This design comes from an exercise in tuning for small area on the open sky130 flow, not from production work.
Where RTL was checked, it was by simulation tests only, not by an equivalence proof against the original.
Not every run is shown, and edits may drop behaviour that the tests do not exercise.
No functional check of the RTL was part of runs 3 and 5.

Fig. 1: run 1, final layout
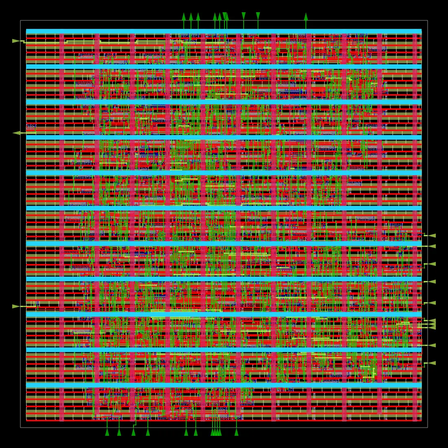
Fig. 2: run 1, cell density map
The die is cut into 16 by 16 equal tiles; dark purple is low, yellow is high, 0 to 100% covered.
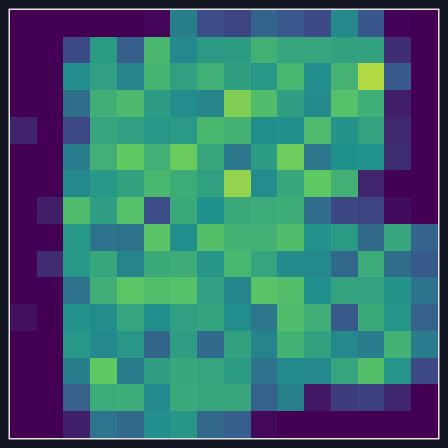
Fig. 3: run 1, placed cells, one colour a class
Fill, decap, tap and diode cells in grey.
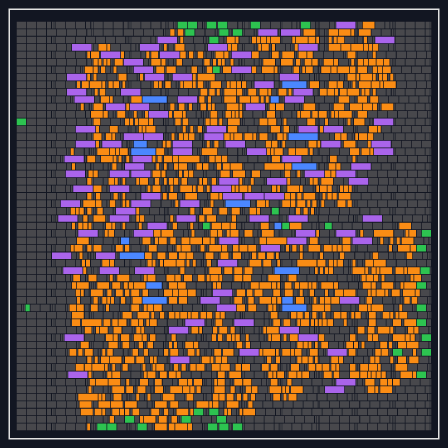
==> flow/design.v <==
module tennis(
 input wire glb_clk,
 input wire pixtick,  
 input wire reset,
 input wire lbat_human,
 input wire [8:0] lbat_move,  
 input wire rbat_human,
 input wire [8:0] rbat_move,  
 input wire tv_mode,
 input wire scanlines,        
 input wire pause, 			   
 output wire hsync,           
 output wire vsync,          
 output wire csync,           
 output wire ball,            
 output wire left_bat,        
 output wire right_bat,      
 output wire field_and_score,
 output wire sound           
);
 reg [8:0] snd_div;
 reg [1:0] snd_sel;
 assign sound = (snd_sel[1]) ?
                 ( (snd_sel[0]) ? snd_div[2] : snd_div[3] )
                 :
                 ( (snd_sel[0]) ? snd_div[4] : 1'b0 );
 always @(posedge glb_clk)
 begin
  if (reset)
  begin
   snd_sel <= 2'd0;
   snd_div <= 9'd0;
  end
  else
  begin
   if (pixlineend)
   begin
    if (lastline)
    begin
     if ( ( (ball_xpos==7'd22) & ~ball_xdir )
          |
          ( (ball_xpos==7'd105) & ball_xdir )
        )
     begin
      snd_sel <= 2'd3;
      snd_div <= 9'd0;
     end
     else if (hcoll)
     begin
      snd_sel <= 2'd2;
      snd_div <= 9'd0;
     end
     else if (vcollonfield)
     begin
      snd_sel <= 2'd1;
      snd_div <= 9'd0;
     end
     else
      snd_div <= snd_div + 9'd1;
    end
    else  
    begin
     if (snd_div==9'h1ff)
      snd_sel <= 2'd0;
     snd_div <= snd_div + 9'd1;
    end
   end  
  end
 end
 reg [7:0] hcount;
 reg [8:0] vcount;
 reg hfield;
 reg vfield;
 wire nsync;
 wire tborder, bborder, vborder, lborder, rborder, midline, v_lbat, v_rbat;
 wire lineend, pixlineend, lastline, lastlineend, pixlastlineend;
 reg [2:0] sc_h_cnt;
 reg [2:0] sc_v_cnt;
 reg [2:0] str6_cnt;
 wire sc_img;
 assign lineend = (hcount==8'd255);
 assign pixlineend = pixtick & lineend;
 assign lastline = (vcount==9'd311);
 assign lastlineend = lastline & lineend;
 assign pixlastlineend = pixtick & lineend & lastline;
 assign v_lbat = ~(above_lbat|below_lbat);
 assign v_rbat = ~(above_rbat|below_rbat);
 assign tborder = (vcount[8:1]==8'd24);  
 assign bborder = (vcount[8:1]==8'd139);  
 assign vborder = tborder | bborder;
 assign midline = (hcount[6:0]==7'd64);
 assign nsync = (hcount[6:3]==5'he);  
 assign hsync = (hcount[6:3]!=4'hf);  
 assign vsync = (vcount[8:1]!=8'd155);  
 assign csync = nsync | ( vsync & hsync );
 assign ball = ( hcount[7] | ~scanlines ) & hfield & vfield & vb & (hcount[6:0]==ball_xpos);
 assign left_bat = ( hcount[7] | ~scanlines ) & vfield & v_lbat & (hcount[6:0]==7'd26);
 assign right_bat = ( hcount[7] | ~scanlines ) & vfield & v_rbat & (hcount[6:0]==7'd102);
 assign field_and_score = ( hcount[7] | ~scanlines )
                          &
                          ( ( hfield & vborder & ~hcount[0] )
                            |
                            ( vfield & midline & ~(vcount[2]^vcount[1]) )
                            |
                            sc_img
                          );
 score_number scnum( .value( (hcount[6]?r_score:l_score) ),
                     .x(sc_h_cnt),
                     .y(sc_v_cnt),
                     .image(sc_img)
                   );
 always @(posedge glb_clk)
 begin
  if (reset)
  begin
   hcount <= 8'd0;
  end
  else
  begin
   if (pixtick)
    hcount <= (hcount+8'd1) | { tv_mode, 7'd0 };
  end
 end
 always @(posedge glb_clk)
 begin
  if (reset)
  begin
   hfield <= 1'd0;
  end
  else
  begin
   if      (hcount[6:0]==7'd23)   hfield <= 1'b1;
   else if (hcount[6:0]==7'd105)  hfield <= 1'b0;
  end
 end
 always @(posedge glb_clk)
 begin
  if (reset)
  begin
   vcount <= 9'd0;
  end
  else
  begin
   if (pixlineend)
   begin
    if (lastline)
     vcount <= 9'd0;
    else
     vcount <= vcount+9'd1;
    end
  end
 end
 always @(posedge glb_clk)
 begin
  if (reset)
  begin
   sc_h_cnt <= 3'd7;
  end
  else
  begin
   if (pixtick)
   begin
    if      ( (hcount[6:0]==7'd48) | (hcount[6:0]==7'd70) ) sc_h_cnt <= 3'd0;
    else if ( (sc_h_cnt!=3'd7) & (~hcount[0]) )   sc_h_cnt <= sc_h_cnt + 3'd1;
   end
  end
 end
 always @(posedge glb_clk)
 begin
  if (reset)
  begin
   str6_cnt <= 3'd0;
   sc_v_cnt <= 3'd7;
  end
  else
  begin
   if (pixlineend)
   begin
    if (vfield)
    begin
     if (str6_cnt==3'd5)
     begin
      str6_cnt <= 3'd0;
      if (sc_v_cnt!=3'd7)
       sc_v_cnt <= sc_v_cnt + 3'd1;
     end
     else
      str6_cnt <= str6_cnt + 3'd1;
    end
    else
    begin
     str6_cnt <= 3'd0;
     sc_v_cnt <= 3'd0;
    end
   end
  end
 end
 always @(*)
  vfield = (vcount >= 9'd48) & (vcount <= 9'd279);
 reg [8:0] lbat_ypos;
 reg [8:0] rbat_ypos;
 reg [8:0] ball_ypos;
 reg [6:0] ball_xpos;
 reg ball_ydir;
 reg ball_xdir;
 reg ball_yspd;
 wire bs = ~(vcoll^ball_ydir);
 wire hs = ~(hcoll^ball_xdir);
 always @(posedge glb_clk)
 begin
  if (reset)
  begin
   lbat_ypos <= 9'd96;
   rbat_ypos <= 9'd224;
   ball_ypos <= 9'd192;
   ball_xpos <= 7'd64;
   ball_ydir <= 1'd0;
   ball_xdir <= 1'd0;
   ball_yspd <= 1'd1;
  end
  else if (pixlastlineend && !pause)
  begin
   if (hcoll) ball_xdir <= ~ball_xdir;
   if (hcoll)
   begin
    if (ball_ydir^(ball_xdir?rbat_ydir:lbat_ydir))
     ball_yspd <= 1'd1;
    else
     ball_yspd <= 1'd0;
   end
   if ( (l_score!=15) & (r_score!=15) )
    ball_xpos <= ball_xpos+{hs,hs,hs,hs,hs,hs,1'd1};
   if (vcoll) ball_ydir <= ~ball_ydir;
   ball_ypos <= ball_ypos+{bs,bs,bs,bs,bs,bs,bs,bs^ball_yspd,1'b1};
   if (lbat_human)
   begin
    if (lbat_move[8])
    begin
     if ((lbat_ypos-lbat_move)>9'd279)
      lbat_ypos <= 9'd279;
     else
      lbat_ypos <= lbat_ypos - lbat_move;
    end
    else
    begin
     if (lbat_move>(lbat_ypos-9'd15))
      lbat_ypos <= 9'd15;
     else
      lbat_ypos <= lbat_ypos - lbat_move;
    end
   end
   else  
   begin
    if (~ball_xdir)
    begin
     if (lbat_ydir)
      lbat_ypos <= lbat_ypos+9'd4;
     else
      lbat_ypos <= lbat_ypos-9'd3;
    end
    else
    begin
     if (lbat_ydir)
      lbat_ypos <= lbat_ypos+9'd1;
     else
      lbat_ypos <= lbat_ypos-9'd1;
    end
   end  
   if (rbat_human)
   begin
    if (rbat_move[8])
    begin
     if ((rbat_ypos-rbat_move)>9'd279)
      rbat_ypos <= 9'd279;
     else
      rbat_ypos <= rbat_ypos - rbat_move;
    end
    else
    begin
     if (rbat_move>(rbat_ypos-9'd15))
      rbat_ypos <= 9'd15;
     else
      rbat_ypos <= rbat_ypos - rbat_move;
    end
   end
   else  
   begin
    if (ball_xdir)
    begin
     if (rbat_ydir)
      rbat_ypos <= rbat_ypos+9'd3;
     else
      rbat_ypos <= rbat_ypos-9'd4;
    end
    else
    begin
     if (rbat_ydir)
      rbat_ypos <= rbat_ypos+9'd1;
     else
      rbat_ypos <= rbat_ypos-9'd1;
    end
   end  
  end  
 end
 reg [1:0] vbcnt;
 reg [4:0] vlcnt;
 reg [4:0] vrcnt;
 reg prev_ball;
 reg prev_lbat;
 reg hcoll;
 reg vcoll;
 reg vcollonfield;
 reg newline;
 reg vb;
 reg above_lbat;
 reg below_lbat;
 reg above_rbat;
 reg below_rbat;
 reg lbat_ydir;
 reg rbat_ydir;
 reg [3:0] l_score;
 reg [3:0] r_score;
 always @(posedge glb_clk)
 begin
  if (reset)
  begin
   lbat_ydir <= 1'd0;
   rbat_ydir <= 1'd0;
  end
  else
  begin
   if (vb)
   begin
    if      (above_lbat)  lbat_ydir <= 1'b0;
    else if (below_lbat)  lbat_ydir <= 1'b1;
    if      (above_rbat)  rbat_ydir <= 1'b0;
    else if (below_rbat)  rbat_ydir <= 1'b1;
   end
  end
 end
 always @(posedge glb_clk)
 begin
  if (reset)
  begin
   newline <= 1'd0;
   prev_lbat <= 1'd0;
   prev_ball <= 1'd0;
  end
  else
  begin
   if (pixtick)
   begin
    newline <= lineend;
    prev_lbat <= left_bat;
    prev_ball <= ball;
   end
  end
 end
 always @(posedge glb_clk)
 begin
  if (reset)
  begin
   hcoll <= 1'd0;
   vcoll <= 1'd0;
   vcollonfield <= 1'd0;
  end
  else
  begin
   if (pixtick)
   begin
    if (lastlineend)
    begin
     hcoll <= 1'b0;
     vcoll <= 1'b0;
     vcollonfield <= 1'b0;
    end
    else  
    begin
     if ( ( prev_lbat & ball & ~ball_xdir ) |
          ( prev_ball & right_bat & ball_xdir ) )
      hcoll <= 1'b1;
     if ( ball & vborder )
      vcollonfield <= 1'b1;
     if ( vb & ~newline &
               ( ( tborder & ~ball_ydir )
                 |
                 ( bborder & ball_ydir )
               )
        )
      vcoll <= 1'b1;
    end  
   end
  end
 end
 always @(posedge glb_clk)
 begin
  if (reset)
  begin
   above_lbat <= 1'd1;
   below_lbat <= 1'd0;
   above_rbat <= 1'd1;
   below_rbat <= 1'd0;
   vbcnt <= 2'd0;
   vlcnt <= 5'd0;
   vrcnt <= 5'd0;
   vb <= 1'd0;
  end
  else
  begin
   if (pixtick)
   begin
    if (lineend)
    begin
     if (lastline)
     begin
      above_lbat <= 1'b1;
      below_lbat <= 1'b0;
      above_rbat <= 1'b1;
      below_rbat <= 1'b0;
      vbcnt <= 2'd0;
      vlcnt <= 5'd0;
      vrcnt <= 5'd0;
     end
     else  
     begin
      if (vcount==ball_ypos)  vb <= 1'b1;
      if (vb)
      begin
       vbcnt <= vbcnt+2'd1;
       if (vbcnt==2'd3)  vb <= 1'b0;
      end
      if (vcount==lbat_ypos)  above_lbat <= 1'b0;
      if (v_lbat)
      begin
       vlcnt <= vlcnt+5'd1;
       if (vlcnt==5'd31)  below_lbat <= 1'b1;
      end
      if (vcount==rbat_ypos)  above_rbat <= 1'b0;
      if (v_rbat)
      begin
       vrcnt <= vrcnt+5'd1;
       if (vrcnt==5'd31)  below_rbat <= 1'b1;
      end
     end  
    end  
   end  
  end
 end
 always @(posedge glb_clk)
 begin
  if ( reset |
       ( ~lbat_human & ~rbat_human & ( (l_score==4'd15) | (r_score==4'd15) ) )
     )
  begin
   l_score <= 4'd0;
   r_score <= 4'd0;
  end
  else
  if (pixlastlineend)
  begin
   if ( (ball_xpos==7'd105) & ball_xdir)
    l_score <= l_score + 4'd1;
   if ( (ball_xpos==7'd22) & ~ball_xdir)
    r_score <= r_score + 4'd1;
  end
 end
endmodule
module score_number(
 input wire [3:0] value,
 input wire [2:0] x,
 input wire [2:0] y,
 output wire image
);
 reg [7:0] ss;
 reg i;
 always @(*)
 begin
  case (value)   
   4'h0: ss <= 8'b00111111;
   4'h1: ss <= 8'b00000110;
   4'h2: ss <= 8'b01011011;
   4'h3: ss <= 8'b01001111;
   4'h4: ss <= 8'b01100110;
   4'h5: ss <= 8'b01101101;
   4'h6: ss <= 8'b01111101;
   4'h7: ss <= 8'b00000111;
   4'h8: ss <= 8'b01111111;
   4'h9: ss <= 8'b01101111;
   4'ha: ss <= 8'b10111111;
   4'hb: ss <= 8'b10000110;
   4'hc: ss <= 8'b11011011;
   4'hd: ss <= 8'b11001111;
   4'he: ss <= 8'b11100110;
   4'hf: ss <= 8'b11101101;
  endcase
 end
 always @(*)
 begin
  case (y)
   3'd1: case (x)
          3'd0: i <= ss[7];
          3'd2: i <= ss[0]|ss[5];
          3'd3: i <= ss[0];
          3'd4: i <= ss[0]|ss[1];
          default: i <= 1'b0;
         endcase
   3'd2: case (x)
          3'd0: i <= ss[7];
          3'd2: i <= ss[5];
          3'd4: i <= ss[1];
          default: i <= 1'b0;
         endcase
   3'd3: case (x)
          3'd0: i <= ss[7];
          3'd2: i <= ss[6]|ss[5]|ss[4];
          3'd3: i <= ss[6];
          3'd4: i <= ss[6]|ss[1]|ss[2];
          default: i <= 1'b0;
         endcase
   3'd4: case (x)
          3'd0: i <= ss[7];
          3'd2: i <= ss[4];
          3'd4: i <= ss[2];
          default: i <= 1'b0;
         endcase
   3'd5: case (x)
          3'd0: i <= ss[7];
          3'd2: i <= ss[3]|ss[4];
          3'd3: i <= ss[3];
          3'd4: i <= ss[3]|ss[2];
          default: i <= 1'b0;
         endcase
   default: i <= 1'b0;
  endcase
 end
 assign image = i;
endmodule
==> flow/run.sh <==
#!/bin/bash
# synth_recipe.tcl (not shown) runs the flow's synth.tcl, then flattens the netlist and writes it again
# the make line also repeats each setting of config.mk as NAME=value (left out here)
make -C /OpenROAD-flow-scripts/flow DESIGN_CONFIG=/design/flow/config.mk WORK_HOME=/design/flow/orfs CLKGATE_MAP_FILE= SYNTH_SCRIPT=/design/flow/synth_recipe.tcl finish
==> flow/config.mk <==
export PLATFORM = sky130hd
export DESIGN_NAME = tennis
export DESIGN_NICKNAME = tennis
export VERILOG_FILES = /design/flow/design.v
export SDC_FILE = /design/flow/constraint.sdc
export NUM_CORES = 4
export LEC_CHECK = 0
export CAP_MARGIN = 20
export CORE_MARGIN = 2
export CORE_UTILIZATION = 40
export SLEW_MARGIN = 20
==> flow/constraint.sdc <==
create_clock -name core_clock -period 10.0 [get_ports {glb_clk}]
set_input_delay 2.0000 -clock core_clock [delete_from_list [all_inputs] [get_ports {glb_clk}]]
set_output_delay 2.0000 -clock core_clock [all_outputs]
set_load 0.01 [all_outputs]
==> flow_summary.yaml, run 1 <==
global_route:
  grt_overflow: 0
final_layout:
  nClkBuffers: 10
  drive_gt1_frac: 0.0383
  design.seq.count: 108
  mostFrequentLayoutCell: "nor2_1"
  synthToLayoutAreaGrowth_pct: 8.56
  buffers_excl_clock: 38
  final-nonclk-buf-share: 0.0359
  fillers: 2279
  register_area_um2: 2160
  clkCellAreaFrac: 0.0319
  nMultiInputCombCells: 940
hold_path:
  hp-class: "flip-flop to flip-flop"
sta:
  timing.final.ws_setup_ns: 4.11
  drv_slew: 0
  fin_setup_tns_ns: 0
  period_share: 0.589
  max_freq_ghz: 0.170
  setup_violations: 0
worst_setup_path:
  cp.arrival_ns: 3.89
  end_kind: "output pin"
  worstSetupPathDepth: 9
  r2r-start: "ball_ydir"
  cpPeakStageDelay_ns: 0.82
  cp-startpoint: "hcount[6]"
logic_synthesis:
  synthSimpleGateAreaFrac: 0.220
  ys_seq_area_frac: 0.232
  synth_top_flop_cell: "dfxtp_1"
  yosys-mux-area-fraction: 0.0235
  yosys_warnings: 2
  async_reset_ff_frac: 0
  postSynthCellCount: 1181
  avgSynthCellArea_um2: 7.87
clock_tree:
  clock_path_buffers: 2
  ctsResizeCount: 0
  clock_sinks: 108
  cts_tree: "yes"
drt:
  viasPerCell: 5.63
  wl_met3_um: 706
floorplan:
  fp.coreArea_um2: 22700
  boundaryPins: 34
  start_util: 0.410
  die_width_um: 156
  row_count: 55
outcome:
  outcome: "no timing/DRC/antenna violations"
place:
  placed_cells: 1444
  dp_hpwl_um: 17600
  place_area_um2: 9770
About Fig. 1:
final non-filler cell total: 1460
final WL: 24000 um
DIE AREA: 24500 um2
final instance area: 10100 um2
Die Height: 156 um

About Fig. 2:
emptiest ninth of the die = upper left
nearly empty tiles = 19%
tiles over 75% full = 2.3%
mean over tiles = 40%
fullest tile = 88%
densest ninth of the die = centre

About Fig. 3:
purple -> sequential cells  # cells 108, share of their area 22%
green -> remaining buffers and delay cells  # cells 38, share of their area 3.7%
blue -> clock drivers and dummy loads  # cells 16, share of their area 3.3%
orange -> combinational and other logic  # cells 1013, share of their area 71%

Fig. 4: run 1, wires at chosen ports, followed through buffers
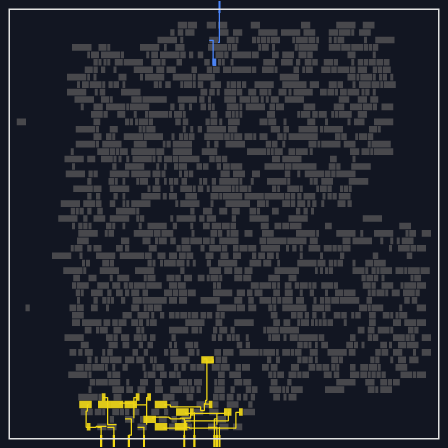

--- run 2 (changed files replaced; the others as in run 1) ---
==> flow/design.v <==
module tennis(
 input wire glb_clk,
 input wire pixtick,  
 input wire reset,
 input wire lbat_human,
 input wire [8:0] lbat_move,  
 input wire rbat_human,
 input wire [8:0] rbat_move,  
 input wire tv_mode,
 input wire scanlines,        
 input wire pause,            
 output wire hsync,           
 output wire vsync,          
 output wire csync,           
 output wire ball,            
 output wire left_bat,        
 output wire right_bat,      
 output wire field_and_score,
 output wire sound           
);
 reg [7:0] hcount;
 reg [8:0] vcount;
 reg hfield;
 reg [8:0] lbat_ypos;
 reg [8:0] rbat_ypos;
 reg [8:0] ball_ypos;
 reg [6:0] ball_xpos;
 reg ball_ydir;
 reg ball_xdir;
 reg ball_yspd;
 reg [1:0] vbcnt;
 reg prev_ball;
 reg prev_lbat;
 reg hcoll;
 reg vcoll;
 reg vcollonfield;
 reg newline;
 reg vb;
 reg lbat_ydir;
 reg rbat_ydir;
 reg [3:0] l_score;
 reg [3:0] r_score;
 reg [8:0] snd_div;
 reg [1:0] snd_sel;
 wire lineend = (hcount==8'd255);
 wire pixlineend = pixtick & lineend;
 wire lastline = (vcount==9'd311);
 wire lastlineend = lastline & lineend;
 wire pixlastlineend = pixlineend & lastline;
 wire [6:0] hc = hcount[6:0];
 wire show = hcount[7] | ~scanlines;
 wire vfield = (vcount >= 9'd48) & (vcount <= 9'd279);
 wire tborder = (vcount[8:1]==8'd24);   
 wire bborder = (vcount[8:1]==8'd139);  
 wire vborder = tborder | bborder;
 wire [9:0] lrel = {1'b0, vcount} + {1'b0, ~lbat_ypos};   
 wire [9:0] rrel = {1'b0, vcount} + {1'b0, ~rbat_ypos};
 wire above_lbat = ~lrel[9];
 wire below_lbat = lrel[9] & (lrel[8:5]!=4'd0);
 wire above_rbat = ~rrel[9];
 wire below_rbat = rrel[9] & (rrel[8:5]!=4'd0);
 wire v_lbat = lrel[9] & (lrel[8:5]==4'd0);
 wire v_rbat = rrel[9] & (rrel[8:5]==4'd0);
 wire nsync = (hc[6:3]==4'he);  
 assign hsync = (hc[6:3]!=4'hf);  
 assign vsync = (vcount[8:1]!=8'd155);  
 assign csync = nsync | ( vsync & hsync );
 assign ball = show & hfield & vfield & vb & (hc==ball_xpos);
 assign left_bat = show & vfield & v_lbat & (hc==7'd26);
 assign right_bat = show & vfield & v_rbat & (hc==7'd102);
 reg [2:0] sx;
 always @(*)
 begin
  if ((hc >= 7'd49) & (hc <= 7'd63))
   sx = hc[3:1] - 3'd1 + {2'd0, hc[0]} ;
  else if ((hc >= 7'd71) & (hc <= 7'd85))
   sx = hc[3:1] - 3'd4 + {2'd0, hc[0]};
  else
   sx = 3'd7;
 end
 reg [2:0] sy;
 always @(*)
 begin
  if      ((vcount >= 9'd54) & (vcount <= 9'd59)) sy = 3'd1;
  else if ((vcount >= 9'd60) & (vcount <= 9'd65)) sy = 3'd2;
  else if ((vcount >= 9'd66) & (vcount <= 9'd71)) sy = 3'd3;
  else if ((vcount >= 9'd72) & (vcount <= 9'd77)) sy = 3'd4;
  else if ((vcount >= 9'd78) & (vcount <= 9'd83)) sy = 3'd5;
  else sy = 3'd0;
 end
 wire sc_img;
 score_number scnum( .value( (hc[6]?r_score:l_score) ),
                     .x(sx),
                     .y(sy),
                     .image(sc_img)
                   );
 assign field_and_score = show
                          &
                          ( ( hfield & vborder & ~hc[0] )
                            |
                            ( vfield & (hc==7'd64) & ~(vcount[2]^vcount[1]) )
                            |
                            sc_img
                          );
 wire lgoal = (ball_xpos==7'd105) & ball_xdir;
 wire rgoal = (ball_xpos==7'd22) & ~ball_xdir;
 assign sound = (snd_sel[1]) ?
                 ( (snd_sel[0]) ? snd_div[2] : snd_div[3] )
                 :
                 ( (snd_sel[0]) ? snd_div[4] : 1'b0 );
 always @(posedge glb_clk)
 begin
  if (reset)
  begin
   snd_sel <= 2'd0;
   snd_div <= 9'd0;
  end
  else if (pixlineend)
  begin
   if (lastline & (lgoal | rgoal))
   begin
    snd_sel <= 2'd3;
    snd_div <= 9'd0;
   end
   else if (lastline & hcoll)
   begin
    snd_sel <= 2'd2;
    snd_div <= 9'd0;
   end
   else if (lastline & vcollonfield)
   begin
    snd_sel <= 2'd1;
    snd_div <= 9'd0;
   end
   else
   begin
    if (~lastline & (snd_div==9'h1ff))
     snd_sel <= 2'd0;
    snd_div <= snd_div + 9'd1;
   end
  end
 end
 always @(posedge glb_clk)
 begin
  if (reset)
   hcount <= 8'd0;
  else if (pixtick)
   hcount <= (hcount+8'd1) | { tv_mode, 7'd0 };
 end
 always @(posedge glb_clk)
 begin
  if      (hc==7'd23)   hfield <= 1'b1;
  else if (hc==7'd105)  hfield <= 1'b0;
 end
 always @(posedge glb_clk)
 begin
  if (reset)
   vcount <= 9'd0;
  else if (pixlineend)
  begin
   if (lastline)
    vcount <= 9'd0;
   else
    vcount <= vcount+9'd1;
  end
 end
 wire bs = ~(vcoll^ball_ydir);
 wire hs = ~(hcoll^ball_xdir);
 wire lfast = ~ball_xdir;
 wire rfast = ball_xdir;
 wire [8:0] lm = lbat_human ? lbat_move :
                 { {6{lbat_ydir}}, lbat_ydir, lbat_ydir^lfast, ~(lbat_ydir&lfast) };
 wire [8:0] rm = rbat_human ? rbat_move :
                 { {6{rbat_ydir}}, rbat_ydir|rfast, rbat_ydir&~rfast, rbat_ydir|~rfast };
 wire [9:0] ld = {1'b0, lbat_ypos} - {1'b0, lm};
 wire [9:0] rd = {1'b0, rbat_ypos} - {1'b0, rm};
 wire [8:0] lnew = (lbat_human & lm[8] & (ld[8:0] > 9'd279)) ? 9'd279 :
                   (lbat_human & ~lm[8] & (lbat_ypos >= 9'd15) & (ld[9] | (ld[8:0] < 9'd15))) ? 9'd15 :
                   ld[8:0];
 wire [8:0] rnew = (rbat_human & rm[8] & (rd[8:0] > 9'd279)) ? 9'd279 :
                   (rbat_human & ~rm[8] & (rbat_ypos >= 9'd15) & (rd[9] | (rd[8:0] < 9'd15))) ? 9'd15 :
                   rd[8:0];
 always @(posedge glb_clk)
 begin
  if (reset)
  begin
   lbat_ypos <= 9'd96;
   rbat_ypos <= 9'd224;
   ball_ypos <= 9'd192;
   ball_xpos <= 7'd64;
   ball_ydir <= 1'd0;
   ball_xdir <= 1'd0;
   ball_yspd <= 1'd1;
  end
  else if (pixlastlineend && !pause)
  begin
   if (hcoll) ball_xdir <= ~ball_xdir;
   if (hcoll)
    ball_yspd <= ball_ydir^(ball_xdir?rbat_ydir:lbat_ydir);
   if ( (l_score!=4'd15) & (r_score!=4'd15) )
    ball_xpos <= ball_xpos+{hs,hs,hs,hs,hs,hs,1'd1};
   if (vcoll) ball_ydir <= ~ball_ydir;
   ball_ypos <= ball_ypos+{bs,bs,bs,bs,bs,bs,bs,bs^ball_yspd,1'b1};
   lbat_ypos <= lnew;
   rbat_ypos <= rnew;
  end
 end
 always @(posedge glb_clk)
 begin
  if (reset)
  begin
   lbat_ydir <= 1'd0;
   rbat_ydir <= 1'd0;
  end
  else if (vb)
  begin
   if      (above_lbat)  lbat_ydir <= 1'b0;
   else if (below_lbat)  lbat_ydir <= 1'b1;
   if      (above_rbat)  rbat_ydir <= 1'b0;
   else if (below_rbat)  rbat_ydir <= 1'b1;
  end
 end
 always @(posedge glb_clk)
 begin
  if (pixtick)
  begin
   newline <= lineend;
   prev_lbat <= left_bat;
   prev_ball <= ball;
  end
 end
 always @(posedge glb_clk)
 begin
  if (reset)
  begin
   hcoll <= 1'd0;
   vcoll <= 1'd0;
   vcollonfield <= 1'd0;
  end
  else if (pixtick)
  begin
   if (lastlineend)
   begin
    hcoll <= 1'b0;
    vcoll <= 1'b0;
    vcollonfield <= 1'b0;
   end
   else
   begin
    if ( ( prev_lbat & ball & ~ball_xdir ) |
         ( prev_ball & right_bat & ball_xdir ) )
     hcoll <= 1'b1;
    if ( ball & vborder )
     vcollonfield <= 1'b1;
    if ( vb & ~newline &
              ( ( tborder & ~ball_ydir )
                |
                ( bborder & ball_ydir )
              )
       )
     vcoll <= 1'b1;
   end
  end
 end
 always @(posedge glb_clk)
 begin
  if (reset)
  begin
   vbcnt <= 2'd0;
   vb <= 1'd0;
  end
  else if (pixlineend)
  begin
   if (lastline)
    vbcnt <= 2'd0;
   else
   begin
    if (vcount==ball_ypos)  vb <= 1'b1;
    if (vb)
    begin
     vbcnt <= vbcnt+2'd1;
     if (vbcnt==2'd3)  vb <= 1'b0;
    end
   end
  end
 end
 always @(posedge glb_clk)
 begin
  if ( reset |
       ( ~lbat_human & ~rbat_human & ( (l_score==4'd15) | (r_score==4'd15) ) )
     )
  begin
   l_score <= 4'd0;
   r_score <= 4'd0;
  end
  else if (pixlastlineend)
  begin
   if (lgoal)
    l_score <= l_score + 4'd1;
   if (rgoal)
    r_score <= r_score + 4'd1;
  end
 end
endmodule
module score_number(
 input wire [3:0] value,
 input wire [2:0] x,
 input wire [2:0] y,
 output wire image
);
 reg [7:0] ss;
 reg i;
 always @(*)
 begin
  case (value)   
   4'h0: ss = 8'b00111111;
   4'h1: ss = 8'b00000110;
   4'h2: ss = 8'b01011011;
   4'h3: ss = 8'b01001111;
   4'h4: ss = 8'b01100110;
   4'h5: ss = 8'b01101101;
   4'h6: ss = 8'b01111101;
   4'h7: ss = 8'b00000111;
   4'h8: ss = 8'b01111111;
   4'h9: ss = 8'b01101111;
   4'ha: ss = 8'b10111111;
   4'hb: ss = 8'b10000110;
   4'hc: ss = 8'b11011011;
   4'hd: ss = 8'b11001111;
   4'he: ss = 8'b11100110;
   4'hf: ss = 8'b11101101;
  endcase
 end
 always @(*)
 begin
  case (y)
   3'd1: case (x)
          3'd0: i = ss[7];
          3'd2: i = ss[0]|ss[5];
          3'd3: i = ss[0];
          3'd4: i = ss[0]|ss[1];
          default: i = 1'b0;
         endcase
   3'd2: case (x)
          3'd0: i = ss[7];
          3'd2: i = ss[5];
          3'd4: i = ss[1];
          default: i = 1'b0;
         endcase
   3'd3: case (x)
          3'd0: i = ss[7];
          3'd2: i = ss[6]|ss[5]|ss[4];
          3'd3: i = ss[6];
          3'd4: i = ss[6]|ss[1]|ss[2];
          default: i = 1'b0;
         endcase
   3'd4: case (x)
          3'd0: i = ss[7];
          3'd2: i = ss[4];
          3'd4: i = ss[2];
          default: i = 1'b0;
         endcase
   3'd5: case (x)
          3'd0: i = ss[7];
          3'd2: i = ss[3]|ss[4];
          3'd3: i = ss[3];
          3'd4: i = ss[3]|ss[2];
          default: i = 1'b0;
         endcase
   default: i = 1'b0;
  endcase
 end
 assign image = i;
endmodule
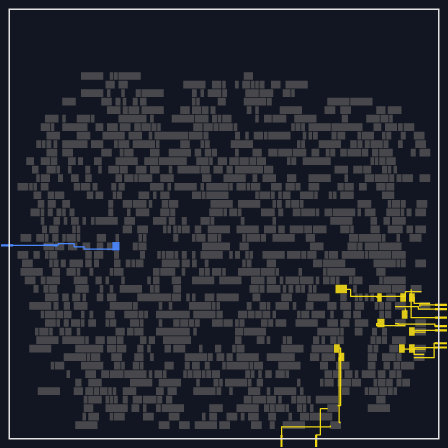
Fig. 5. Wires at chosen ports, followed through buffers (run 2).
blue -> csync  # bits 1, direction output, end cells 1, buffers 1, wire 41.9 um
yellow -> rbat_move  # bits 9, direction input, end cells 11, buffers 9, wire 214 um

==> run 2 against run 1 <==
Effect of this change:
- setup slack worse by 0.059 ns
- global-route usage decreased by 0.58 points
- synthesized cell count is 26% lower
- utilization is 0.81 points higher
- critical path type unchanged
- hold slack gained 0.030 ns
- critical endpoint unchanged
- still clean
- die area shrank 24%
- cell count is 23% lower
==> flow_summary.yaml, run 2 <==
outcome:
  outcome: "no timing/DRC/antenna violations"
sta:
  max_freq_ghz: 0.168
  rsz0062_at_grt: "no"
  fin_skew_ns: 0.00689
  setup_violations: 0
  timing.final.ws_setup_ns: 4.06
  drv_slew: 0
  period_share: 0.594
  fin_hold_ws_ns: 0.487
  min_period_ns: 5.94
  fin_setup_tns_ns: 0
final_layout:
  synthToLayoutAreaGrowth_pct: 10.8
  fin_util: 0.453
  buffers_excl_clock: 37
  mostFrequentLayoutCell: "nor2_1"
  clkCellAreaFrac: 0.0362
  nMultiInputCombCells: 701
  design.seq.count: 85
  register_area_um2: 1730
  final-nonclk-buf-share: 0.0455
  fillers: 1756
  nClkBuffers: 11
  final_cells: 1117
  final_area_um2: 7800
  drive_gt1_frac: 0.0471
drt:
  totalWireLength_um: 17300
  wl_per_cell_um: 15.5
  viasPerCell: 5.53
  wl_met3_um: 442
worst_setup_path:
  end_kind: "output pin"
  cp-startpoint: "hcount[6]"
  r2r_end: "lbat_ypos[0]"
  cpPeakStageDelay_ns: 0.70
  cp.arrival_ns: 3.94
  r2r-start: "ball_xdir"
  cp_slowest_cell: "mux2i_1"
floorplan:
  die_width_um: 137
  start_util: 0.409
  boundaryPins: 34
  die_y_um: 137
  fp.coreArea_um2: 17200
place:
  placed_cells: 1101
  place_area_um2: 7520
  place.port_buffers: 33
  dp_hpwl_um: 12800
clock_tree:
  ctsResizeCount: 0
  clkTransAtPathRegs_ns: 0.06
  cts_tree: "yes"
  clock_sinks: 85
  clock_path_buffers: 2
  cts_setup_buffers: 0
logic_synthesis:
  async_reset_ff_frac: 0
  postSynthCellCount: 879
  ys_seq_area_frac: 0.246
  synth_top_flop_cell: "dfxtp_1"
  yosys_warnings: 2
  yosys-mux-area-fraction: 0.0386
global_route:
  track_usage: 0.192
  grt_overflow: 0
  grt_pass1_wl_um: 28700
hold_path:
  hp-class: "flip-flop to flip-flop"
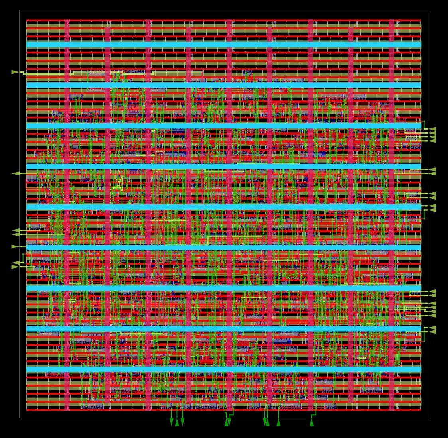
Fig. 6. Final layout (run 2).
DIE AREA: 18700 um2
Cell Rows: 48

Fig. 7: run 2, PDN straps and rails
Bar = 50 um. Pins as bars on the die edge. Tap cells in grey.
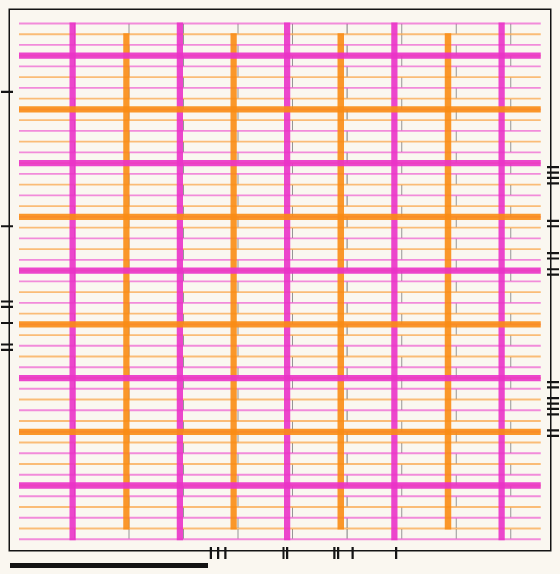

--- run 3 (diff from run 2) ---
--- a/flow/design.v
+++ b/flow/design.v
@@ -108,44 +108,36 @@
                  ( (snd_sel[0]) ? snd_div[2] : snd_div[3] )
                  :
                  ( (snd_sel[0]) ? snd_div[4] : 1'b0 );
+ wire snd_start = pixlastlineend & (lgoal | rgoal | hcoll | vcollonfield);
+ always @(posedge glb_clk)
+ begin
+  if (reset | snd_start)
+   snd_div <= 9'd0;
+  else
+   snd_div <= snd_div + {8'd0, pixlineend};
+ end
  always @(posedge glb_clk)
  begin
   if (reset)
-  begin
    snd_sel <= 2'd0;
-   snd_div <= 9'd0;
-  end
   else if (pixlineend)
   begin
    if (lastline & (lgoal | rgoal))
-   begin
     snd_sel <= 2'd3;
-    snd_div <= 9'd0;
-   end
    else if (lastline & hcoll)
-   begin
     snd_sel <= 2'd2;
-    snd_div <= 9'd0;
-   end
    else if (lastline & vcollonfield)
-   begin
     snd_sel <= 2'd1;
-    snd_div <= 9'd0;
-   end
-   else
-   begin
-    if (~lastline & (snd_div==9'h1ff))
-     snd_sel <= 2'd0;
-    snd_div <= snd_div + 9'd1;
-   end
+   else if (~lastline & (snd_div==9'h1ff))
+    snd_sel <= 2'd0;
   end
  end
  always @(posedge glb_clk)
  begin
   if (reset)
    hcount <= 8'd0;
-  else if (pixtick)
-   hcount <= (hcount+8'd1) | { tv_mode, 7'd0 };
+  else
+   hcount <= (hcount+{7'd0,pixtick}) | { tv_mode&pixtick, 7'd0 };
  end
  always @(posedge glb_clk)
  begin
@@ -154,55 +146,67 @@
  end
  always @(posedge glb_clk)
  begin
-  if (reset)
+  if (reset | pixlastlineend)
    vcount <= 9'd0;
-  else if (pixlineend)
-  begin
-   if (lastline)
-    vcount <= 9'd0;
-   else
-    vcount <= vcount+9'd1;
-  end
+  else
+   vcount <= vcount+{8'd0,pixlineend};
  end
  wire bs = ~(vcoll^ball_ydir);
  wire hs = ~(hcoll^ball_xdir);
+ wire frame_en = pixlastlineend & ~pause;
  wire lfast = ~ball_xdir;
  wire rfast = ball_xdir;
- wire [8:0] lm = lbat_human ? lbat_move :
+ wire [8:0] lm = ~frame_en ? 9'd0 : lbat_human ? lbat_move :
                  { {6{lbat_ydir}}, lbat_ydir, lbat_ydir^lfast, ~(lbat_ydir&lfast) };
- wire [8:0] rm = rbat_human ? rbat_move :
+ wire [8:0] rm = ~frame_en ? 9'd0 : rbat_human ? rbat_move :
                  { {6{rbat_ydir}}, rbat_ydir|rfast, rbat_ydir&~rfast, rbat_ydir|~rfast };
  wire [9:0] ld = {1'b0, lbat_ypos} - {1'b0, lm};
  wire [9:0] rd = {1'b0, rbat_ypos} - {1'b0, rm};
- wire [8:0] lnew = (lbat_human & lm[8] & (ld[8:0] > 9'd279)) ? 9'd279 :
-                   (lbat_human & ~lm[8] & (lbat_ypos >= 9'd15) & (ld[9] | (ld[8:0] < 9'd15))) ? 9'd15 :
-                   ld[8:0];
- wire [8:0] rnew = (rbat_human & rm[8] & (rd[8:0] > 9'd279)) ? 9'd279 :
-                   (rbat_human & ~rm[8] & (rbat_ypos >= 9'd15) & (rd[9] | (rd[8:0] < 9'd15))) ? 9'd15 :
-                   rd[8:0];
+ wire lc279 = frame_en & lbat_human & lm[8] & (ld[8:0] > 9'd279);
+ wire lc15  = frame_en & lbat_human & ~lm[8] & (lbat_ypos >= 9'd15) & (ld[9] | (ld[8:0] < 9'd15));
+ wire rc279 = frame_en & rbat_human & rm[8] & (rd[8:0] > 9'd279);
+ wire rc15  = frame_en & rbat_human & ~rm[8] & (rbat_ypos >= 9'd15) & (rd[9] | (rd[8:0] < 9'd15));
  always @(posedge glb_clk)
  begin
   if (reset)
   begin
    lbat_ypos <= 9'd96;
    rbat_ypos <= 9'd224;
+  end
+  else
+  begin
+   lbat_ypos <= lc279 ? 9'd279 : lc15 ? 9'd15 : ld[8:0];
+   rbat_ypos <= rc279 ? 9'd279 : rc15 ? 9'd15 : rd[8:0];
+  end
+ end
+ wire xmove = frame_en & (l_score!=4'd15) & (r_score!=4'd15);
+ always @(posedge glb_clk)
+ begin
+  if (reset)
+  begin
    ball_ypos <= 9'd192;
    ball_xpos <= 7'd64;
+  end
+  else
+  begin
+   ball_ypos <= ball_ypos + {{7{frame_en&bs}}, frame_en&(bs^ball_yspd), frame_en};
+   ball_xpos <= ball_xpos + {{6{xmove&hs}}, xmove};
+  end
+ end
+ always @(posedge glb_clk)
+ begin
+  if (reset)
+  begin
    ball_ydir <= 1'd0;
    ball_xdir <= 1'd0;
    ball_yspd <= 1'd1;
   end
-  else if (pixlastlineend && !pause)
+  else if (frame_en)
   begin
    if (hcoll) ball_xdir <= ~ball_xdir;
    if (hcoll)
     ball_yspd <= ball_ydir^(ball_xdir?rbat_ydir:lbat_ydir);
-   if ( (l_score!=4'd15) & (r_score!=4'd15) )
-    ball_xpos <= ball_xpos+{hs,hs,hs,hs,hs,hs,1'd1};
    if (vcoll) ball_ydir <= ~ball_ydir;
-   ball_ypos <= ball_ypos+{bs,bs,bs,bs,bs,bs,bs,bs^ball_yspd,1'b1};
-   lbat_ypos <= lnew;
-   rbat_ypos <= rnew;
   end
  end
  always @(posedge glb_clk)
==> flow/flow/run.sh (new file) <==
#!/bin/bash
# Own layout flow: the standard synthesis, then its combinational logic re-mapped
# for area with ABC (flip-flops untouched), then the standard ORFS flow from floorplan on.
set -euo pipefail
W=$(pwd)
R=$W/orfs/results/${FLOW_PLATFORM}/tennis/base
LIB=$FLOW_HOME/platforms/${FLOW_PLATFORM}/lib/sky130_fd_sc_hd__tt_025C_1v80.lib
YOSYS=$FLOW_HOME/../tools/install/yosys/bin/yosys
[ -x "$YOSYS" ] || YOSYS=yosys
DU="-dont_use *probe* -dont_use *lpflow* -dont_use *clkbuf* -dont_use *clkinv* -dont_use *dly* -dont_use *conb* -dont_use *bleeder* -dont_use *tap* -dont_use *fill* -dont_use *decap* -dont_use *diode*"

bash standard.sh synth > $W/log_1_standard_synth.txt 2>&1
cp $R/1_2_yosys.v $W/std_netlist.v

sed -e "s|@LIB@|$LIB|g" -e "s|@NET@|$W/std_netlist.v|g" -e "s|@OUT@|$W/resyn_netlist.v|g" \
    -e "s|@SCRIPT@|$W/flow/area.abc|g" -e "s|@DU@|$DU|g" $W/flow/resyn.ys > $W/resyn_run.ys
"$YOSYS" -l $W/log_2_resyn.txt -s $W/resyn_run.ys > /dev/null 2>&1

cp $W/resyn_netlist.v $R/1_2_yosys.v
rm -f $R/1_synth.odb $R/1_synth.sdc
bash standard.sh finish > $W/log_3_standard_finish.txt 2>&1
==> flow/flow/area.abc (new file) <==
strash
&get -n
&deepsyn -T 20
&put
dch -f
amap
==> flow/flow/resyn.ys (new file) <==
# Re-map the combinational logic of the standard synthesis netlist for area.
# The flip-flop instances (names, cell types, connections) are kept as they are.
read_liberty -ignore_miss_func @LIB@
read_verilog @NET@
hierarchy -top tennis
setattr -mod -set keep_hierarchy 1 sky130_fd_sc_hd__df* sky130_fd_sc_hd__edf*
select -set comb t:sky130_fd_sc_hd__* t:sky130_fd_sc_hd__df* %d t:sky130_fd_sc_hd__edf* %d
rename -hide @comb
select -clear
flatten
opt_clean
tee -o @OUT@.pre.stat stat -liberty @LIB@
abc -liberty @LIB@ @DU@ -script @SCRIPT@
opt_clean -purge
hilomap -singleton -hicell sky130_fd_sc_hd__conb_1 HI -locell sky130_fd_sc_hd__conb_1 LO
splitnets
opt_clean -purge
insbuf -buf sky130_fd_sc_hd__buf_4 A X
tee -o @OUT@.stat stat -liberty @LIB@
select -module tennis
write_verilog -noattr -nohex -nodec -selected @OUT@
==> flow/standard.sh (new file) <==
#!/bin/bash
# synth_recipe.tcl (not shown) runs the flow's synth.tcl, then flattens the netlist and writes it again
# the make line also repeats each setting of config.mk as NAME=value (left out here)
make -C /OpenROAD-flow-scripts/flow DESIGN_CONFIG=/design/flow/config.mk WORK_HOME=/design/flow/orfs CLKGATE_MAP_FILE= SYNTH_SCRIPT=/design/flow/synth_recipe.tcl "${@:-finish}"
removed: flow/run.sh
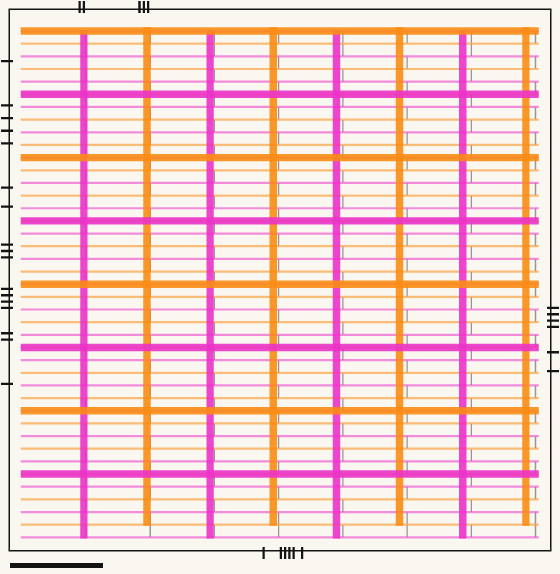
Fig. 8. PDN straps and rails (run 3).
Bar = 20 um. Pins as bars on the die edge. Tap cells in grey.
orange -> VDD
magenta -> VSS
met5 straps = 8
met1 rails = 41
signal pins = 34

==> run 3 against run 2 <==
Effect of this change:
- utilization grew 3.1 points
- flip-flop and latch count did not move
- via count fell by 13%
- highest routed layer unchanged
- setup slack lost 2.8 ns
- sequential share of layout area increased by 7.4 points
- register-to-register slack worse by 3.2 ns
- hold slack got worse by 0.019 ns
- count of clock-buffer cells in the layout down 1
- die area fell by 28%
==> flow_summary.yaml, run 3 <==
place:
  dp_hpwl_um: 11400
  post-place-ws_ns: 1.10
  gp_routability_congestion: 0.925
  placed_cells: 939
  place_area_um2: 5590
  place.port_buffers: 33
global_route:
  grt_pass1_wl_um: 23800
  grt_pass1_vias: 4810
  met1_usage: 0.295
  track_usage: 0.226
  grt_overflow: 0
  grt_antenna_before_repair: 0
sta:
  worst_pin_slew_ns: 0.746
  min_period_ns: 8.72
  period_share: 0.872
  drv_slew: 0
  fin_skew_ns: 0.00662
  timing.final.ws_setup_ns: 1.28
  fin_hold_ws_ns: 0.468
  max_freq_ghz: 0.115
  setup_violations: 0
  fin_setup_tns_ns: 0
  hold_viol: 0
  rsz0062_at_grt: "no"
drt:
  vias: 5356
  viasPerCell: 5.61
  wl_per_cell_um: 15.5
  top_layer: "met4"
  wl_met3_um: 723
clock_tree:
  clock_path_buffers: 2
  htree_levels: 3
  clock_sinks: 85
  cts-root-buf: "clkbuf_16"
  ctsResizeCount: 0
  clkTransAtPathRegs_ns: 0.06
  cts_setup_buffers: 0
  clock_latency_ns: 0.35
  cts_tree: "yes"
  cts_buffers: 9
floorplan:
  die_y_um: 116
  boundaryPins: 34
  die_width_um: 116
  fp.coreArea_um2: 12100
  start_util: 0.415
final_layout:
  n_antenna_cell: 0
  nMultiInputCombCells: 556
  register_area_um2: 1730
  clkCellAreaFrac: 0.0455
  fillers: 1264
  design.seq.count: 85
  buffers_excl_clock: 37
  nClkBuffers: 10
  layout.nets: 808
  synthToLayoutAreaGrowth_pct: 16.7
  multi_input_area_share: 0.502
  fin_util: 0.484
  final-nonclk-buf-share: 0.0615
  final_area_um2: 5860
  mostFrequentLayoutCell: "nor2_1"
  drive_gt1_frac: 0.0229
logic_synthesis:
  yosys_warnings: 2
  postSynthCellCount: 734
hold_path:
  worstHoldPathCells: 1
  hp-class: "flip-flop to flip-flop"
worst_setup_path:
  cp-startpoint: "pixtick"
  cp.buffers_inverters: 6
  r2r_cells: 39
  worstSetupPathDepth: 38
  r2r_end: "lbat_ypos[7]"
  cp_slowest_cell: "clkdlybuf4s50_1"
  cp.arrival_ns: 8.98
  end_kind: "flip-flop"
  r2r-start: "hcount[1]"
  startpoint_type: "input pin"
  path_delay_family: "simple AND/OR/NAND/NOR gates"
  cpPeakStageDelay_ns: 0.59
  endpoint: "lbat_ypos[7]"
outcome:
  outcome: "no timing/DRC/antenna violations"
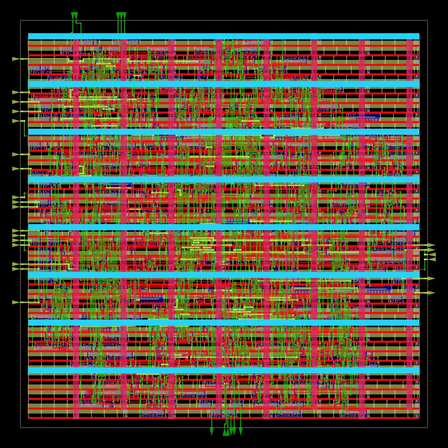
Fig. 9. Final layout (run 3).
Cell Rows: 40
final non-filler cell total: 955
final WL: 14800 um
DIE AREA: 13500 um2

Fig. 10: run 3, wires at chosen ports, followed through buffers
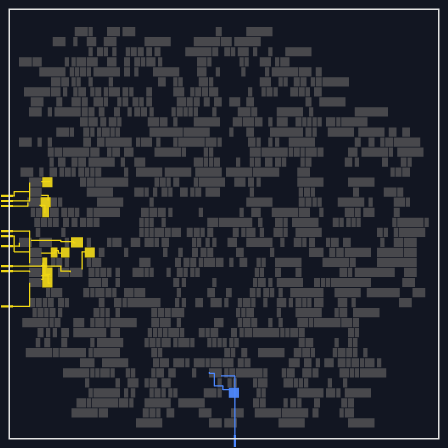

--- run 4 (diff from run 3) ---
--- a/flow/design.v
+++ b/flow/design.v
@@ -29,12 +29,9 @@
  reg ball_xdir;
  reg ball_yspd;
  reg [1:0] vbcnt;
- reg prev_ball;
- reg prev_lbat;
  reg hcoll;
  reg vcoll;
  reg vcollonfield;
- reg newline;
  reg vb;
  reg lbat_ydir;
  reg rbat_ydir;
@@ -224,15 +221,14 @@
    else if (below_rbat)  rbat_ydir <= 1'b1;
   end
  end
+ reg prev_show;
  always @(posedge glb_clk)
  begin
   if (pixtick)
-  begin
-   newline <= lineend;
-   prev_lbat <= left_bat;
-   prev_ball <= ball;
-  end
+   prev_show <= show;
  end
+ wire lhit = prev_show & show & vfield & v_lbat & vb & (hc==7'd27) & (ball_xpos==7'd27) & ~ball_xdir;
+ wire rhit = prev_show & show & vfield & v_rbat & vb & (hc==7'd102) & (ball_xpos==7'd101) & ball_xdir;
  always @(posedge glb_clk)
  begin
   if (reset)
@@ -251,12 +247,11 @@
    end
    else
    begin
-    if ( ( prev_lbat & ball & ~ball_xdir ) |
-         ( prev_ball & right_bat & ball_xdir ) )
+    if (lhit | rhit)
      hcoll <= 1'b1;
     if ( ball & vborder )
      vcollonfield <= 1'b1;
-    if ( vb & ~newline &
+    if ( vb &
               ( ( tborder & ~ball_ydir )
                 |
                 ( bborder & ball_ydir )
--- a/flow/flow/run.sh
+++ b/flow/flow/run.sh
@@ -18,4 +18,4 @@
 
 cp $W/resyn_netlist.v $R/1_2_yosys.v
 rm -f $R/1_synth.odb $R/1_synth.sdc
-bash standard.sh finish > $W/log_3_standard_finish.txt 2>&1
+bash standard.sh finish "BUFFER_PORTS_ARGS=-buffer_cell sky130_fd_sc_hd__buf_1" "CTS_ARGS=-sink_clustering_enable -repair_clock_nets -dont_use_dummy_load -buf_list sky130_fd_sc_hd__clkbuf_8" > $W/log_3_standard_finish.txt 2>&1
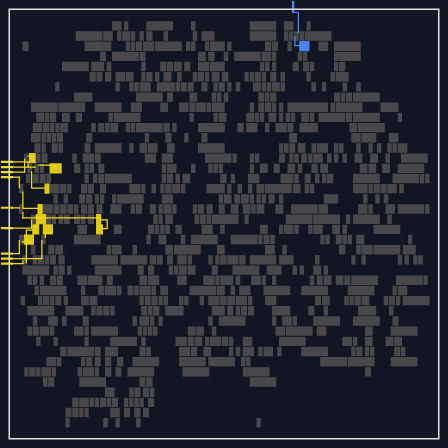
Fig. 11. Wires at chosen ports, followed through buffers (run 4).
blue -> csync  # bits 1, direction output, end cells 1, buffers 1, wire 11.0 um
yellow -> rbat_move  # bits 9, direction input, end cells 10, buffers 9, wire 127 um

==> run 4 against run 3 <==
Effect of this change:
- still clean on timing, DRC and antenna
- design area down 8.8%
- global-route usage up 1.3 points
- utilization down 3.7 points
- cell count down 5.0%
- critical path depth up 12
- setup slack worse by 0.071 ns
- synthesized cell count down 2.5%
- clock skew up 0.018 ns
- via count up 0.73%
- critical path type unchanged
- highest routed layer unchanged
==> flow_summary.yaml, run 4 <==
sta:
  min_period_ns: 8.79
  drv_slew: 0
  hold_viol: 0
  rsz0062_at_grt: "no"
  max_freq_ghz: 0.114
  worst_pin_slew_ns: 0.928
drt:
  viasPerCell: 5.95
  wl_met3_um: 1130
  totalWireLength_um: 15100
  vias: 5395
clock_tree:
  clock_sinks: 83
  cts-root-buf: "clkbuf_8"
  clkTransAtPathRegs_ns: 0.08
  cts_buffers: 9
  cts_tree: "yes"
  htree_levels: 3
worst_setup_path:
  r2r-start: "hcount[0]"
  cp.buffers_inverters: 8
  r2r_cells: 49
  worstSetupPathDepth: 50
global_route:
  met1_usage: 0.324
  grt_pass1_wl_um: 24600
  grt_antenna_before_repair: 0
final_layout:
  final_cells: 907
  n_antenna_cell: 0
  buffers_excl_clock: 35
  nClkBuffers: 9
  nMultiInputCombCells: 545
  design.seq.count: 83
  multi_input_area_share: 0.541
  synthToLayoutAreaGrowth_pct: 9.55
  register_area_um2: 1670
floorplan:
  die_width_um: 114
  fp.coreArea_um2: 12000
  die_y_um: 114
  die-area_um2: 13100
place:
  placed_cells: 898
  place.port_buffers: 33
logic_synthesis:
  postSynthCellCount: 716
  yosys_warnings: 2
outcome:
  outcome: "no timing/DRC/antenna violations"
hold_path:
  hp-class: "flip-flop to flip-flop"
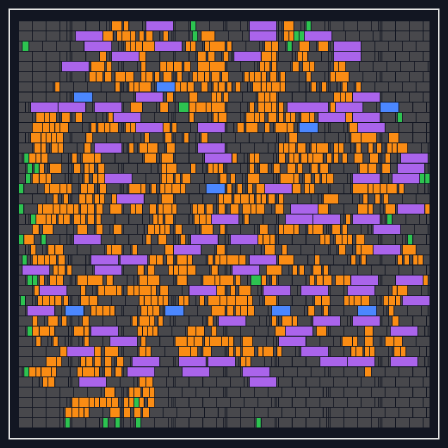
Fig. 12. Placed cells, one colour a class (run 4).
Fill, decap, tap and diode cells in grey.
green -> remaining buffers and delay cells  # cells 35, share of their area 2.7%
purple -> sequential cells  # cells 83, share of their area 32%
blue -> clock drivers  # cells 9, share of their area 2.4%
orange -> combinational and other logic  # cells 633, share of their area 62%

Fig. 13: run 4, PDN straps and rails
Bar = 20 um. Pins as bars on the die edge. Tap cells in grey.
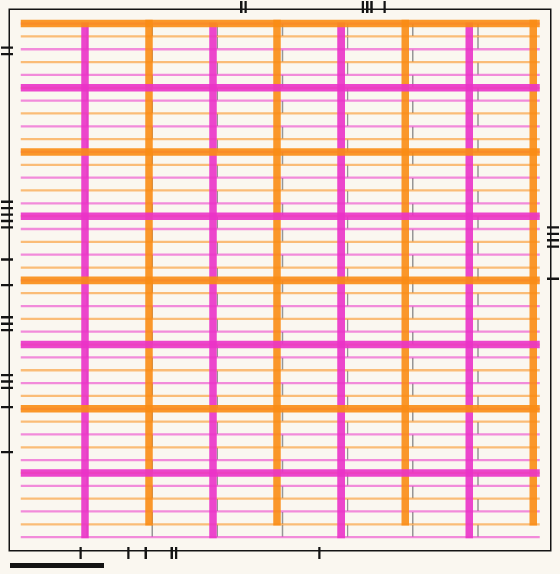

--- run 5 (diff from run 4) ---
--- a/flow/design.v
+++ b/flow/design.v
@@ -21,8 +21,8 @@
  reg [7:0] hcount;
  reg [8:0] vcount;
  reg hfield;
- reg [8:0] lbat_ypos;
- reg [8:0] rbat_ypos;
+ reg [8:0] lbat_npos;
+ reg [8:0] rbat_npos;
  reg [8:0] ball_ypos;
  reg [6:0] ball_xpos;
  reg ball_ydir;
@@ -50,8 +50,8 @@
  wire tborder = (vcount[8:1]==8'd24);   
  wire bborder = (vcount[8:1]==8'd139);  
  wire vborder = tborder | bborder;
- wire [9:0] lrel = {1'b0, vcount} + {1'b0, ~lbat_ypos};   
- wire [9:0] rrel = {1'b0, vcount} + {1'b0, ~rbat_ypos};
+ wire [9:0] lrel = {1'b0, vcount} + {1'b0, lbat_npos};   
+ wire [9:0] rrel = {1'b0, vcount} + {1'b0, rbat_npos};
  wire above_lbat = ~lrel[9];
  wire below_lbat = lrel[9] & (lrel[8:5]!=4'd0);
  wire above_rbat = ~rrel[9];
@@ -157,23 +157,23 @@
                  { {6{lbat_ydir}}, lbat_ydir, lbat_ydir^lfast, ~(lbat_ydir&lfast) };
  wire [8:0] rm = ~frame_en ? 9'd0 : rbat_human ? rbat_move :
                  { {6{rbat_ydir}}, rbat_ydir|rfast, rbat_ydir&~rfast, rbat_ydir|~rfast };
- wire [9:0] ld = {1'b0, lbat_ypos} - {1'b0, lm};
- wire [9:0] rd = {1'b0, rbat_ypos} - {1'b0, rm};
- wire lc279 = frame_en & lbat_human & lm[8] & (ld[8:0] > 9'd279);
- wire lc15  = frame_en & lbat_human & ~lm[8] & (lbat_ypos >= 9'd15) & (ld[9] | (ld[8:0] < 9'd15));
- wire rc279 = frame_en & rbat_human & rm[8] & (rd[8:0] > 9'd279);
- wire rc15  = frame_en & rbat_human & ~rm[8] & (rbat_ypos >= 9'd15) & (rd[9] | (rd[8:0] < 9'd15));
+ wire [9:0] ls = {1'b0, lbat_npos} + {1'b0, lm};
+ wire [9:0] rs = {1'b0, rbat_npos} + {1'b0, rm};
+ wire lc279 = frame_en & lbat_human & lm[8] & (ls[8:0] < 9'd232);
+ wire lc15  = frame_en & lbat_human & ~lm[8] & (lbat_npos <= 9'd496) & (ls[9] | (ls[8:0] > 9'd496));
+ wire rc279 = frame_en & rbat_human & rm[8] & (rs[8:0] < 9'd232);
+ wire rc15  = frame_en & rbat_human & ~rm[8] & (rbat_npos <= 9'd496) & (rs[9] | (rs[8:0] > 9'd496));
  always @(posedge glb_clk)
  begin
   if (reset)
   begin
-   lbat_ypos <= 9'd96;
-   rbat_ypos <= 9'd224;
+   lbat_npos <= ~9'd96;
+   rbat_npos <= ~9'd224;
   end
   else
   begin
-   lbat_ypos <= lc279 ? 9'd279 : lc15 ? 9'd15 : ld[8:0];
-   rbat_ypos <= rc279 ? 9'd279 : rc15 ? 9'd15 : rd[8:0];
+   lbat_npos <= lc279 ? ~9'd279 : lc15 ? ~9'd15 : ls[8:0];
+   rbat_npos <= rc279 ? ~9'd279 : rc15 ? ~9'd15 : rs[8:0];
   end
  end
  wire xmove = frame_en & (l_score!=4'd15) & (r_score!=4'd15);
==> flow/flow/run.sh (replaced) <==
#!/bin/bash
# Own layout flow: the standard synthesis, then its combinational logic re-mapped
# for area with ABC (flip-flops untouched: same instances, names and cells), keeping
# the smallest of several ABC seeds, then the standard ORFS flow from floorplan on,
# with buf_1 port buffers and a clkbuf_8 clock tree.
set -euo pipefail
W=$(pwd)
R=$W/orfs/results/${FLOW_PLATFORM}/tennis/base
LIB=$FLOW_HOME/platforms/${FLOW_PLATFORM}/lib/sky130_fd_sc_hd__tt_025C_1v80.lib
YOSYS=$FLOW_HOME/../tools/install/yosys/bin/yosys
[ -x "$YOSYS" ] || YOSYS=yosys
DU="-dont_use *probe* -dont_use *lpflow* -dont_use *clkbuf* -dont_use *clkinv* -dont_use *dly* -dont_use *conb* -dont_use *bleeder* -dont_use *tap* -dont_use *fill* -dont_use *decap* -dont_use *diode*"

bash standard.sh synth > $W/log_1_standard_synth.txt 2>&1
cp $R/1_2_yosys.v $W/std_netlist.v

resyn() {
  local seed=$1
  sed -e "s|@SEED@|$seed|g" $W/flow/area.abc > $W/area_$seed.abc
  sed -e "s|@LIB@|$LIB|g" -e "s|@NET@|$W/std_netlist.v|g" -e "s|@OUT@|$W/resyn_$seed.v|g" \
      -e "s|@SCRIPT@|$W/area_$seed.abc|g" -e "s|@DU@|$DU|g" $W/flow/resyn.ys > $W/resyn_$seed.ys
  "$YOSYS" -l $W/log_2_resyn_$seed.txt -s $W/resyn_$seed.ys > /dev/null 2>&1 || true
}
for group in "0 1 2 3" "4 5 6 7"; do
  for s in $group; do resyn $s & done
  wait
done
best=""; best_area=""
for s in 0 1 2 3 4 5 6 7; do
  [ -f $W/resyn_$s.v.stat ] || continue
  a=$(grep "Chip area for top module" $W/resyn_$s.v.stat | awk '{print $NF}')
  echo "seed $s area $a" >> $W/log_2_resyn_summary.txt
  if [ -z "$best" ] || awk -v a=$a -v b=$best_area 'BEGIN{exit !(a<b)}'; then best=$s; best_area=$a; fi
done
echo "best seed $best area $best_area" >> $W/log_2_resyn_summary.txt

cp $W/resyn_$best.v $R/1_2_yosys.v
rm -f $R/1_synth.odb $R/1_synth.sdc
bash standard.sh finish "BUFFER_PORTS_ARGS=-buffer_cell sky130_fd_sc_hd__buf_1" "CTS_ARGS=-sink_clustering_enable -repair_clock_nets -dont_use_dummy_load -buf_list sky130_fd_sc_hd__clkbuf_8" > $W/log_3_standard_finish.txt 2>&1
==> flow/flow/area.abc (replaced) <==
strash
&get -n
&deepsyn -T 20 -S @SEED@
&put
dch -f
amap
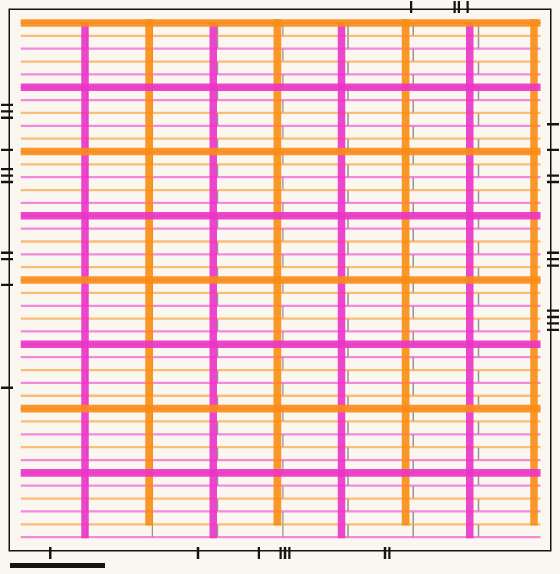
Fig. 14. PDN straps and rails (run 5).
Bar = 20 um. Pins as bars on the die edge. Tap cells in grey.
magenta -> VSS
orange -> VDD
met5 straps = 8
tap cells = 147
signal pins = 34
met4 straps = 8

==> run 5 against run 4 <==
Effect of this change:
- still clean on timing, DRC and antenna
- critical path depth down 5
- non-clock buffer count up 1
- hold slack worse by 0.035 ns
==> flow_summary.yaml, run 5 <==
worst_setup_path:
  r2r-start: "vcount[2]"
  end_kind: "flip-flop"
  worstSetupPathDepth: 45
  r2r_cells: 41
  cp-startpoint: "pixtick"
  cp.buffers_inverters: 6
  cpPeakStageDelay_ns: 0.39
final_layout:
  final_cells: 900
  nClkBuffers: 9
  buffers_excl_clock: 36
  design.seq.count: 83
  register_area_um2: 1670
  synthToLayoutAreaGrowth_pct: 9.34
  nMultiInputCombCells: 528
  multi_input_area_share: 0.532
  n_antenna_cell: 0
clock_tree:
  cts-root-buf: "clkbuf_8"
  clkTransAtPathRegs_ns: 0.07
  htree_levels: 3
  cts_tree: "yes"
  clock_sinks: 83
  cts_buffers: 9
floorplan:
  boundaryPins: 34
  fp.coreArea_um2: 12000
  die_width_um: 114
  row_count: 40
  die_y_um: 114
  die-area_um2: 13100
drt:
  vias: 5295
  totalWireLength_um: 14500
  wl_met1_um: 7000
  wl_met3_um: 730
  route.met2.wl_um: 6420
  viasPerCell: 5.88
sta:
  max_freq_ghz: 0.122
  worst_pin_slew_ns: 0.804
  hold_viol: 0
  min_period_ns: 8.17
  setup_violations: 0
  rsz0062_at_grt: "no"
  drv_slew: 0
place:
  place.port_buffers: 33
  placed_cells: 891
hold_path:
  hp-class: "flip-flop to flip-flop"
global_route:
  grt_antenna_before_repair: 0
  met1_usage: 0.320
  grt_pass1_wl_um: 23800
logic_synthesis:
  yosys_warnings: 2
  postSynthCellCount: 708
outcome:
  outcome: "no timing/DRC/antenna violations"
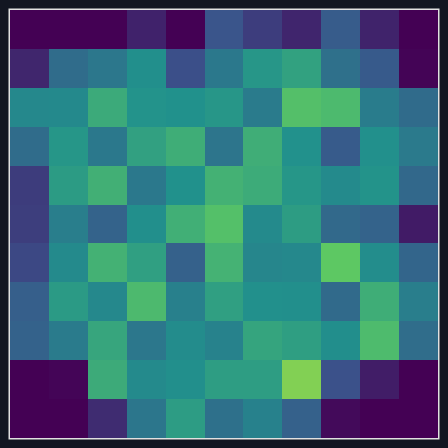
Fig. 15. Cell density map (run 5).
The die is cut into 11 by 11 equal tiles; dark purple is low, yellow is high, 0 to 100% covered.
mean over tiles = 39%
densest ninth of the die = centre
fullest tile = 81%
tiles over 75% full = 0.80%
nearly empty tiles = 11%

Fig. 16: run 5, final layout
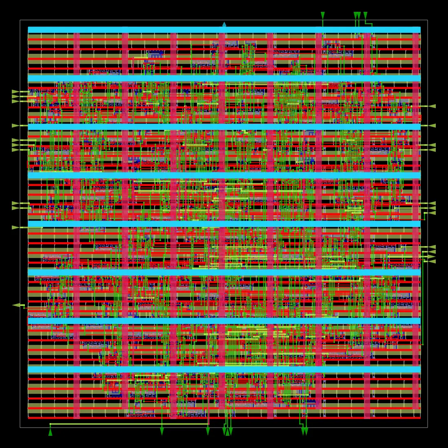

--- run 6 (diff from run 5) ---
--- a/flow/design.v
+++ b/flow/design.v
@@ -37,7 +37,6 @@
  reg rbat_ydir;
  reg [3:0] l_score;
  reg [3:0] r_score;
- reg [8:0] snd_div;
  reg [1:0] snd_sel;
  wire lineend = (hcount==8'd255);
  wire pixlineend = pixtick & lineend;
@@ -101,17 +100,18 @@
                           );
  wire lgoal = (ball_xpos==7'd105) & ball_xdir;
  wire rgoal = (ball_xpos==7'd22) & ~ball_xdir;
+ reg snd_frame2;
+ wire [2:0] snd_div = snd_frame2 ? (vcount[4:2] + 3'd6) : vcount[4:2];
+ wire snd_end = snd_frame2 & (vcount==9'd199);
  assign sound = (snd_sel[1]) ?
-                 ( (snd_sel[0]) ? snd_div[2] : snd_div[3] )
+                 ( (snd_sel[0]) ? snd_div[0] : snd_div[1] )
                  :
-                 ( (snd_sel[0]) ? snd_div[4] : 1'b0 );
- wire snd_start = pixlastlineend & (lgoal | rgoal | hcoll | vcollonfield);
+                 ( (snd_sel[0]) ? snd_div[2] : 1'b0 );
+ wire snd_start = lgoal | rgoal | hcoll | vcollonfield;
  always @(posedge glb_clk)
  begin
-  if (reset | snd_start)
-   snd_div <= 9'd0;
-  else
-   snd_div <= snd_div + {8'd0, pixlineend};
+  if (pixlastlineend)
+   snd_frame2 <= ~snd_start;
  end
  always @(posedge glb_clk)
  begin
@@ -125,7 +125,7 @@
     snd_sel <= 2'd2;
    else if (lastline & vcollonfield)
     snd_sel <= 2'd1;
-   else if (~lastline & (snd_div==9'h1ff))
+   else if (~lastline & snd_end)
     snd_sel <= 2'd0;
   end
  end
--- a/flow/flow/run.sh
+++ b/flow/flow/run.sh
@@ -36,4 +36,4 @@
 
 cp $W/resyn_$best.v $R/1_2_yosys.v
 rm -f $R/1_synth.odb $R/1_synth.sdc
-bash standard.sh finish "BUFFER_PORTS_ARGS=-buffer_cell sky130_fd_sc_hd__buf_1" "CTS_ARGS=-sink_clustering_enable -repair_clock_nets -dont_use_dummy_load -buf_list sky130_fd_sc_hd__clkbuf_8" > $W/log_3_standard_finish.txt 2>&1
+bash standard.sh finish "BUFFER_PORTS_ARGS=-buffer_cell sky130_fd_sc_hd__buf_1" "CTS_ARGS=-sink_clustering_enable -repair_clock_nets -dont_use_dummy_load -sink_clustering_size 28 -sink_clustering_max_diameter 250 -buf_list sky130_fd_sc_hd__clkbuf_8" > $W/log_3_standard_finish.txt 2>&1
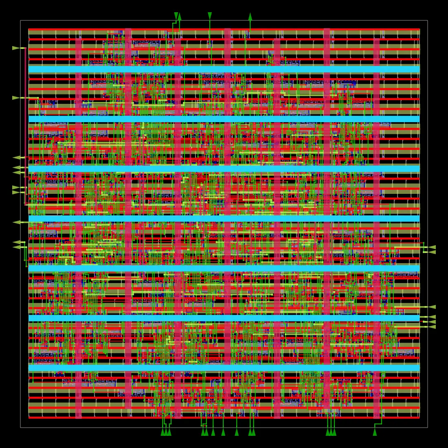
Fig. 17. Final layout (run 6).
Die Height: 111 um
Final Util: 0.446

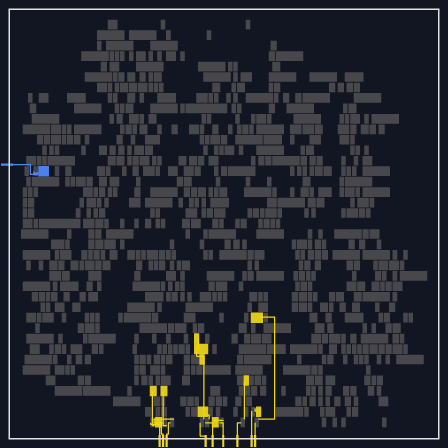
Fig. 18. Wires at chosen ports, followed through buffers (run 6).
yellow -> rbat_move  # bits 9, direction input, end cells 11, buffers 9, wire 145 um
blue -> csync  # bits 1, direction output, end cells 1, buffers 1, wire 10.9 um

==> run 6 against run 5 <==
Effect of this change:
- synthesized area down 5.4%
- routed wire length down 2.3%
- count of clock-buffer cells in the layout unchanged
- via count down 2.6%
==> flow_summary.yaml, run 6 <==
place:
  placed_cells: 876
  place.port_buffers: 33
  post-place-ws_ns: 1.32
drt:
  route.met2.wl_um: 6630
  wl_met3_um: 979
  top_layer: "met4"
  vias: 5156
  wl_met1_um: 6110
  viasPerCell: 5.83
  totalWireLength_um: 14200
sta:
  worst_pin_slew_ns: 0.840
  setup_violations: 0
  rsz0062_at_grt: "no"
  drv_slew: 0
  max_freq_ghz: 0.118
  hold_viol: 0
  min_period_ns: 8.44
  fin_skew_ns: 0.0237
  timing.final.ws_setup_ns: 1.56
  fin_setup_tns_ns: 0
clock_tree:
  clkTransAtPathRegs_ns: 0.08
  cts-root-buf: "clkbuf_8"
  clock_sinks: 75
  cts_tree: "yes"
  clock_latency_ns: 0.37
  ctsResizeCount: 0
  clock_path_buffers: 2
  cts_buffers: 9
  htree_levels: 3
logic_synthesis:
  yosys_warnings: 2
  postSynthCellCount: 698
final_layout:
  nClkBuffers: 9
  mostFrequentLayoutCell: "nor2_1"
  multi_input_area_share: 0.547
  final_cells: 885
  buffers_excl_clock: 35
  design.seq.count: 75
  nMultiInputCombCells: 537
  register_area_um2: 1520
  n_antenna_cell: 0
  synthToLayoutAreaGrowth_pct: 9.60
  final_area_um2: 5040
  largestClassByArea: "multi-input gates"
floorplan:
  boundaryPins: 34
  row_count: 39
  die-area_um2: 12400
  fp.coreArea_um2: 11300
  die_width_um: 111
worst_setup_path:
  cpPeakStageDelay_ns: 0.51
  cp-startpoint: "pixtick"
  endpoint: "lbat_npos[3]"
  r2r_cells: 37
  end_kind: "flip-flop"
  cp.buffers_inverters: 7
  r2r-start: "hcount[6]"
  worstSetupPathDepth: 40
global_route:
  grt_antenna_before_repair: 0
  grt_use_met3: 0.0563
  grt_pass1_wl_um: 23800
  met1_usage: 0.291
hold_path:
  hp-class: "flip-flop to flip-flop"
outcome:
  outcome: "no timing/DRC/antenna violations"
Fig. 19: run 6, cell density map
The die is cut into 11 by 11 equal tiles; dark purple is low, yellow is high, 0 to 100% covered.
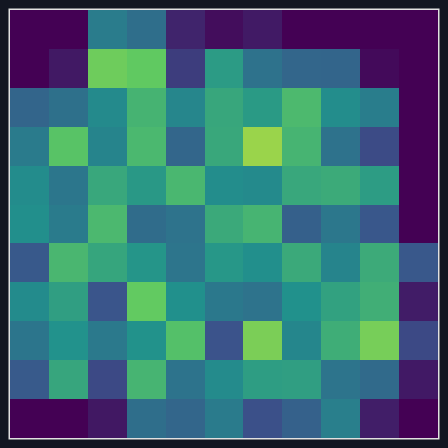

--- run 7 (diff from run 6) ---
--- a/flow/flow/run.sh
+++ b/flow/flow/run.sh
@@ -27,13 +27,13 @@
 done
 best=""; best_area=""
 for s in 0 1 2 3 4 5 6 7; do
-  [ -f $W/resyn_$s.v.stat ] || continue
+  [ -f $W/resyn_$s.v.stat ] && [ -s $W/resyn_$s.v ] || continue
   a=$(grep "Chip area for top module" $W/resyn_$s.v.stat | awk '{print $NF}')
   echo "seed $s area $a" >> $W/log_2_resyn_summary.txt
   if [ -z "$best" ] || awk -v a=$a -v b=$best_area 'BEGIN{exit !(a<b)}'; then best=$s; best_area=$a; fi
 done
 echo "best seed $best area $best_area" >> $W/log_2_resyn_summary.txt
 
-cp $W/resyn_$best.v $R/1_2_yosys.v
+if [ -n "$best" ]; then cp $W/resyn_$best.v $R/1_2_yosys.v; fi
 rm -f $R/1_synth.odb $R/1_synth.sdc
 bash standard.sh finish "BUFFER_PORTS_ARGS=-buffer_cell sky130_fd_sc_hd__buf_1" "CTS_ARGS=-sink_clustering_enable -repair_clock_nets -dont_use_dummy_load -sink_clustering_size 28 -sink_clustering_max_diameter 250 -buf_list sky130_fd_sc_hd__clkbuf_8" > $W/log_3_standard_finish.txt 2>&1
==> flow/flow/area.abc (replaced) <==
strash
&get -n
&deepsyn -T 20 -S @SEED@
&put
dch -f
amap
topo
mfs3 -ae
strash
dch -f
amap
topo
mfs3 -ae
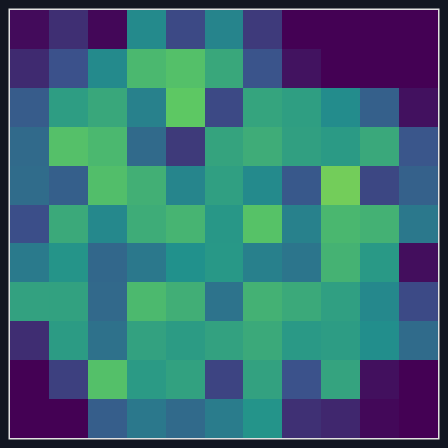
Fig. 20. Cell density map (run 7).
The die is cut into 11 by 11 equal tiles; dark purple is low, yellow is high, 0 to 100% covered.
tiles over 75% full = 0.80%
mean over tiles = 39%
nearly empty tiles = 9.9%
emptiest ninth of the die = upper right

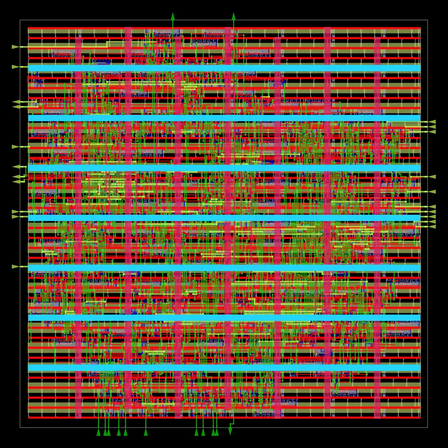
Fig. 21. Final layout (run 7).
Final Util: 0.444
Die Wd: 111 um
DIE AREA: 12300 um2
Ports: 34

==> run 7 against run 6 <==
Effect of this change:
- still clean
- critical path depth did not move
- flip-flop and latch count did not move
- non-clock buffer count did not move
- sequential share of layout area rose by 0.11 points
- count of clock-buffer cells in the layout did not move
- clock skew fell by 0.0045 ns
- register-to-register slack got worse by 0.05 ns
- via count fell by 1.3%
- highest routed layer unchanged
==> flow_summary.yaml, run 7 <==
outcome:
  outcome: "no timing/DRC/antenna violations"
worst_setup_path:
  cpPeakStageDelay_ns: 0.57
  endpoint: "lbat_npos[1]"
  r2r_cells: 37
  end_kind: "flip-flop"
sta:
  min_period_ns: 8.44
  hold_viol: 0
  fin_setup_tns_ns: 0
  fin_skew_ns: 0.0192
  drv_slew: 0
  timing.final.ws_setup_ns: 1.56
  setup_violations: 0
  max_freq_ghz: 0.119
final_layout:
  buffers_excl_clock: 35
  final_cells: 867
  n_antenna_cell: 0
  mostFrequentLayoutCell: "nor2_1"
  register_area_um2: 1520
  multi_input_area_share: 0.548
  largestClassByArea: "multi-input gates"
  design.seq.count: 75
  final_area_um2: 5020
hold_path:
  hp-class: "flip-flop to flip-flop"
drt:
  viasPerCell: 5.87
  wl_met3_um: 989
  vias: 5087
clock_tree:
  cts_buffers: 9
  clock_sinks: 75
  htree_levels: 3
  clock_latency_ns: 0.37
  cts-root-buf: "clkbuf_8"
global_route:
  grt_use_met3: 0.0421
  grt_antenna_before_repair: 0
  grt_pass1_wl_um: 23500
place:
  placed_cells: 858
--- run 8 (diff from run 7) ---
--- a/flow/flow/run.sh
+++ b/flow/flow/run.sh
@@ -36,4 +36,4 @@
 
 if [ -n "$best" ]; then cp $W/resyn_$best.v $R/1_2_yosys.v; fi
 rm -f $R/1_synth.odb $R/1_synth.sdc
-bash standard.sh finish "BUFFER_PORTS_ARGS=-buffer_cell sky130_fd_sc_hd__buf_1" "CTS_ARGS=-sink_clustering_enable -repair_clock_nets -dont_use_dummy_load -sink_clustering_size 28 -sink_clustering_max_diameter 250 -buf_list sky130_fd_sc_hd__clkbuf_8" > $W/log_3_standard_finish.txt 2>&1
+bash standard.sh finish "BUFFER_PORTS_ARGS=-buffer_cell sky130_fd_sc_hd__buf_1" "CTS_ARGS=-sink_clustering_enable -repair_clock_nets -dont_use_dummy_load -buf_list sky130_fd_sc_hd__clkbuf_4 sky130_fd_sc_hd__clkbuf_8" > $W/log_3_standard_finish.txt 2>&1
==> run 8 against run 7 <==
Effect of this change:
- synthesized area did not move
- synthesized cell count did not move
- the run now fails in 4_1_cts
==> flow_summary.yaml, run 8 <==
place:
  post-place-ws_ns: 1.21
  placed_cells: 858
  dp_hpwl_um: 10800
  place.port_buffers: 33
  place_area_um2: 4900
  gp_routability_congestion: 0.923
logic_synthesis:
  postSynthCellCount: 680
  yosys_warnings: 2
  synthesis.area_um2: 4580
  syn_nets: 706
  avgSynthCellArea_um2: 6.74
floorplan:
  die_y_um: 111
  die_width_um: 111
  row_count: 39
  boundaryPins: 34
  start_util: 0.405
outcome:
  error_line: "[ERROR STA-0564] clock_tree_synthesis positional arguments not supported."
  haltStage: "4_1_cts"
  outcome: "stopped before the end"
--- run 9 (diff from run 8) ---
--- a/flow/flow/run.sh
+++ b/flow/flow/run.sh
@@ -36,4 +36,4 @@
 
 if [ -n "$best" ]; then cp $W/resyn_$best.v $R/1_2_yosys.v; fi
 rm -f $R/1_synth.odb $R/1_synth.sdc
-bash standard.sh finish "BUFFER_PORTS_ARGS=-buffer_cell sky130_fd_sc_hd__buf_1" "CTS_ARGS=-sink_clustering_enable -repair_clock_nets -dont_use_dummy_load -buf_list sky130_fd_sc_hd__clkbuf_4 sky130_fd_sc_hd__clkbuf_8" > $W/log_3_standard_finish.txt 2>&1
+bash standard.sh finish "BUFFER_PORTS_ARGS=-buffer_cell sky130_fd_sc_hd__buf_1" "CTS_ARGS=-sink_clustering_enable -repair_clock_nets -dont_use_dummy_load -buf_list {sky130_fd_sc_hd__clkbuf_4 sky130_fd_sc_hd__clkbuf_8}" > $W/log_3_standard_finish.txt 2>&1
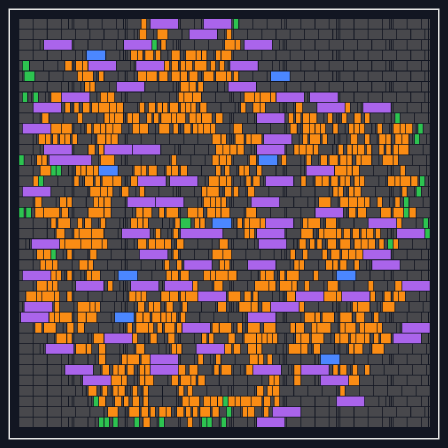
Fig. 22. Placed cells, one colour a class (run 9).
Fill, decap, tap and diode cells in grey.
orange -> combinational and other logic  # cells 605, share of their area 63%
blue -> clock drivers  # cells 9, share of their area 2.6%
green -> remaining buffers and delay cells  # cells 35, share of their area 2.9%
purple -> sequential cells  # cells 75, share of their area 31%

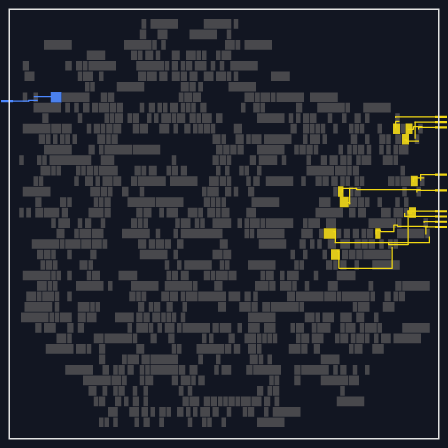
Fig. 23. Wires at chosen ports, followed through buffers (run 9).
blue -> csync  # bits 1, direction output, end cells 1, buffers 1, wire 11.4 um
yellow -> rbat_move  # bits 9, direction input, end cells 10, buffers 9, wire 191 um

==> run 9 against run 8 <==
Effect of this change:
- the run now finishes clean
- synthesized cell count stayed put
- synthesized area unchanged
==> flow_summary.yaml, run 9 <==
sta:
  min_period_ns: 8.44
  setup_violations: 0
  worst_pin_slew_ns: 0.670
  timing.final.ws_setup_ns: 1.56
  period_share: 0.844
  fin_hold_ws_ns: 0.505
final_layout:
  layout.nets: 752
  multi_input_area_share: 0.548
  mostFrequentLayoutCell: "nor2_1"
  inverters: 82
  final_area_um2: 5020
  drive_gt1_frac: 0.0166
  nClkBuffers: 9
  final-nonclk-buf-share: 0.0279
  fillers: 1201
  multi_input_area_um2: 2750
  largestClassByArea: "multi-input gates"
  nMultiInputCombCells: 523
  buffers_excl_clock: 35
  final_cells: 867
  register_area_um2: 1520
drt:
  drc: 0
  firstDrtPassIters: 6
  viasPerCell: 5.87
  wl_met1_um: 6630
  wl_per_cell_um: 16.6
  top_layer: "met4"
  drtIter0Drc: 425
  vias: 5087
clock_tree:
  hold_buffers: 0
  cts_tree: "yes"
  cts_setup_buffers: 0
  htree_levels: 3
  clkTransAtPathRegs_ns: 0.08
  cts-root-buf: "clkbuf_8"
  clock_latency_ns: 0.37
global_route:
  grt_antenna_before_repair: 0
  grt_pass1_wl_um: 23500
  use_met2: 0.373
  grt_max_degree: 41
  grt_pass1_vias: 4783
  grt_overflow: 0
  grt-busiest-layer: "met2"
  met1_usage: 0.317
floorplan:
  die_y_um: 111
  row_count: 39
  die_width_um: 111
  num_tap_cells: 143
  start_util: 0.405
  boundaryPins: 34
worst_setup_path:
  cp.buffers_inverters: 8
  endpoint: "lbat_npos[1]"
  end_kind: "flip-flop"
  r2r_cells: 37
  cpPeakStageDelay_ns: 0.57
  cp_common_cell: "nor2_1"
  crit_type: "input pin to flip-flop"
  cp.arrival_ns: 8.65
  cp-startpoint: "pixtick"
logic_synthesis:
  yosys_warnings: 2
  syn_nets: 706
  synthesis.area_um2: 4580
  avgSynthCellArea_um2: 6.74
  postSynthCellCount: 680
hold_path:
  worstHoldPathCells: 2
  hp-class: "flip-flop to flip-flop"
  hp-start: "snd_sel[0]"
place:
  place_area_um2: 4900
  post-place-ws_ns: 1.21
  gp_routability_congestion: 0.923
  place.port_buffers: 33
  dp_hpwl_um: 10800
  placed_cells: 858
job:
  maxCapViolCount: 0
outcome:
  outcome: "no timing/DRC/antenna violations"
Fig. 24: run 9, PDN straps and rails
Bar = 20 um. Pins as bars on the die edge. Tap cells in grey.
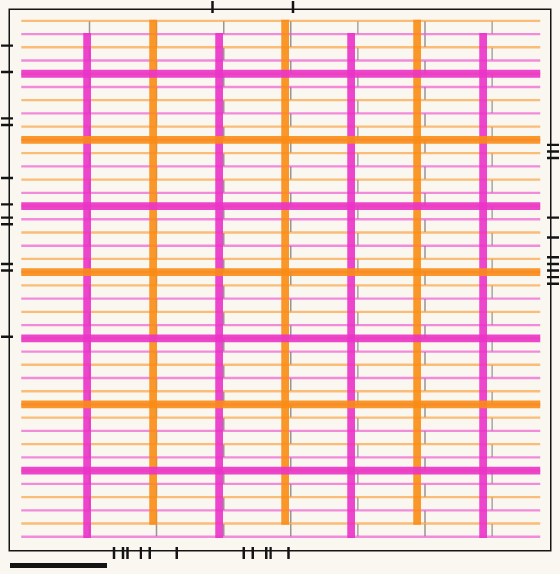

--- run 10 (diff from run 9) ---
--- a/flow/design.v
+++ b/flow/design.v
@@ -28,9 +28,9 @@
  reg ball_ydir;
  reg ball_xdir;
  reg ball_yspd;
- reg [1:0] vbcnt;
  reg hcoll;
- reg vcoll;
+ wire vcoll = ball_ydir ? ((ball_ypos >= 9'd274) & (ball_ypos <= 9'd278))
+                        : ((ball_ypos >= 9'd44) & (ball_ypos <= 9'd48));
  reg vcollonfield;
  reg vb;
  reg lbat_ydir;
@@ -234,7 +234,6 @@
   if (reset)
   begin
    hcoll <= 1'd0;
-   vcoll <= 1'd0;
    vcollonfield <= 1'd0;
   end
   else if (pixtick)
@@ -242,7 +241,6 @@
    if (lastlineend)
    begin
     hcoll <= 1'b0;
-    vcoll <= 1'b0;
     vcollonfield <= 1'b0;
    end
    else
@@ -251,34 +249,29 @@
      hcoll <= 1'b1;
     if ( ball & vborder )
      vcollonfield <= 1'b1;
-    if ( vb &
-              ( ( tborder & ~ball_ydir )
-                |
-                ( bborder & ball_ydir )
-              )
-       )
-     vcoll <= 1'b1;
    end
   end
  end
+ reg vb_wrap;
+ wire vb_last = vb_wrap ? (vcount[1:0]==2'd3) : (vcount[1:0]==ball_ypos[1:0]);
  always @(posedge glb_clk)
  begin
   if (reset)
   begin
-   vbcnt <= 2'd0;
+   vb_wrap <= 1'd0;
    vb <= 1'd0;
   end
   else if (pixlineend)
   begin
    if (lastline)
-    vbcnt <= 2'd0;
+    vb_wrap <= vb;
    else
    begin
     if (vcount==ball_ypos)  vb <= 1'b1;
-    if (vb)
+    if (vb & vb_last)
     begin
-     vbcnt <= vbcnt+2'd1;
-     if (vbcnt==2'd3)  vb <= 1'b0;
+     vb <= 1'b0;
+     vb_wrap <= 1'b0;
     end
    end
   end
--- a/flow/flow/run.sh
+++ b/flow/flow/run.sh
@@ -21,12 +21,12 @@
       -e "s|@SCRIPT@|$W/area_$seed.abc|g" -e "s|@DU@|$DU|g" $W/flow/resyn.ys > $W/resyn_$seed.ys
   "$YOSYS" -l $W/log_2_resyn_$seed.txt -s $W/resyn_$seed.ys > /dev/null 2>&1 || true
 }
-for group in "0 1 2 3" "4 5 6 7"; do
+for group in "0 1 2 3" "4 5 6 7" "8 9 10 11"; do
   for s in $group; do resyn $s & done
   wait
 done
 best=""; best_area=""
-for s in 0 1 2 3 4 5 6 7; do
+for s in 0 1 2 3 4 5 6 7 8 9 10 11; do
   [ -f $W/resyn_$s.v.stat ] && [ -s $W/resyn_$s.v ] || continue
   a=$(grep "Chip area for top module" $W/resyn_$s.v.stat | awk '{print $NF}')
   echo "seed $s area $a" >> $W/log_2_resyn_summary.txt
@@ -36,4 +36,4 @@
 
 if [ -n "$best" ]; then cp $W/resyn_$best.v $R/1_2_yosys.v; fi
 rm -f $R/1_synth.odb $R/1_synth.sdc
-bash standard.sh finish "BUFFER_PORTS_ARGS=-buffer_cell sky130_fd_sc_hd__buf_1" "CTS_ARGS=-sink_clustering_enable -repair_clock_nets -dont_use_dummy_load -buf_list {sky130_fd_sc_hd__clkbuf_4 sky130_fd_sc_hd__clkbuf_8}" > $W/log_3_standard_finish.txt 2>&1
+bash standard.sh finish "BUFFER_PORTS_ARGS=-buffer_cell sky130_fd_sc_hd__buf_1" "CTS_ARGS=-sink_clustering_enable -repair_clock_nets -dont_use_dummy_load -root_buf sky130_fd_sc_hd__clkbuf_8 -buf_list sky130_fd_sc_hd__clkbuf_4" > $W/log_3_standard_finish.txt 2>&1
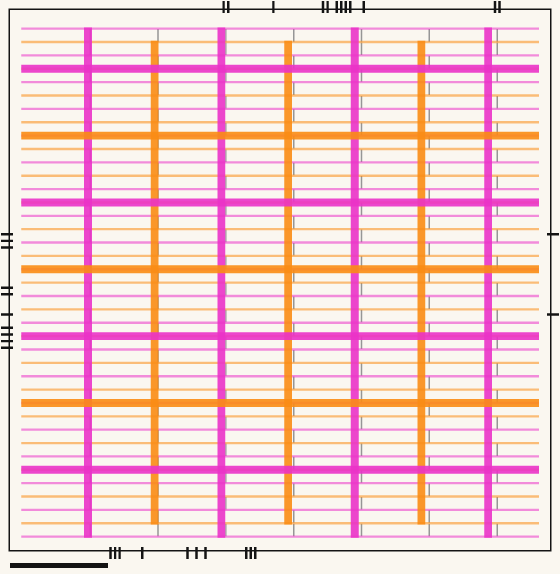
Fig. 25. PDN straps and rails (run 10).
Bar = 20 um. Pins as bars on the die edge. Tap cells in grey.
magenta -> VSS
orange -> VDD
met1 rails = 39
met5 straps = 7
tap cells = 140
signal pins = 34
met4 straps = 7

==> run 10 against run 9 <==
Effect of this change:
- setup slack got worse by 0.37 ns
- design area decreased by 2.1%
- count of clock-buffer cells in the layout unchanged
- synthesized area shrank 2.1%
- first-iteration DRC count shrank 4.5%
- register-to-register slack worse by 0.47 ns
- non-clock buffer count down 1
- hold slack gained 0.0045 ns
- via count decreased by 0.96%
- sequential share of layout area fell by 0.16 points
==> flow_summary.yaml, run 10 <==
worst_setup_path:
  cp.arrival_ns: 9.03
  r2r_cells: 40
  cp_common_cell: "nor2_1"
  cpPeakStageDelay_ns: 0.38
  endpoint: "rbat_npos[7]"
  cp.buffers_inverters: 5
  end_kind: "flip-flop"
global_route:
  met1_usage: 0.333
  grt_antenna_before_repair: 0
  use_met2: 0.391
  grt_pass1_vias: 4637
  grt-busiest-layer: "met2"
  grt_overflow: 0
  grt_pass1_wl_um: 22900
  grt_use_met3: 0.0628
final_layout:
  buffers_excl_clock: 34
  multi_input_area_um2: 2700
  final_area_um2: 4920
  largestClassByArea: "multi-input gates"
  mostFrequentLayoutCell: "nor2_1"
  final-nonclk-buf-share: 0.0270
  nClkBuffers: 9
  inverters: 82
  final_cells: 849
  fillers: 1157
  register_area_um2: 1480
  multi_input_area_share: 0.548
  nMultiInputCombCells: 511
  layout.nets: 737
place:
  place_area_um2: 4790
  post-place-ws_ns: 0.564
  gp_routability_congestion: 0.871
  dp_hpwl_um: 10500
  placed_cells: 840
sta:
  period_share: 0.880
  min_period_ns: 8.80
  setup_violations: 0
  timing.final.ws_setup_ns: 1.20
  fin_hold_ws_ns: 0.509
clock_tree:
  hold_buffers: 0
  htree_levels: 3
  clkTransAtPathRegs_ns: 0.06
  clock_latency_ns: 0.37
  cts_tree: "yes"
  cts_setup_buffers: 0
drt:
  drc: 0
  wl_met1_um: 6440
  viasPerCell: 5.93
  vias: 5038
  wl_per_cell_um: 16.6
  drtIter0Drc: 406
  firstDrtPassIters: 8
logic_synthesis:
  avgSynthCellArea_um2: 6.73
  postSynthCellCount: 666
  synthesis.area_um2: 4480
  syn_nets: 692
  yosys_warnings: 2
hold_path:
  worstHoldPathCells: 1
  hp-start: "hfield"
  hp-class: "flip-flop to flip-flop"
floorplan:
  num_tap_cells: 140
  boundaryPins: 34
outcome:
  outcome: "no timing/DRC/antenna violations"
job:
  maxCapViolCount: 0
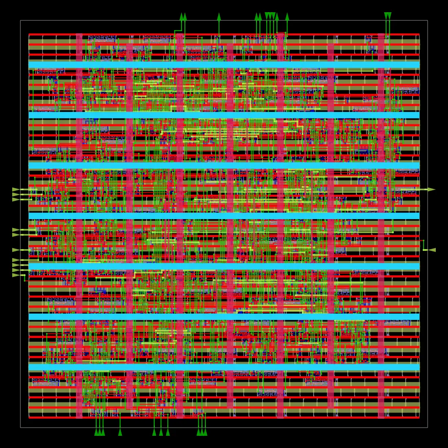
Fig. 26. Final layout (run 10).
Cell Rows: 38
Die Wd: 110 um

Fig. 27: run 10, wires at chosen ports, followed through buffers
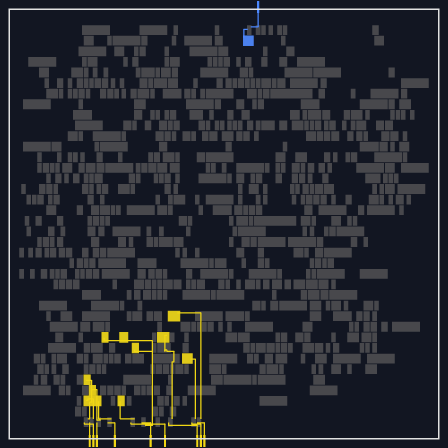

--- run 11 (diff from run 10) ---
--- a/flow/flow/run.sh
+++ b/flow/flow/run.sh
@@ -36,4 +36,4 @@
 
 if [ -n "$best" ]; then cp $W/resyn_$best.v $R/1_2_yosys.v; fi
 rm -f $R/1_synth.odb $R/1_synth.sdc
-bash standard.sh finish "BUFFER_PORTS_ARGS=-buffer_cell sky130_fd_sc_hd__buf_1" "CTS_ARGS=-sink_clustering_enable -repair_clock_nets -dont_use_dummy_load -root_buf sky130_fd_sc_hd__clkbuf_8 -buf_list sky130_fd_sc_hd__clkbuf_4" > $W/log_3_standard_finish.txt 2>&1
+bash standard.sh finish "BUFFER_PORTS_ARGS=-buffer_cell sky130_fd_sc_hd__buf_1" "CTS_ARGS=-repair_clock_nets -dont_use_dummy_load -buf_list sky130_fd_sc_hd__clkbuf_8" > $W/log_3_standard_finish.txt 2>&1
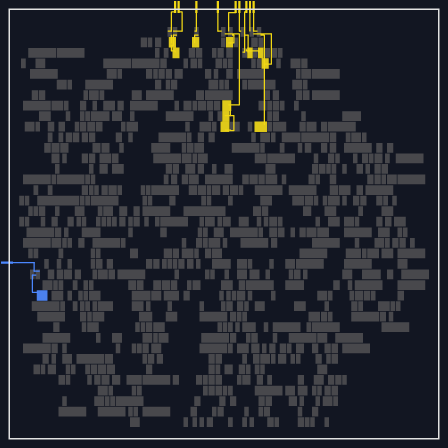
Fig. 28. Wires at chosen ports, followed through buffers (run 11).
blue -> csync  # bits 1, direction output, end cells 1, buffers 1, wire 16.1 um
yellow -> rbat_move  # bits 9, direction input, end cells 11, buffers 9, wire 162 um

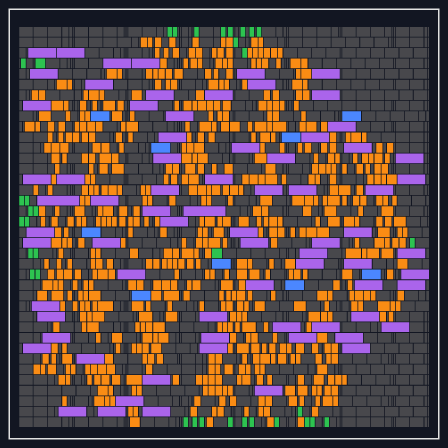
Fig. 29. Placed cells, one colour a class (run 11).
Fill, decap, tap and diode cells in grey.
orange -> combinational and other logic  # cells 597, share of their area 64%
green -> remaining buffers and delay cells  # cells 35, share of their area 2.9%
purple -> sequential cells  # cells 73, share of their area 31%
blue -> clock drivers  # cells 9, share of their area 2.6%

==> run 11 against run 10 <==
Effect of this change:
- still clean on timing, DRC and antenna
- cell count rose by 0.59%
- synthesized area rose by 0.86%
- design area rose by 0.86%
- utilization rose by 0.19 points
- hold slack got worse by 0.033 ns
- register-to-register slack improved by 1.4 ns
- setup slack improved by 1.6 ns
- non-clock buffer count rose by 1
- clock skew fell by 0.0083 ns
- largest cell class unchanged
==> flow_summary.yaml, run 11 <==
sta:
  min_period_ns: 7.21
  slew-limit-headroom: 0.472
  fin_hold_ws_ns: 0.477
  hold_viol: 0
  period_share: 0.721
  setup_violations: 0
global_route:
  use_met2: 0.414
  grt_pass1_vias: 4667
  grt_antenna_before_repair: 0
  grt_use_met3: 0.0511
  grt_pass1_wl_um: 23300
  met1_usage: 0.329
  grt-busiest-layer: "met2"
drt:
  firstDrtPassIters: 6
  drc: 0
  wl_met1_um: 6350
  viasPerCell: 5.90
  wl_per_cell_um: 16.6
  vias: 5036
  drtIter0Drc: 283
worst_setup_path:
  cpPeakStageDelay_ns: 0.34
  r2r_cells: 38
  r2r_end: "lbat_npos[2]"
  endpoint: "lbat_npos[2]"
  end_kind: "flip-flop"
  cp.arrival_ns: 7.41
  cp_common_cell: "nand2_1"
  r2r-start: "hcount[1]"
  cp.buffers_inverters: 6
final_layout:
  nMultiInputCombCells: 519
  final_area_um2: 4960
  inverters: 78
  multi_input_area_um2: 2750
  fillers: 1187
  layout.nets: 742
  buffers_excl_clock: 35
  multi_input_area_share: 0.554
  mostFrequentLayoutCell: "nor2_1"
  largestClassByArea: "multi-input gates"
  register_area_um2: 1480
  final-nonclk-buf-share: 0.0280
  final_cells: 854
clock_tree:
  hold_buffers: 0
  cts_tree: "yes"
  clock_path_buffers: 2
  cts_buffers: 9
  clkTransAtPathRegs_ns: 0.08
  clock_latency_ns: 0.36
  htree_levels: 3
logic_synthesis:
  syn_nets: 696
  avgSynthCellArea_um2: 6.75
  yosys_warnings: 2
  postSynthCellCount: 670
place:
  post-place-ws_ns: 2.47
  dp_hpwl_um: 10800
  place_area_um2: 4840
  gp_routability_congestion: 0.953
hold_path:
  hp-start: "vcollonfield"
  worstHoldPathCells: 2
  hp-class: "flip-flop to flip-flop"
floorplan:
  row_count: 38
  num_tap_cells: 140
  boundaryPins: 34
outcome:
  outcome: "no timing/DRC/antenna violations"
job:
  maxCapViolCount: 0
--- run 12 (diff from run 11) ---
--- a/flow/flow/run.sh
+++ b/flow/flow/run.sh
@@ -36,4 +36,4 @@
 
 if [ -n "$best" ]; then cp $W/resyn_$best.v $R/1_2_yosys.v; fi
 rm -f $R/1_synth.odb $R/1_synth.sdc
-bash standard.sh finish "BUFFER_PORTS_ARGS=-buffer_cell sky130_fd_sc_hd__buf_1" "CTS_ARGS=-repair_clock_nets -dont_use_dummy_load -buf_list sky130_fd_sc_hd__clkbuf_8" > $W/log_3_standard_finish.txt 2>&1
+bash standard.sh finish "BUFFER_PORTS_ARGS=-buffer_cell sky130_fd_sc_hd__buf_1" "CTS_ARGS=-sink_clustering_enable -repair_clock_nets -dont_use_dummy_load -sink_clustering_size 40 -sink_clustering_max_diameter 400 -sink_clustering_levels 1 -buf_list sky130_fd_sc_hd__clkbuf_8" > $W/log_3_standard_finish.txt 2>&1
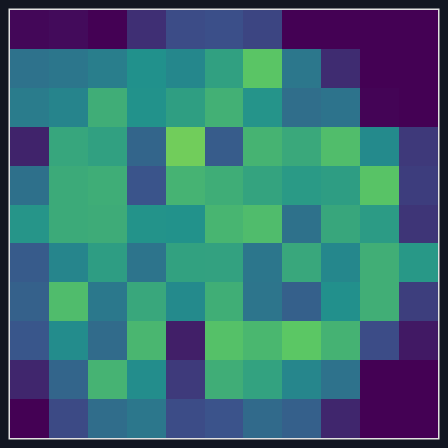
Fig. 30. Cell density map (run 12).
The die is cut into 11 by 11 equal tiles; dark purple is low, yellow is high, 0 to 100% covered.
mean over tiles = 39%
densest ninth of the die = centre
fullest tile = 78%
emptiest ninth of the die = upper right

==> run 12 against run 11 <==
Effect of this change:
- still clean on timing, DRC and antenna
- synthesized cell count is the same
- setup slack did not move
- design area is the same
- routed wire length stayed put
- critical path depth unchanged
- via count unchanged
- sequential share of layout area unchanged
- first-iteration DRC count unchanged
- utilization unchanged
- global-route usage unchanged
- non-clock buffer count did not move
- critical endpoint unchanged
==> flow_summary.yaml, run 12 <==
outcome:
  outcome: "no timing/DRC/antenna violations"
clock_tree:
  cts_buffers: 9
  clock_latency_ns: 0.36
  hold_buffers: 0
  clock_path_buffers: 2
  htree_levels: 3
  cts_tree: "yes"
  clkTransAtPathRegs_ns: 0.08
worst_setup_path:
  r2r_setup_slack_ns: 3.64
  path_delay_family: "simple AND/OR/NAND/NOR gates"
  cpPeakStageDelay_ns: 0.34
  end_kind: "flip-flop"
  endpoint: "lbat_npos[2]"
  r2r_end: "lbat_npos[2]"
  cp.arrival_ns: 7.41
  r2r-start: "hcount[1]"
  cp.buffers_inverters: 6
  cp_common_cell: "nand2_1"
  r2r_cells: 38
  crit_fanout: 12
drt:
  vias: 5036
  detail-route-antenna-nets: 0
  wl_met3_um: 893
  drtIter0Drc: 283
  wl_per_cell_um: 16.6
  viasPerCell: 5.90
  firstDrtPassIters: 6
  wl_met1_um: 6350
  drc: 0
sta:
  slew-limit-headroom: 0.472
  hold_viol: 0
  period_share: 0.721
  fin_skew_ns: 0.0157
  worst_pin_slew_ns: 0.791
  fin_hold_ws_ns: 0.477
  setup_violations: 0
  min_period_ns: 7.21
global_route:
  grt_pass1_vias: 4667
  grt_pass1_wl_um: 23300
  grt-busiest-layer: "met2"
  use_met2: 0.414
  grt_antenna_before_repair: 0
  grt_use_met3: 0.0511
  met1_usage: 0.329
final_layout:
  largestClassByArea: "multi-input gates"
  fillers: 1187
  buffers_excl_clock: 35
  inverters: 78
  nMultiInputCombCells: 519
  layout.nets: 742
  multi_input_area_um2: 2750
  multi_input_area_share: 0.554
  mostFrequentLayoutCell: "nor2_1"
  final-nonclk-buf-share: 0.0280
  register_area_um2: 1480
place:
  dp_hpwl_um: 10800
  gp_routability_congestion: 0.953
  post-place-ws_ns: 2.47
  place_area_um2: 4840
job:
  maxCapViolCount: 0
floorplan:
  die_y_um: 110
  boundaryPins: 34
  row_count: 38
  num_tap_cells: 140
logic_synthesis:
  yosys_warnings: 2
  avgSynthCellArea_um2: 6.75
  postSynthCellCount: 670
  syn_nets: 696
hold_path:
  worstHoldPathCells: 2
  hp-class: "flip-flop to flip-flop"
  whs_endpoint: "vcollonfield"
  hp-start: "vcollonfield"
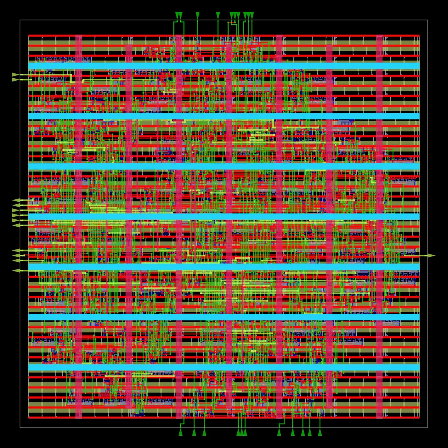
Fig. 31. Final layout (run 12).
final non-filler cell total: 854
DIE AREA: 12200 um2
Final Util: 0.454
final instance area: 4960 um2

Fig. 32: run 12, PDN straps and rails
Bar = 20 um. Pins as bars on the die edge. Tap cells in grey.
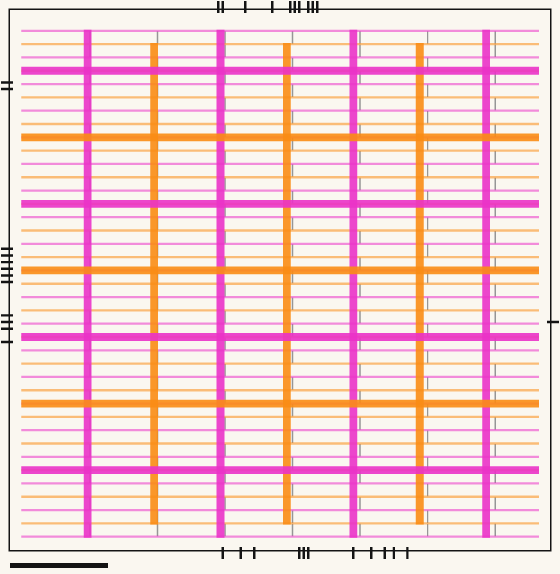

--- run 13 (diff from run 12) ---
--- a/flow/flow/run.sh
+++ b/flow/flow/run.sh
@@ -36,4 +36,4 @@
 
 if [ -n "$best" ]; then cp $W/resyn_$best.v $R/1_2_yosys.v; fi
 rm -f $R/1_synth.odb $R/1_synth.sdc
-bash standard.sh finish "BUFFER_PORTS_ARGS=-buffer_cell sky130_fd_sc_hd__buf_1" "CTS_ARGS=-sink_clustering_enable -repair_clock_nets -dont_use_dummy_load -sink_clustering_size 40 -sink_clustering_max_diameter 400 -sink_clustering_levels 1 -buf_list sky130_fd_sc_hd__clkbuf_8" > $W/log_3_standard_finish.txt 2>&1
+bash standard.sh finish "BUFFER_PORTS_ARGS=-buffer_cell sky130_fd_sc_hd__buf_1" "CTS_ARGS=-sink_clustering_enable -repair_clock_nets -dont_use_dummy_load -sink_clustering_size 28 -sink_clustering_max_diameter 250 -buf_list sky130_fd_sc_hd__clkbuf_8" > $W/log_3_standard_finish.txt 2>&1
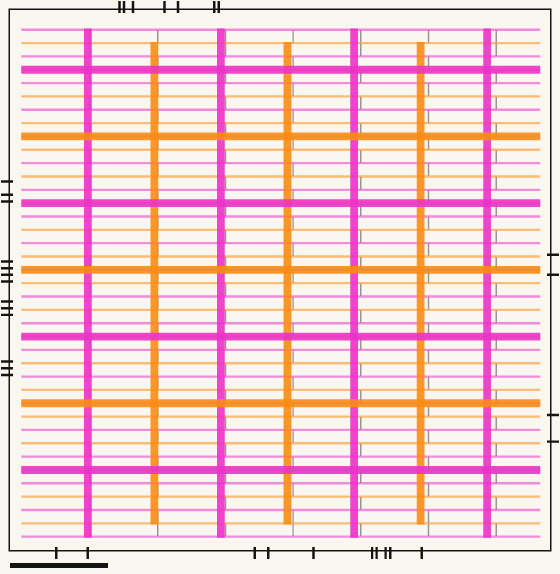
Fig. 33. PDN straps and rails (run 13).
Bar = 20 um. Pins as bars on the die edge. Tap cells in grey.
orange -> VDD
magenta -> VSS
signal pins = 34
rows = 38
met5 straps = 7
met4 straps = 7

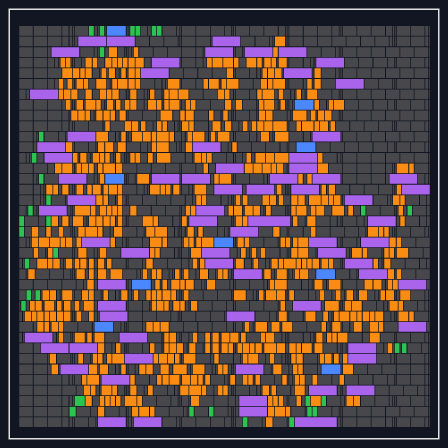
Fig. 34. Placed cells, one colour a class (run 13).
Fill, decap, tap and diode cells in grey.
blue -> clock drivers  # cells 9, share of their area 2.6%
purple -> sequential cells  # cells 73, share of their area 31%
orange -> combinational and other logic  # cells 598, share of their area 63%
green -> remaining buffers and delay cells  # cells 34, share of their area 2.8%

==> run 13 against run 12 <==
Effect of this change:
- still clean on timing, DRC and antenna
- hold slack lost 0.025 ns
- sequential share of layout area up 0.16 points
- fmax is 17% lower
==> flow_summary.yaml, run 13 <==
worst_setup_path:
  cpPeakStageDelay_ns: 0.46
  end_kind: "flip-flop"
  r2r_end: "rbat_npos[1]"
  endpoint: "rbat_npos[1]"
  r2r-start: "hcount[0]"
  r2r_cells: 40
sta:
  hold_viol: 0
  fin_hold_ws_ns: 0.451
  fin_skew_ns: 0.0234
  worst_pin_slew_ns: 0.727
  setup_violations: 0
  min_period_ns: 8.65
global_route:
  grt-busiest-layer: "met2"
  grt_pass1_vias: 4673
  grt_antenna_before_repair: 0
  grt_use_met3: 0.0453
logic_synthesis:
  postSynthCellCount: 671
final_layout:
  layout.nets: 742
  fin_util: 0.451
  multi_input_area_um2: 2690
  multi_input_area_share: 0.545
  register_area_um2: 1480
  buffers_excl_clock: 34
  nMultiInputCombCells: 510
  largestClassByArea: "multi-input gates"
  inverters: 88
floorplan:
  boundaryPins: 34
  die_y_um: 110
  num_tap_cells: 140
  row_count: 38
drt:
  viasPerCell: 5.97
  detail-route-antenna-nets: 0
  firstDrtPassIters: 7
  wl_per_cell_um: 16.8
outcome:
  outcome: "no timing/DRC/antenna violations"
clock_tree:
  clkTransAtPathRegs_ns: 0.08
  htree_levels: 3
  cts_buffers: 9
  hold_buffers: 0
  clock_latency_ns: 0.37
job:
  maxCapViolCount: 0
hold_path:
  hp-class: "flip-flop to flip-flop"
place:
  post-place-ws_ns: 1.10
  dp_hpwl_um: 10700
--- run 14 (diff from run 13) ---
--- a/flow/flow/run.sh
+++ b/flow/flow/run.sh
@@ -16,17 +16,19 @@
 
 resyn() {
   local seed=$1
-  sed -e "s|@SEED@|$seed|g" $W/flow/area.abc > $W/area_$seed.abc
+  local script=$W/flow/area.abc
+  if [ $seed -ge 12 ]; then script=$W/flow/area_long.abc; fi
+  sed -e "s|@SEED@|$((seed % 12))|g" $script > $W/area_$seed.abc
   sed -e "s|@LIB@|$LIB|g" -e "s|@NET@|$W/std_netlist.v|g" -e "s|@OUT@|$W/resyn_$seed.v|g" \
       -e "s|@SCRIPT@|$W/area_$seed.abc|g" -e "s|@DU@|$DU|g" $W/flow/resyn.ys > $W/resyn_$seed.ys
   "$YOSYS" -l $W/log_2_resyn_$seed.txt -s $W/resyn_$seed.ys > /dev/null 2>&1 || true
 }
-for group in "0 1 2 3" "4 5 6 7" "8 9 10 11"; do
+for group in "0 1 2 3" "4 5 6 7" "8 9 10 11" "12 13 14 15" "16 17 18 19" "20 21 22 23"; do
   for s in $group; do resyn $s & done
   wait
 done
 best=""; best_area=""
-for s in 0 1 2 3 4 5 6 7 8 9 10 11; do
+for s in $(seq 0 23); do
   [ -f $W/resyn_$s.v.stat ] && [ -s $W/resyn_$s.v ] || continue
   a=$(grep "Chip area for top module" $W/resyn_$s.v.stat | awk '{print $NF}')
   echo "seed $s area $a" >> $W/log_2_resyn_summary.txt
==> flow/flow/area_long.abc (new file) <==
strash
&get -n
&deepsyn -T 40 -S @SEED@
&put
dch -f
amap
topo
mfs3 -ae
strash
dch -f
amap
topo
mfs3 -ae
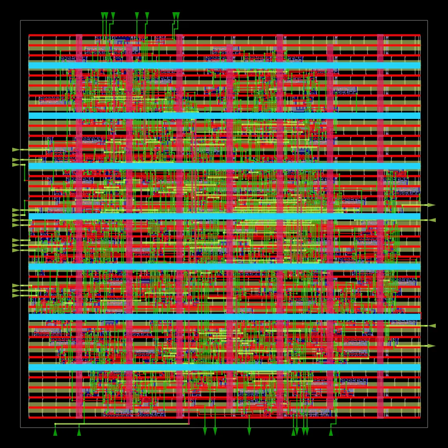
Fig. 35. Final layout (run 14).
Die Height: 110 um
Die Wd: 110 um
final WL: 14300 um
DIE AREA: 12100 um2
final instance area: 4930 um2

==> run 14 against run 13 <==
Effect of this change:
- hold slack is the same
- count of clock-buffer cells in the layout unchanged
- non-clock buffer count is the same
- largest cell class unchanged
- fmax did not move
- design area is the same
==> flow_summary.yaml, run 14 <==
outcome:
  outcome: "no timing/DRC/antenna violations"
sta:
  worst_pin_slew_ns: 0.727
  period_share: 0.865
  max_freq_ghz: 0.116
  setup_violations: 0
  timing.final.ws_setup_ns: 1.35
  fin_setup_tns_ns: 0
  fin_hold_ws_ns: 0.451
  hold_viol: 0
  min_period_ns: 8.65
  fin_skew_ns: 0.0234
  rsz0062_at_grt: "no"
  slew-limit-headroom: 0.514
final_layout:
  nMultiInputCombCells: 510
  buffers_excl_clock: 34
  register_area_um2: 1480
  multi_input_area_share: 0.545
  largestClassByArea: "multi-input gates"
  nClkBuffers: 9
  design.seq.count: 73
  final-nonclk-buf-share: 0.0269
  n_antenna_cell: 0
  clkCellAreaFrac: 0.0251
  layout.nets: 742
  fin_util: 0.451
  synthToLayoutAreaGrowth_pct: 9.59
  final_cells: 854
  inverters: 88
  multi_input_area_um2: 2690
  mostFrequentLayoutCell: "nor2_1"
  seq-cell-share: 0.300
  drive_gt1_frac: 0.0154
clock_tree:
  hold_buffers: 0
  cts-root-buf: "clkbuf_8"
  cts_setup_buffers: 0
  cts_buffers: 9
  clock_latency_ns: 0.37
  htree_levels: 3
  clock_sinks: 73
  clkTransAtPathRegs_ns: 0.08
floorplan:
  start_util: 0.412
  num_tap_cells: 140
  row_count: 38
  fp.coreArea_um2: 10900
  boundaryPins: 34
drt:
  wl_met1_um: 6680
  drtIter0Drc: 429
  detail-route-antenna-nets: 0
  top_layer: "met4"
  viasPerCell: 5.97
  route.met2.wl_um: 6180
  firstDrtPassIters: 7
  drc: 0
  wl_met3_um: 1120
  wl_per_cell_um: 16.8
worst_setup_path:
  worstSetupPathDepth: 39
  end_kind: "flip-flop"
  r2r_end: "rbat_npos[1]"
  r2r_cells: 40
  cpPeakStageDelay_ns: 0.46
  cp.buffers_inverters: 6
  crit_fanout: 13
  path_delay_family: "simple AND/OR/NAND/NOR gates"
  r2r_setup_slack_ns: 2.14
  cp_common_cell: "nor2_1"
  startpoint_type: "input pin"
  r2r-start: "hcount[0]"
  endpoint: "rbat_npos[1]"
logic_synthesis:
  yosys_warnings: 2
  avgSynthCellArea_um2: 6.71
  syn_nets: 697
  postSynthCellCount: 671
global_route:
  met1_usage: 0.338
  grt_overflow: 0
  grt_use_met3: 0.0453
  grt-busiest-layer: "met2"
  grt_pass1_wl_um: 23000
  grt_antenna_before_repair: 0
  grt_max_degree: 44
  track_usage: 0.246
  grt_pass1_vias: 4673
hold_path:
  whs_endpoint: "r_score[3]"
  worstHoldPathCells: 1
  hp-start: "r_score[3]"
  hp-class: "flip-flop to flip-flop"
place:
  dp_hpwl_um: 10700
  place.port_buffers: 33
  placed_cells: 845
  place_area_um2: 4810
  post-place-ws_ns: 1.10
  gp_routability_congestion: 1.00
job:
  maxCapViolCount: 0
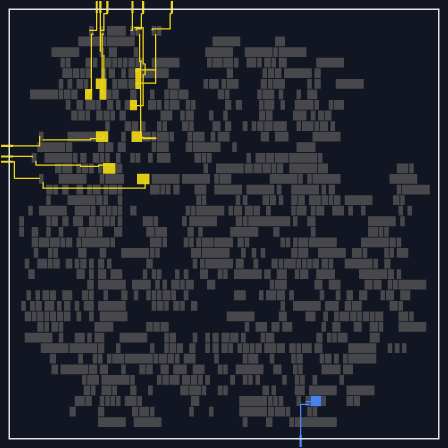
Fig. 36. Wires at chosen ports, followed through buffers (run 14).
blue -> csync  # bits 1, direction output, end cells 1, buffers 1, wire 12.0 um
yellow -> rbat_move  # bits 9, direction input, end cells 10, buffers 9, wire 265 um

[re-timing with driven ports]
No port has a modelled driver above. Below, the same layouts with a new extraction and two added sets of constraints.
Step 1 (the two cells are an assumption about what drives the block):
set clk [get_ports {glb_clk}]
set_driving_cell -lib_cell sky130_fd_sc_hd__clkbuf_16 $clk
set_driving_cell -lib_cell sky130_fd_sc_hd__buf_2 [delete_from_list [all_inputs] $clk]
Step 2 times the ports against the registers' clock, not the clock port: input delays grow and output delays shrink by t, the midpoint of the rising clock arrivals with the driver on.
a / b / c = no drivers / after step 1 / after step 2; a / b = the first two.
run	t (ns)	setup slack, ns	worst setup path after step 2
run 1	0.402	4.115 / 4.070 / 4.218	input to output
run 2	0.393	4.055 / 4.014 / 4.068	input to output
run 3	0.385	1.282 / 1.296 / 0.911	input to register
run 4	0.402	1.211 / 1.225 / 0.822	input to register
run 5	0.400	1.827 / 1.839 / 1.439	input to register
run 6	0.392	1.561 / 1.572 / 1.180	input to register
run 7	0.392	1.562 / 1.576 / 1.184	input to register
run 9	0.392	1.562 / 1.576 / 1.184	input to register
run 10	0.399	1.196 / 1.213 / 0.814	input to register
run 11	0.386	2.789 / 2.800 / 2.415	input to register
run 12	0.386	2.789 / 2.800 / 2.415	input to register
run 13	0.393	1.354 / 1.363 / 0.970	input to register
run 14	0.393	1.354 / 1.363 / 0.970	input to register
After both steps setup and hold are still met in every run listed. The setup slack of run 4, which loses most, moves by +0.014 ns with the drivers and by -0.389 ns with both steps.
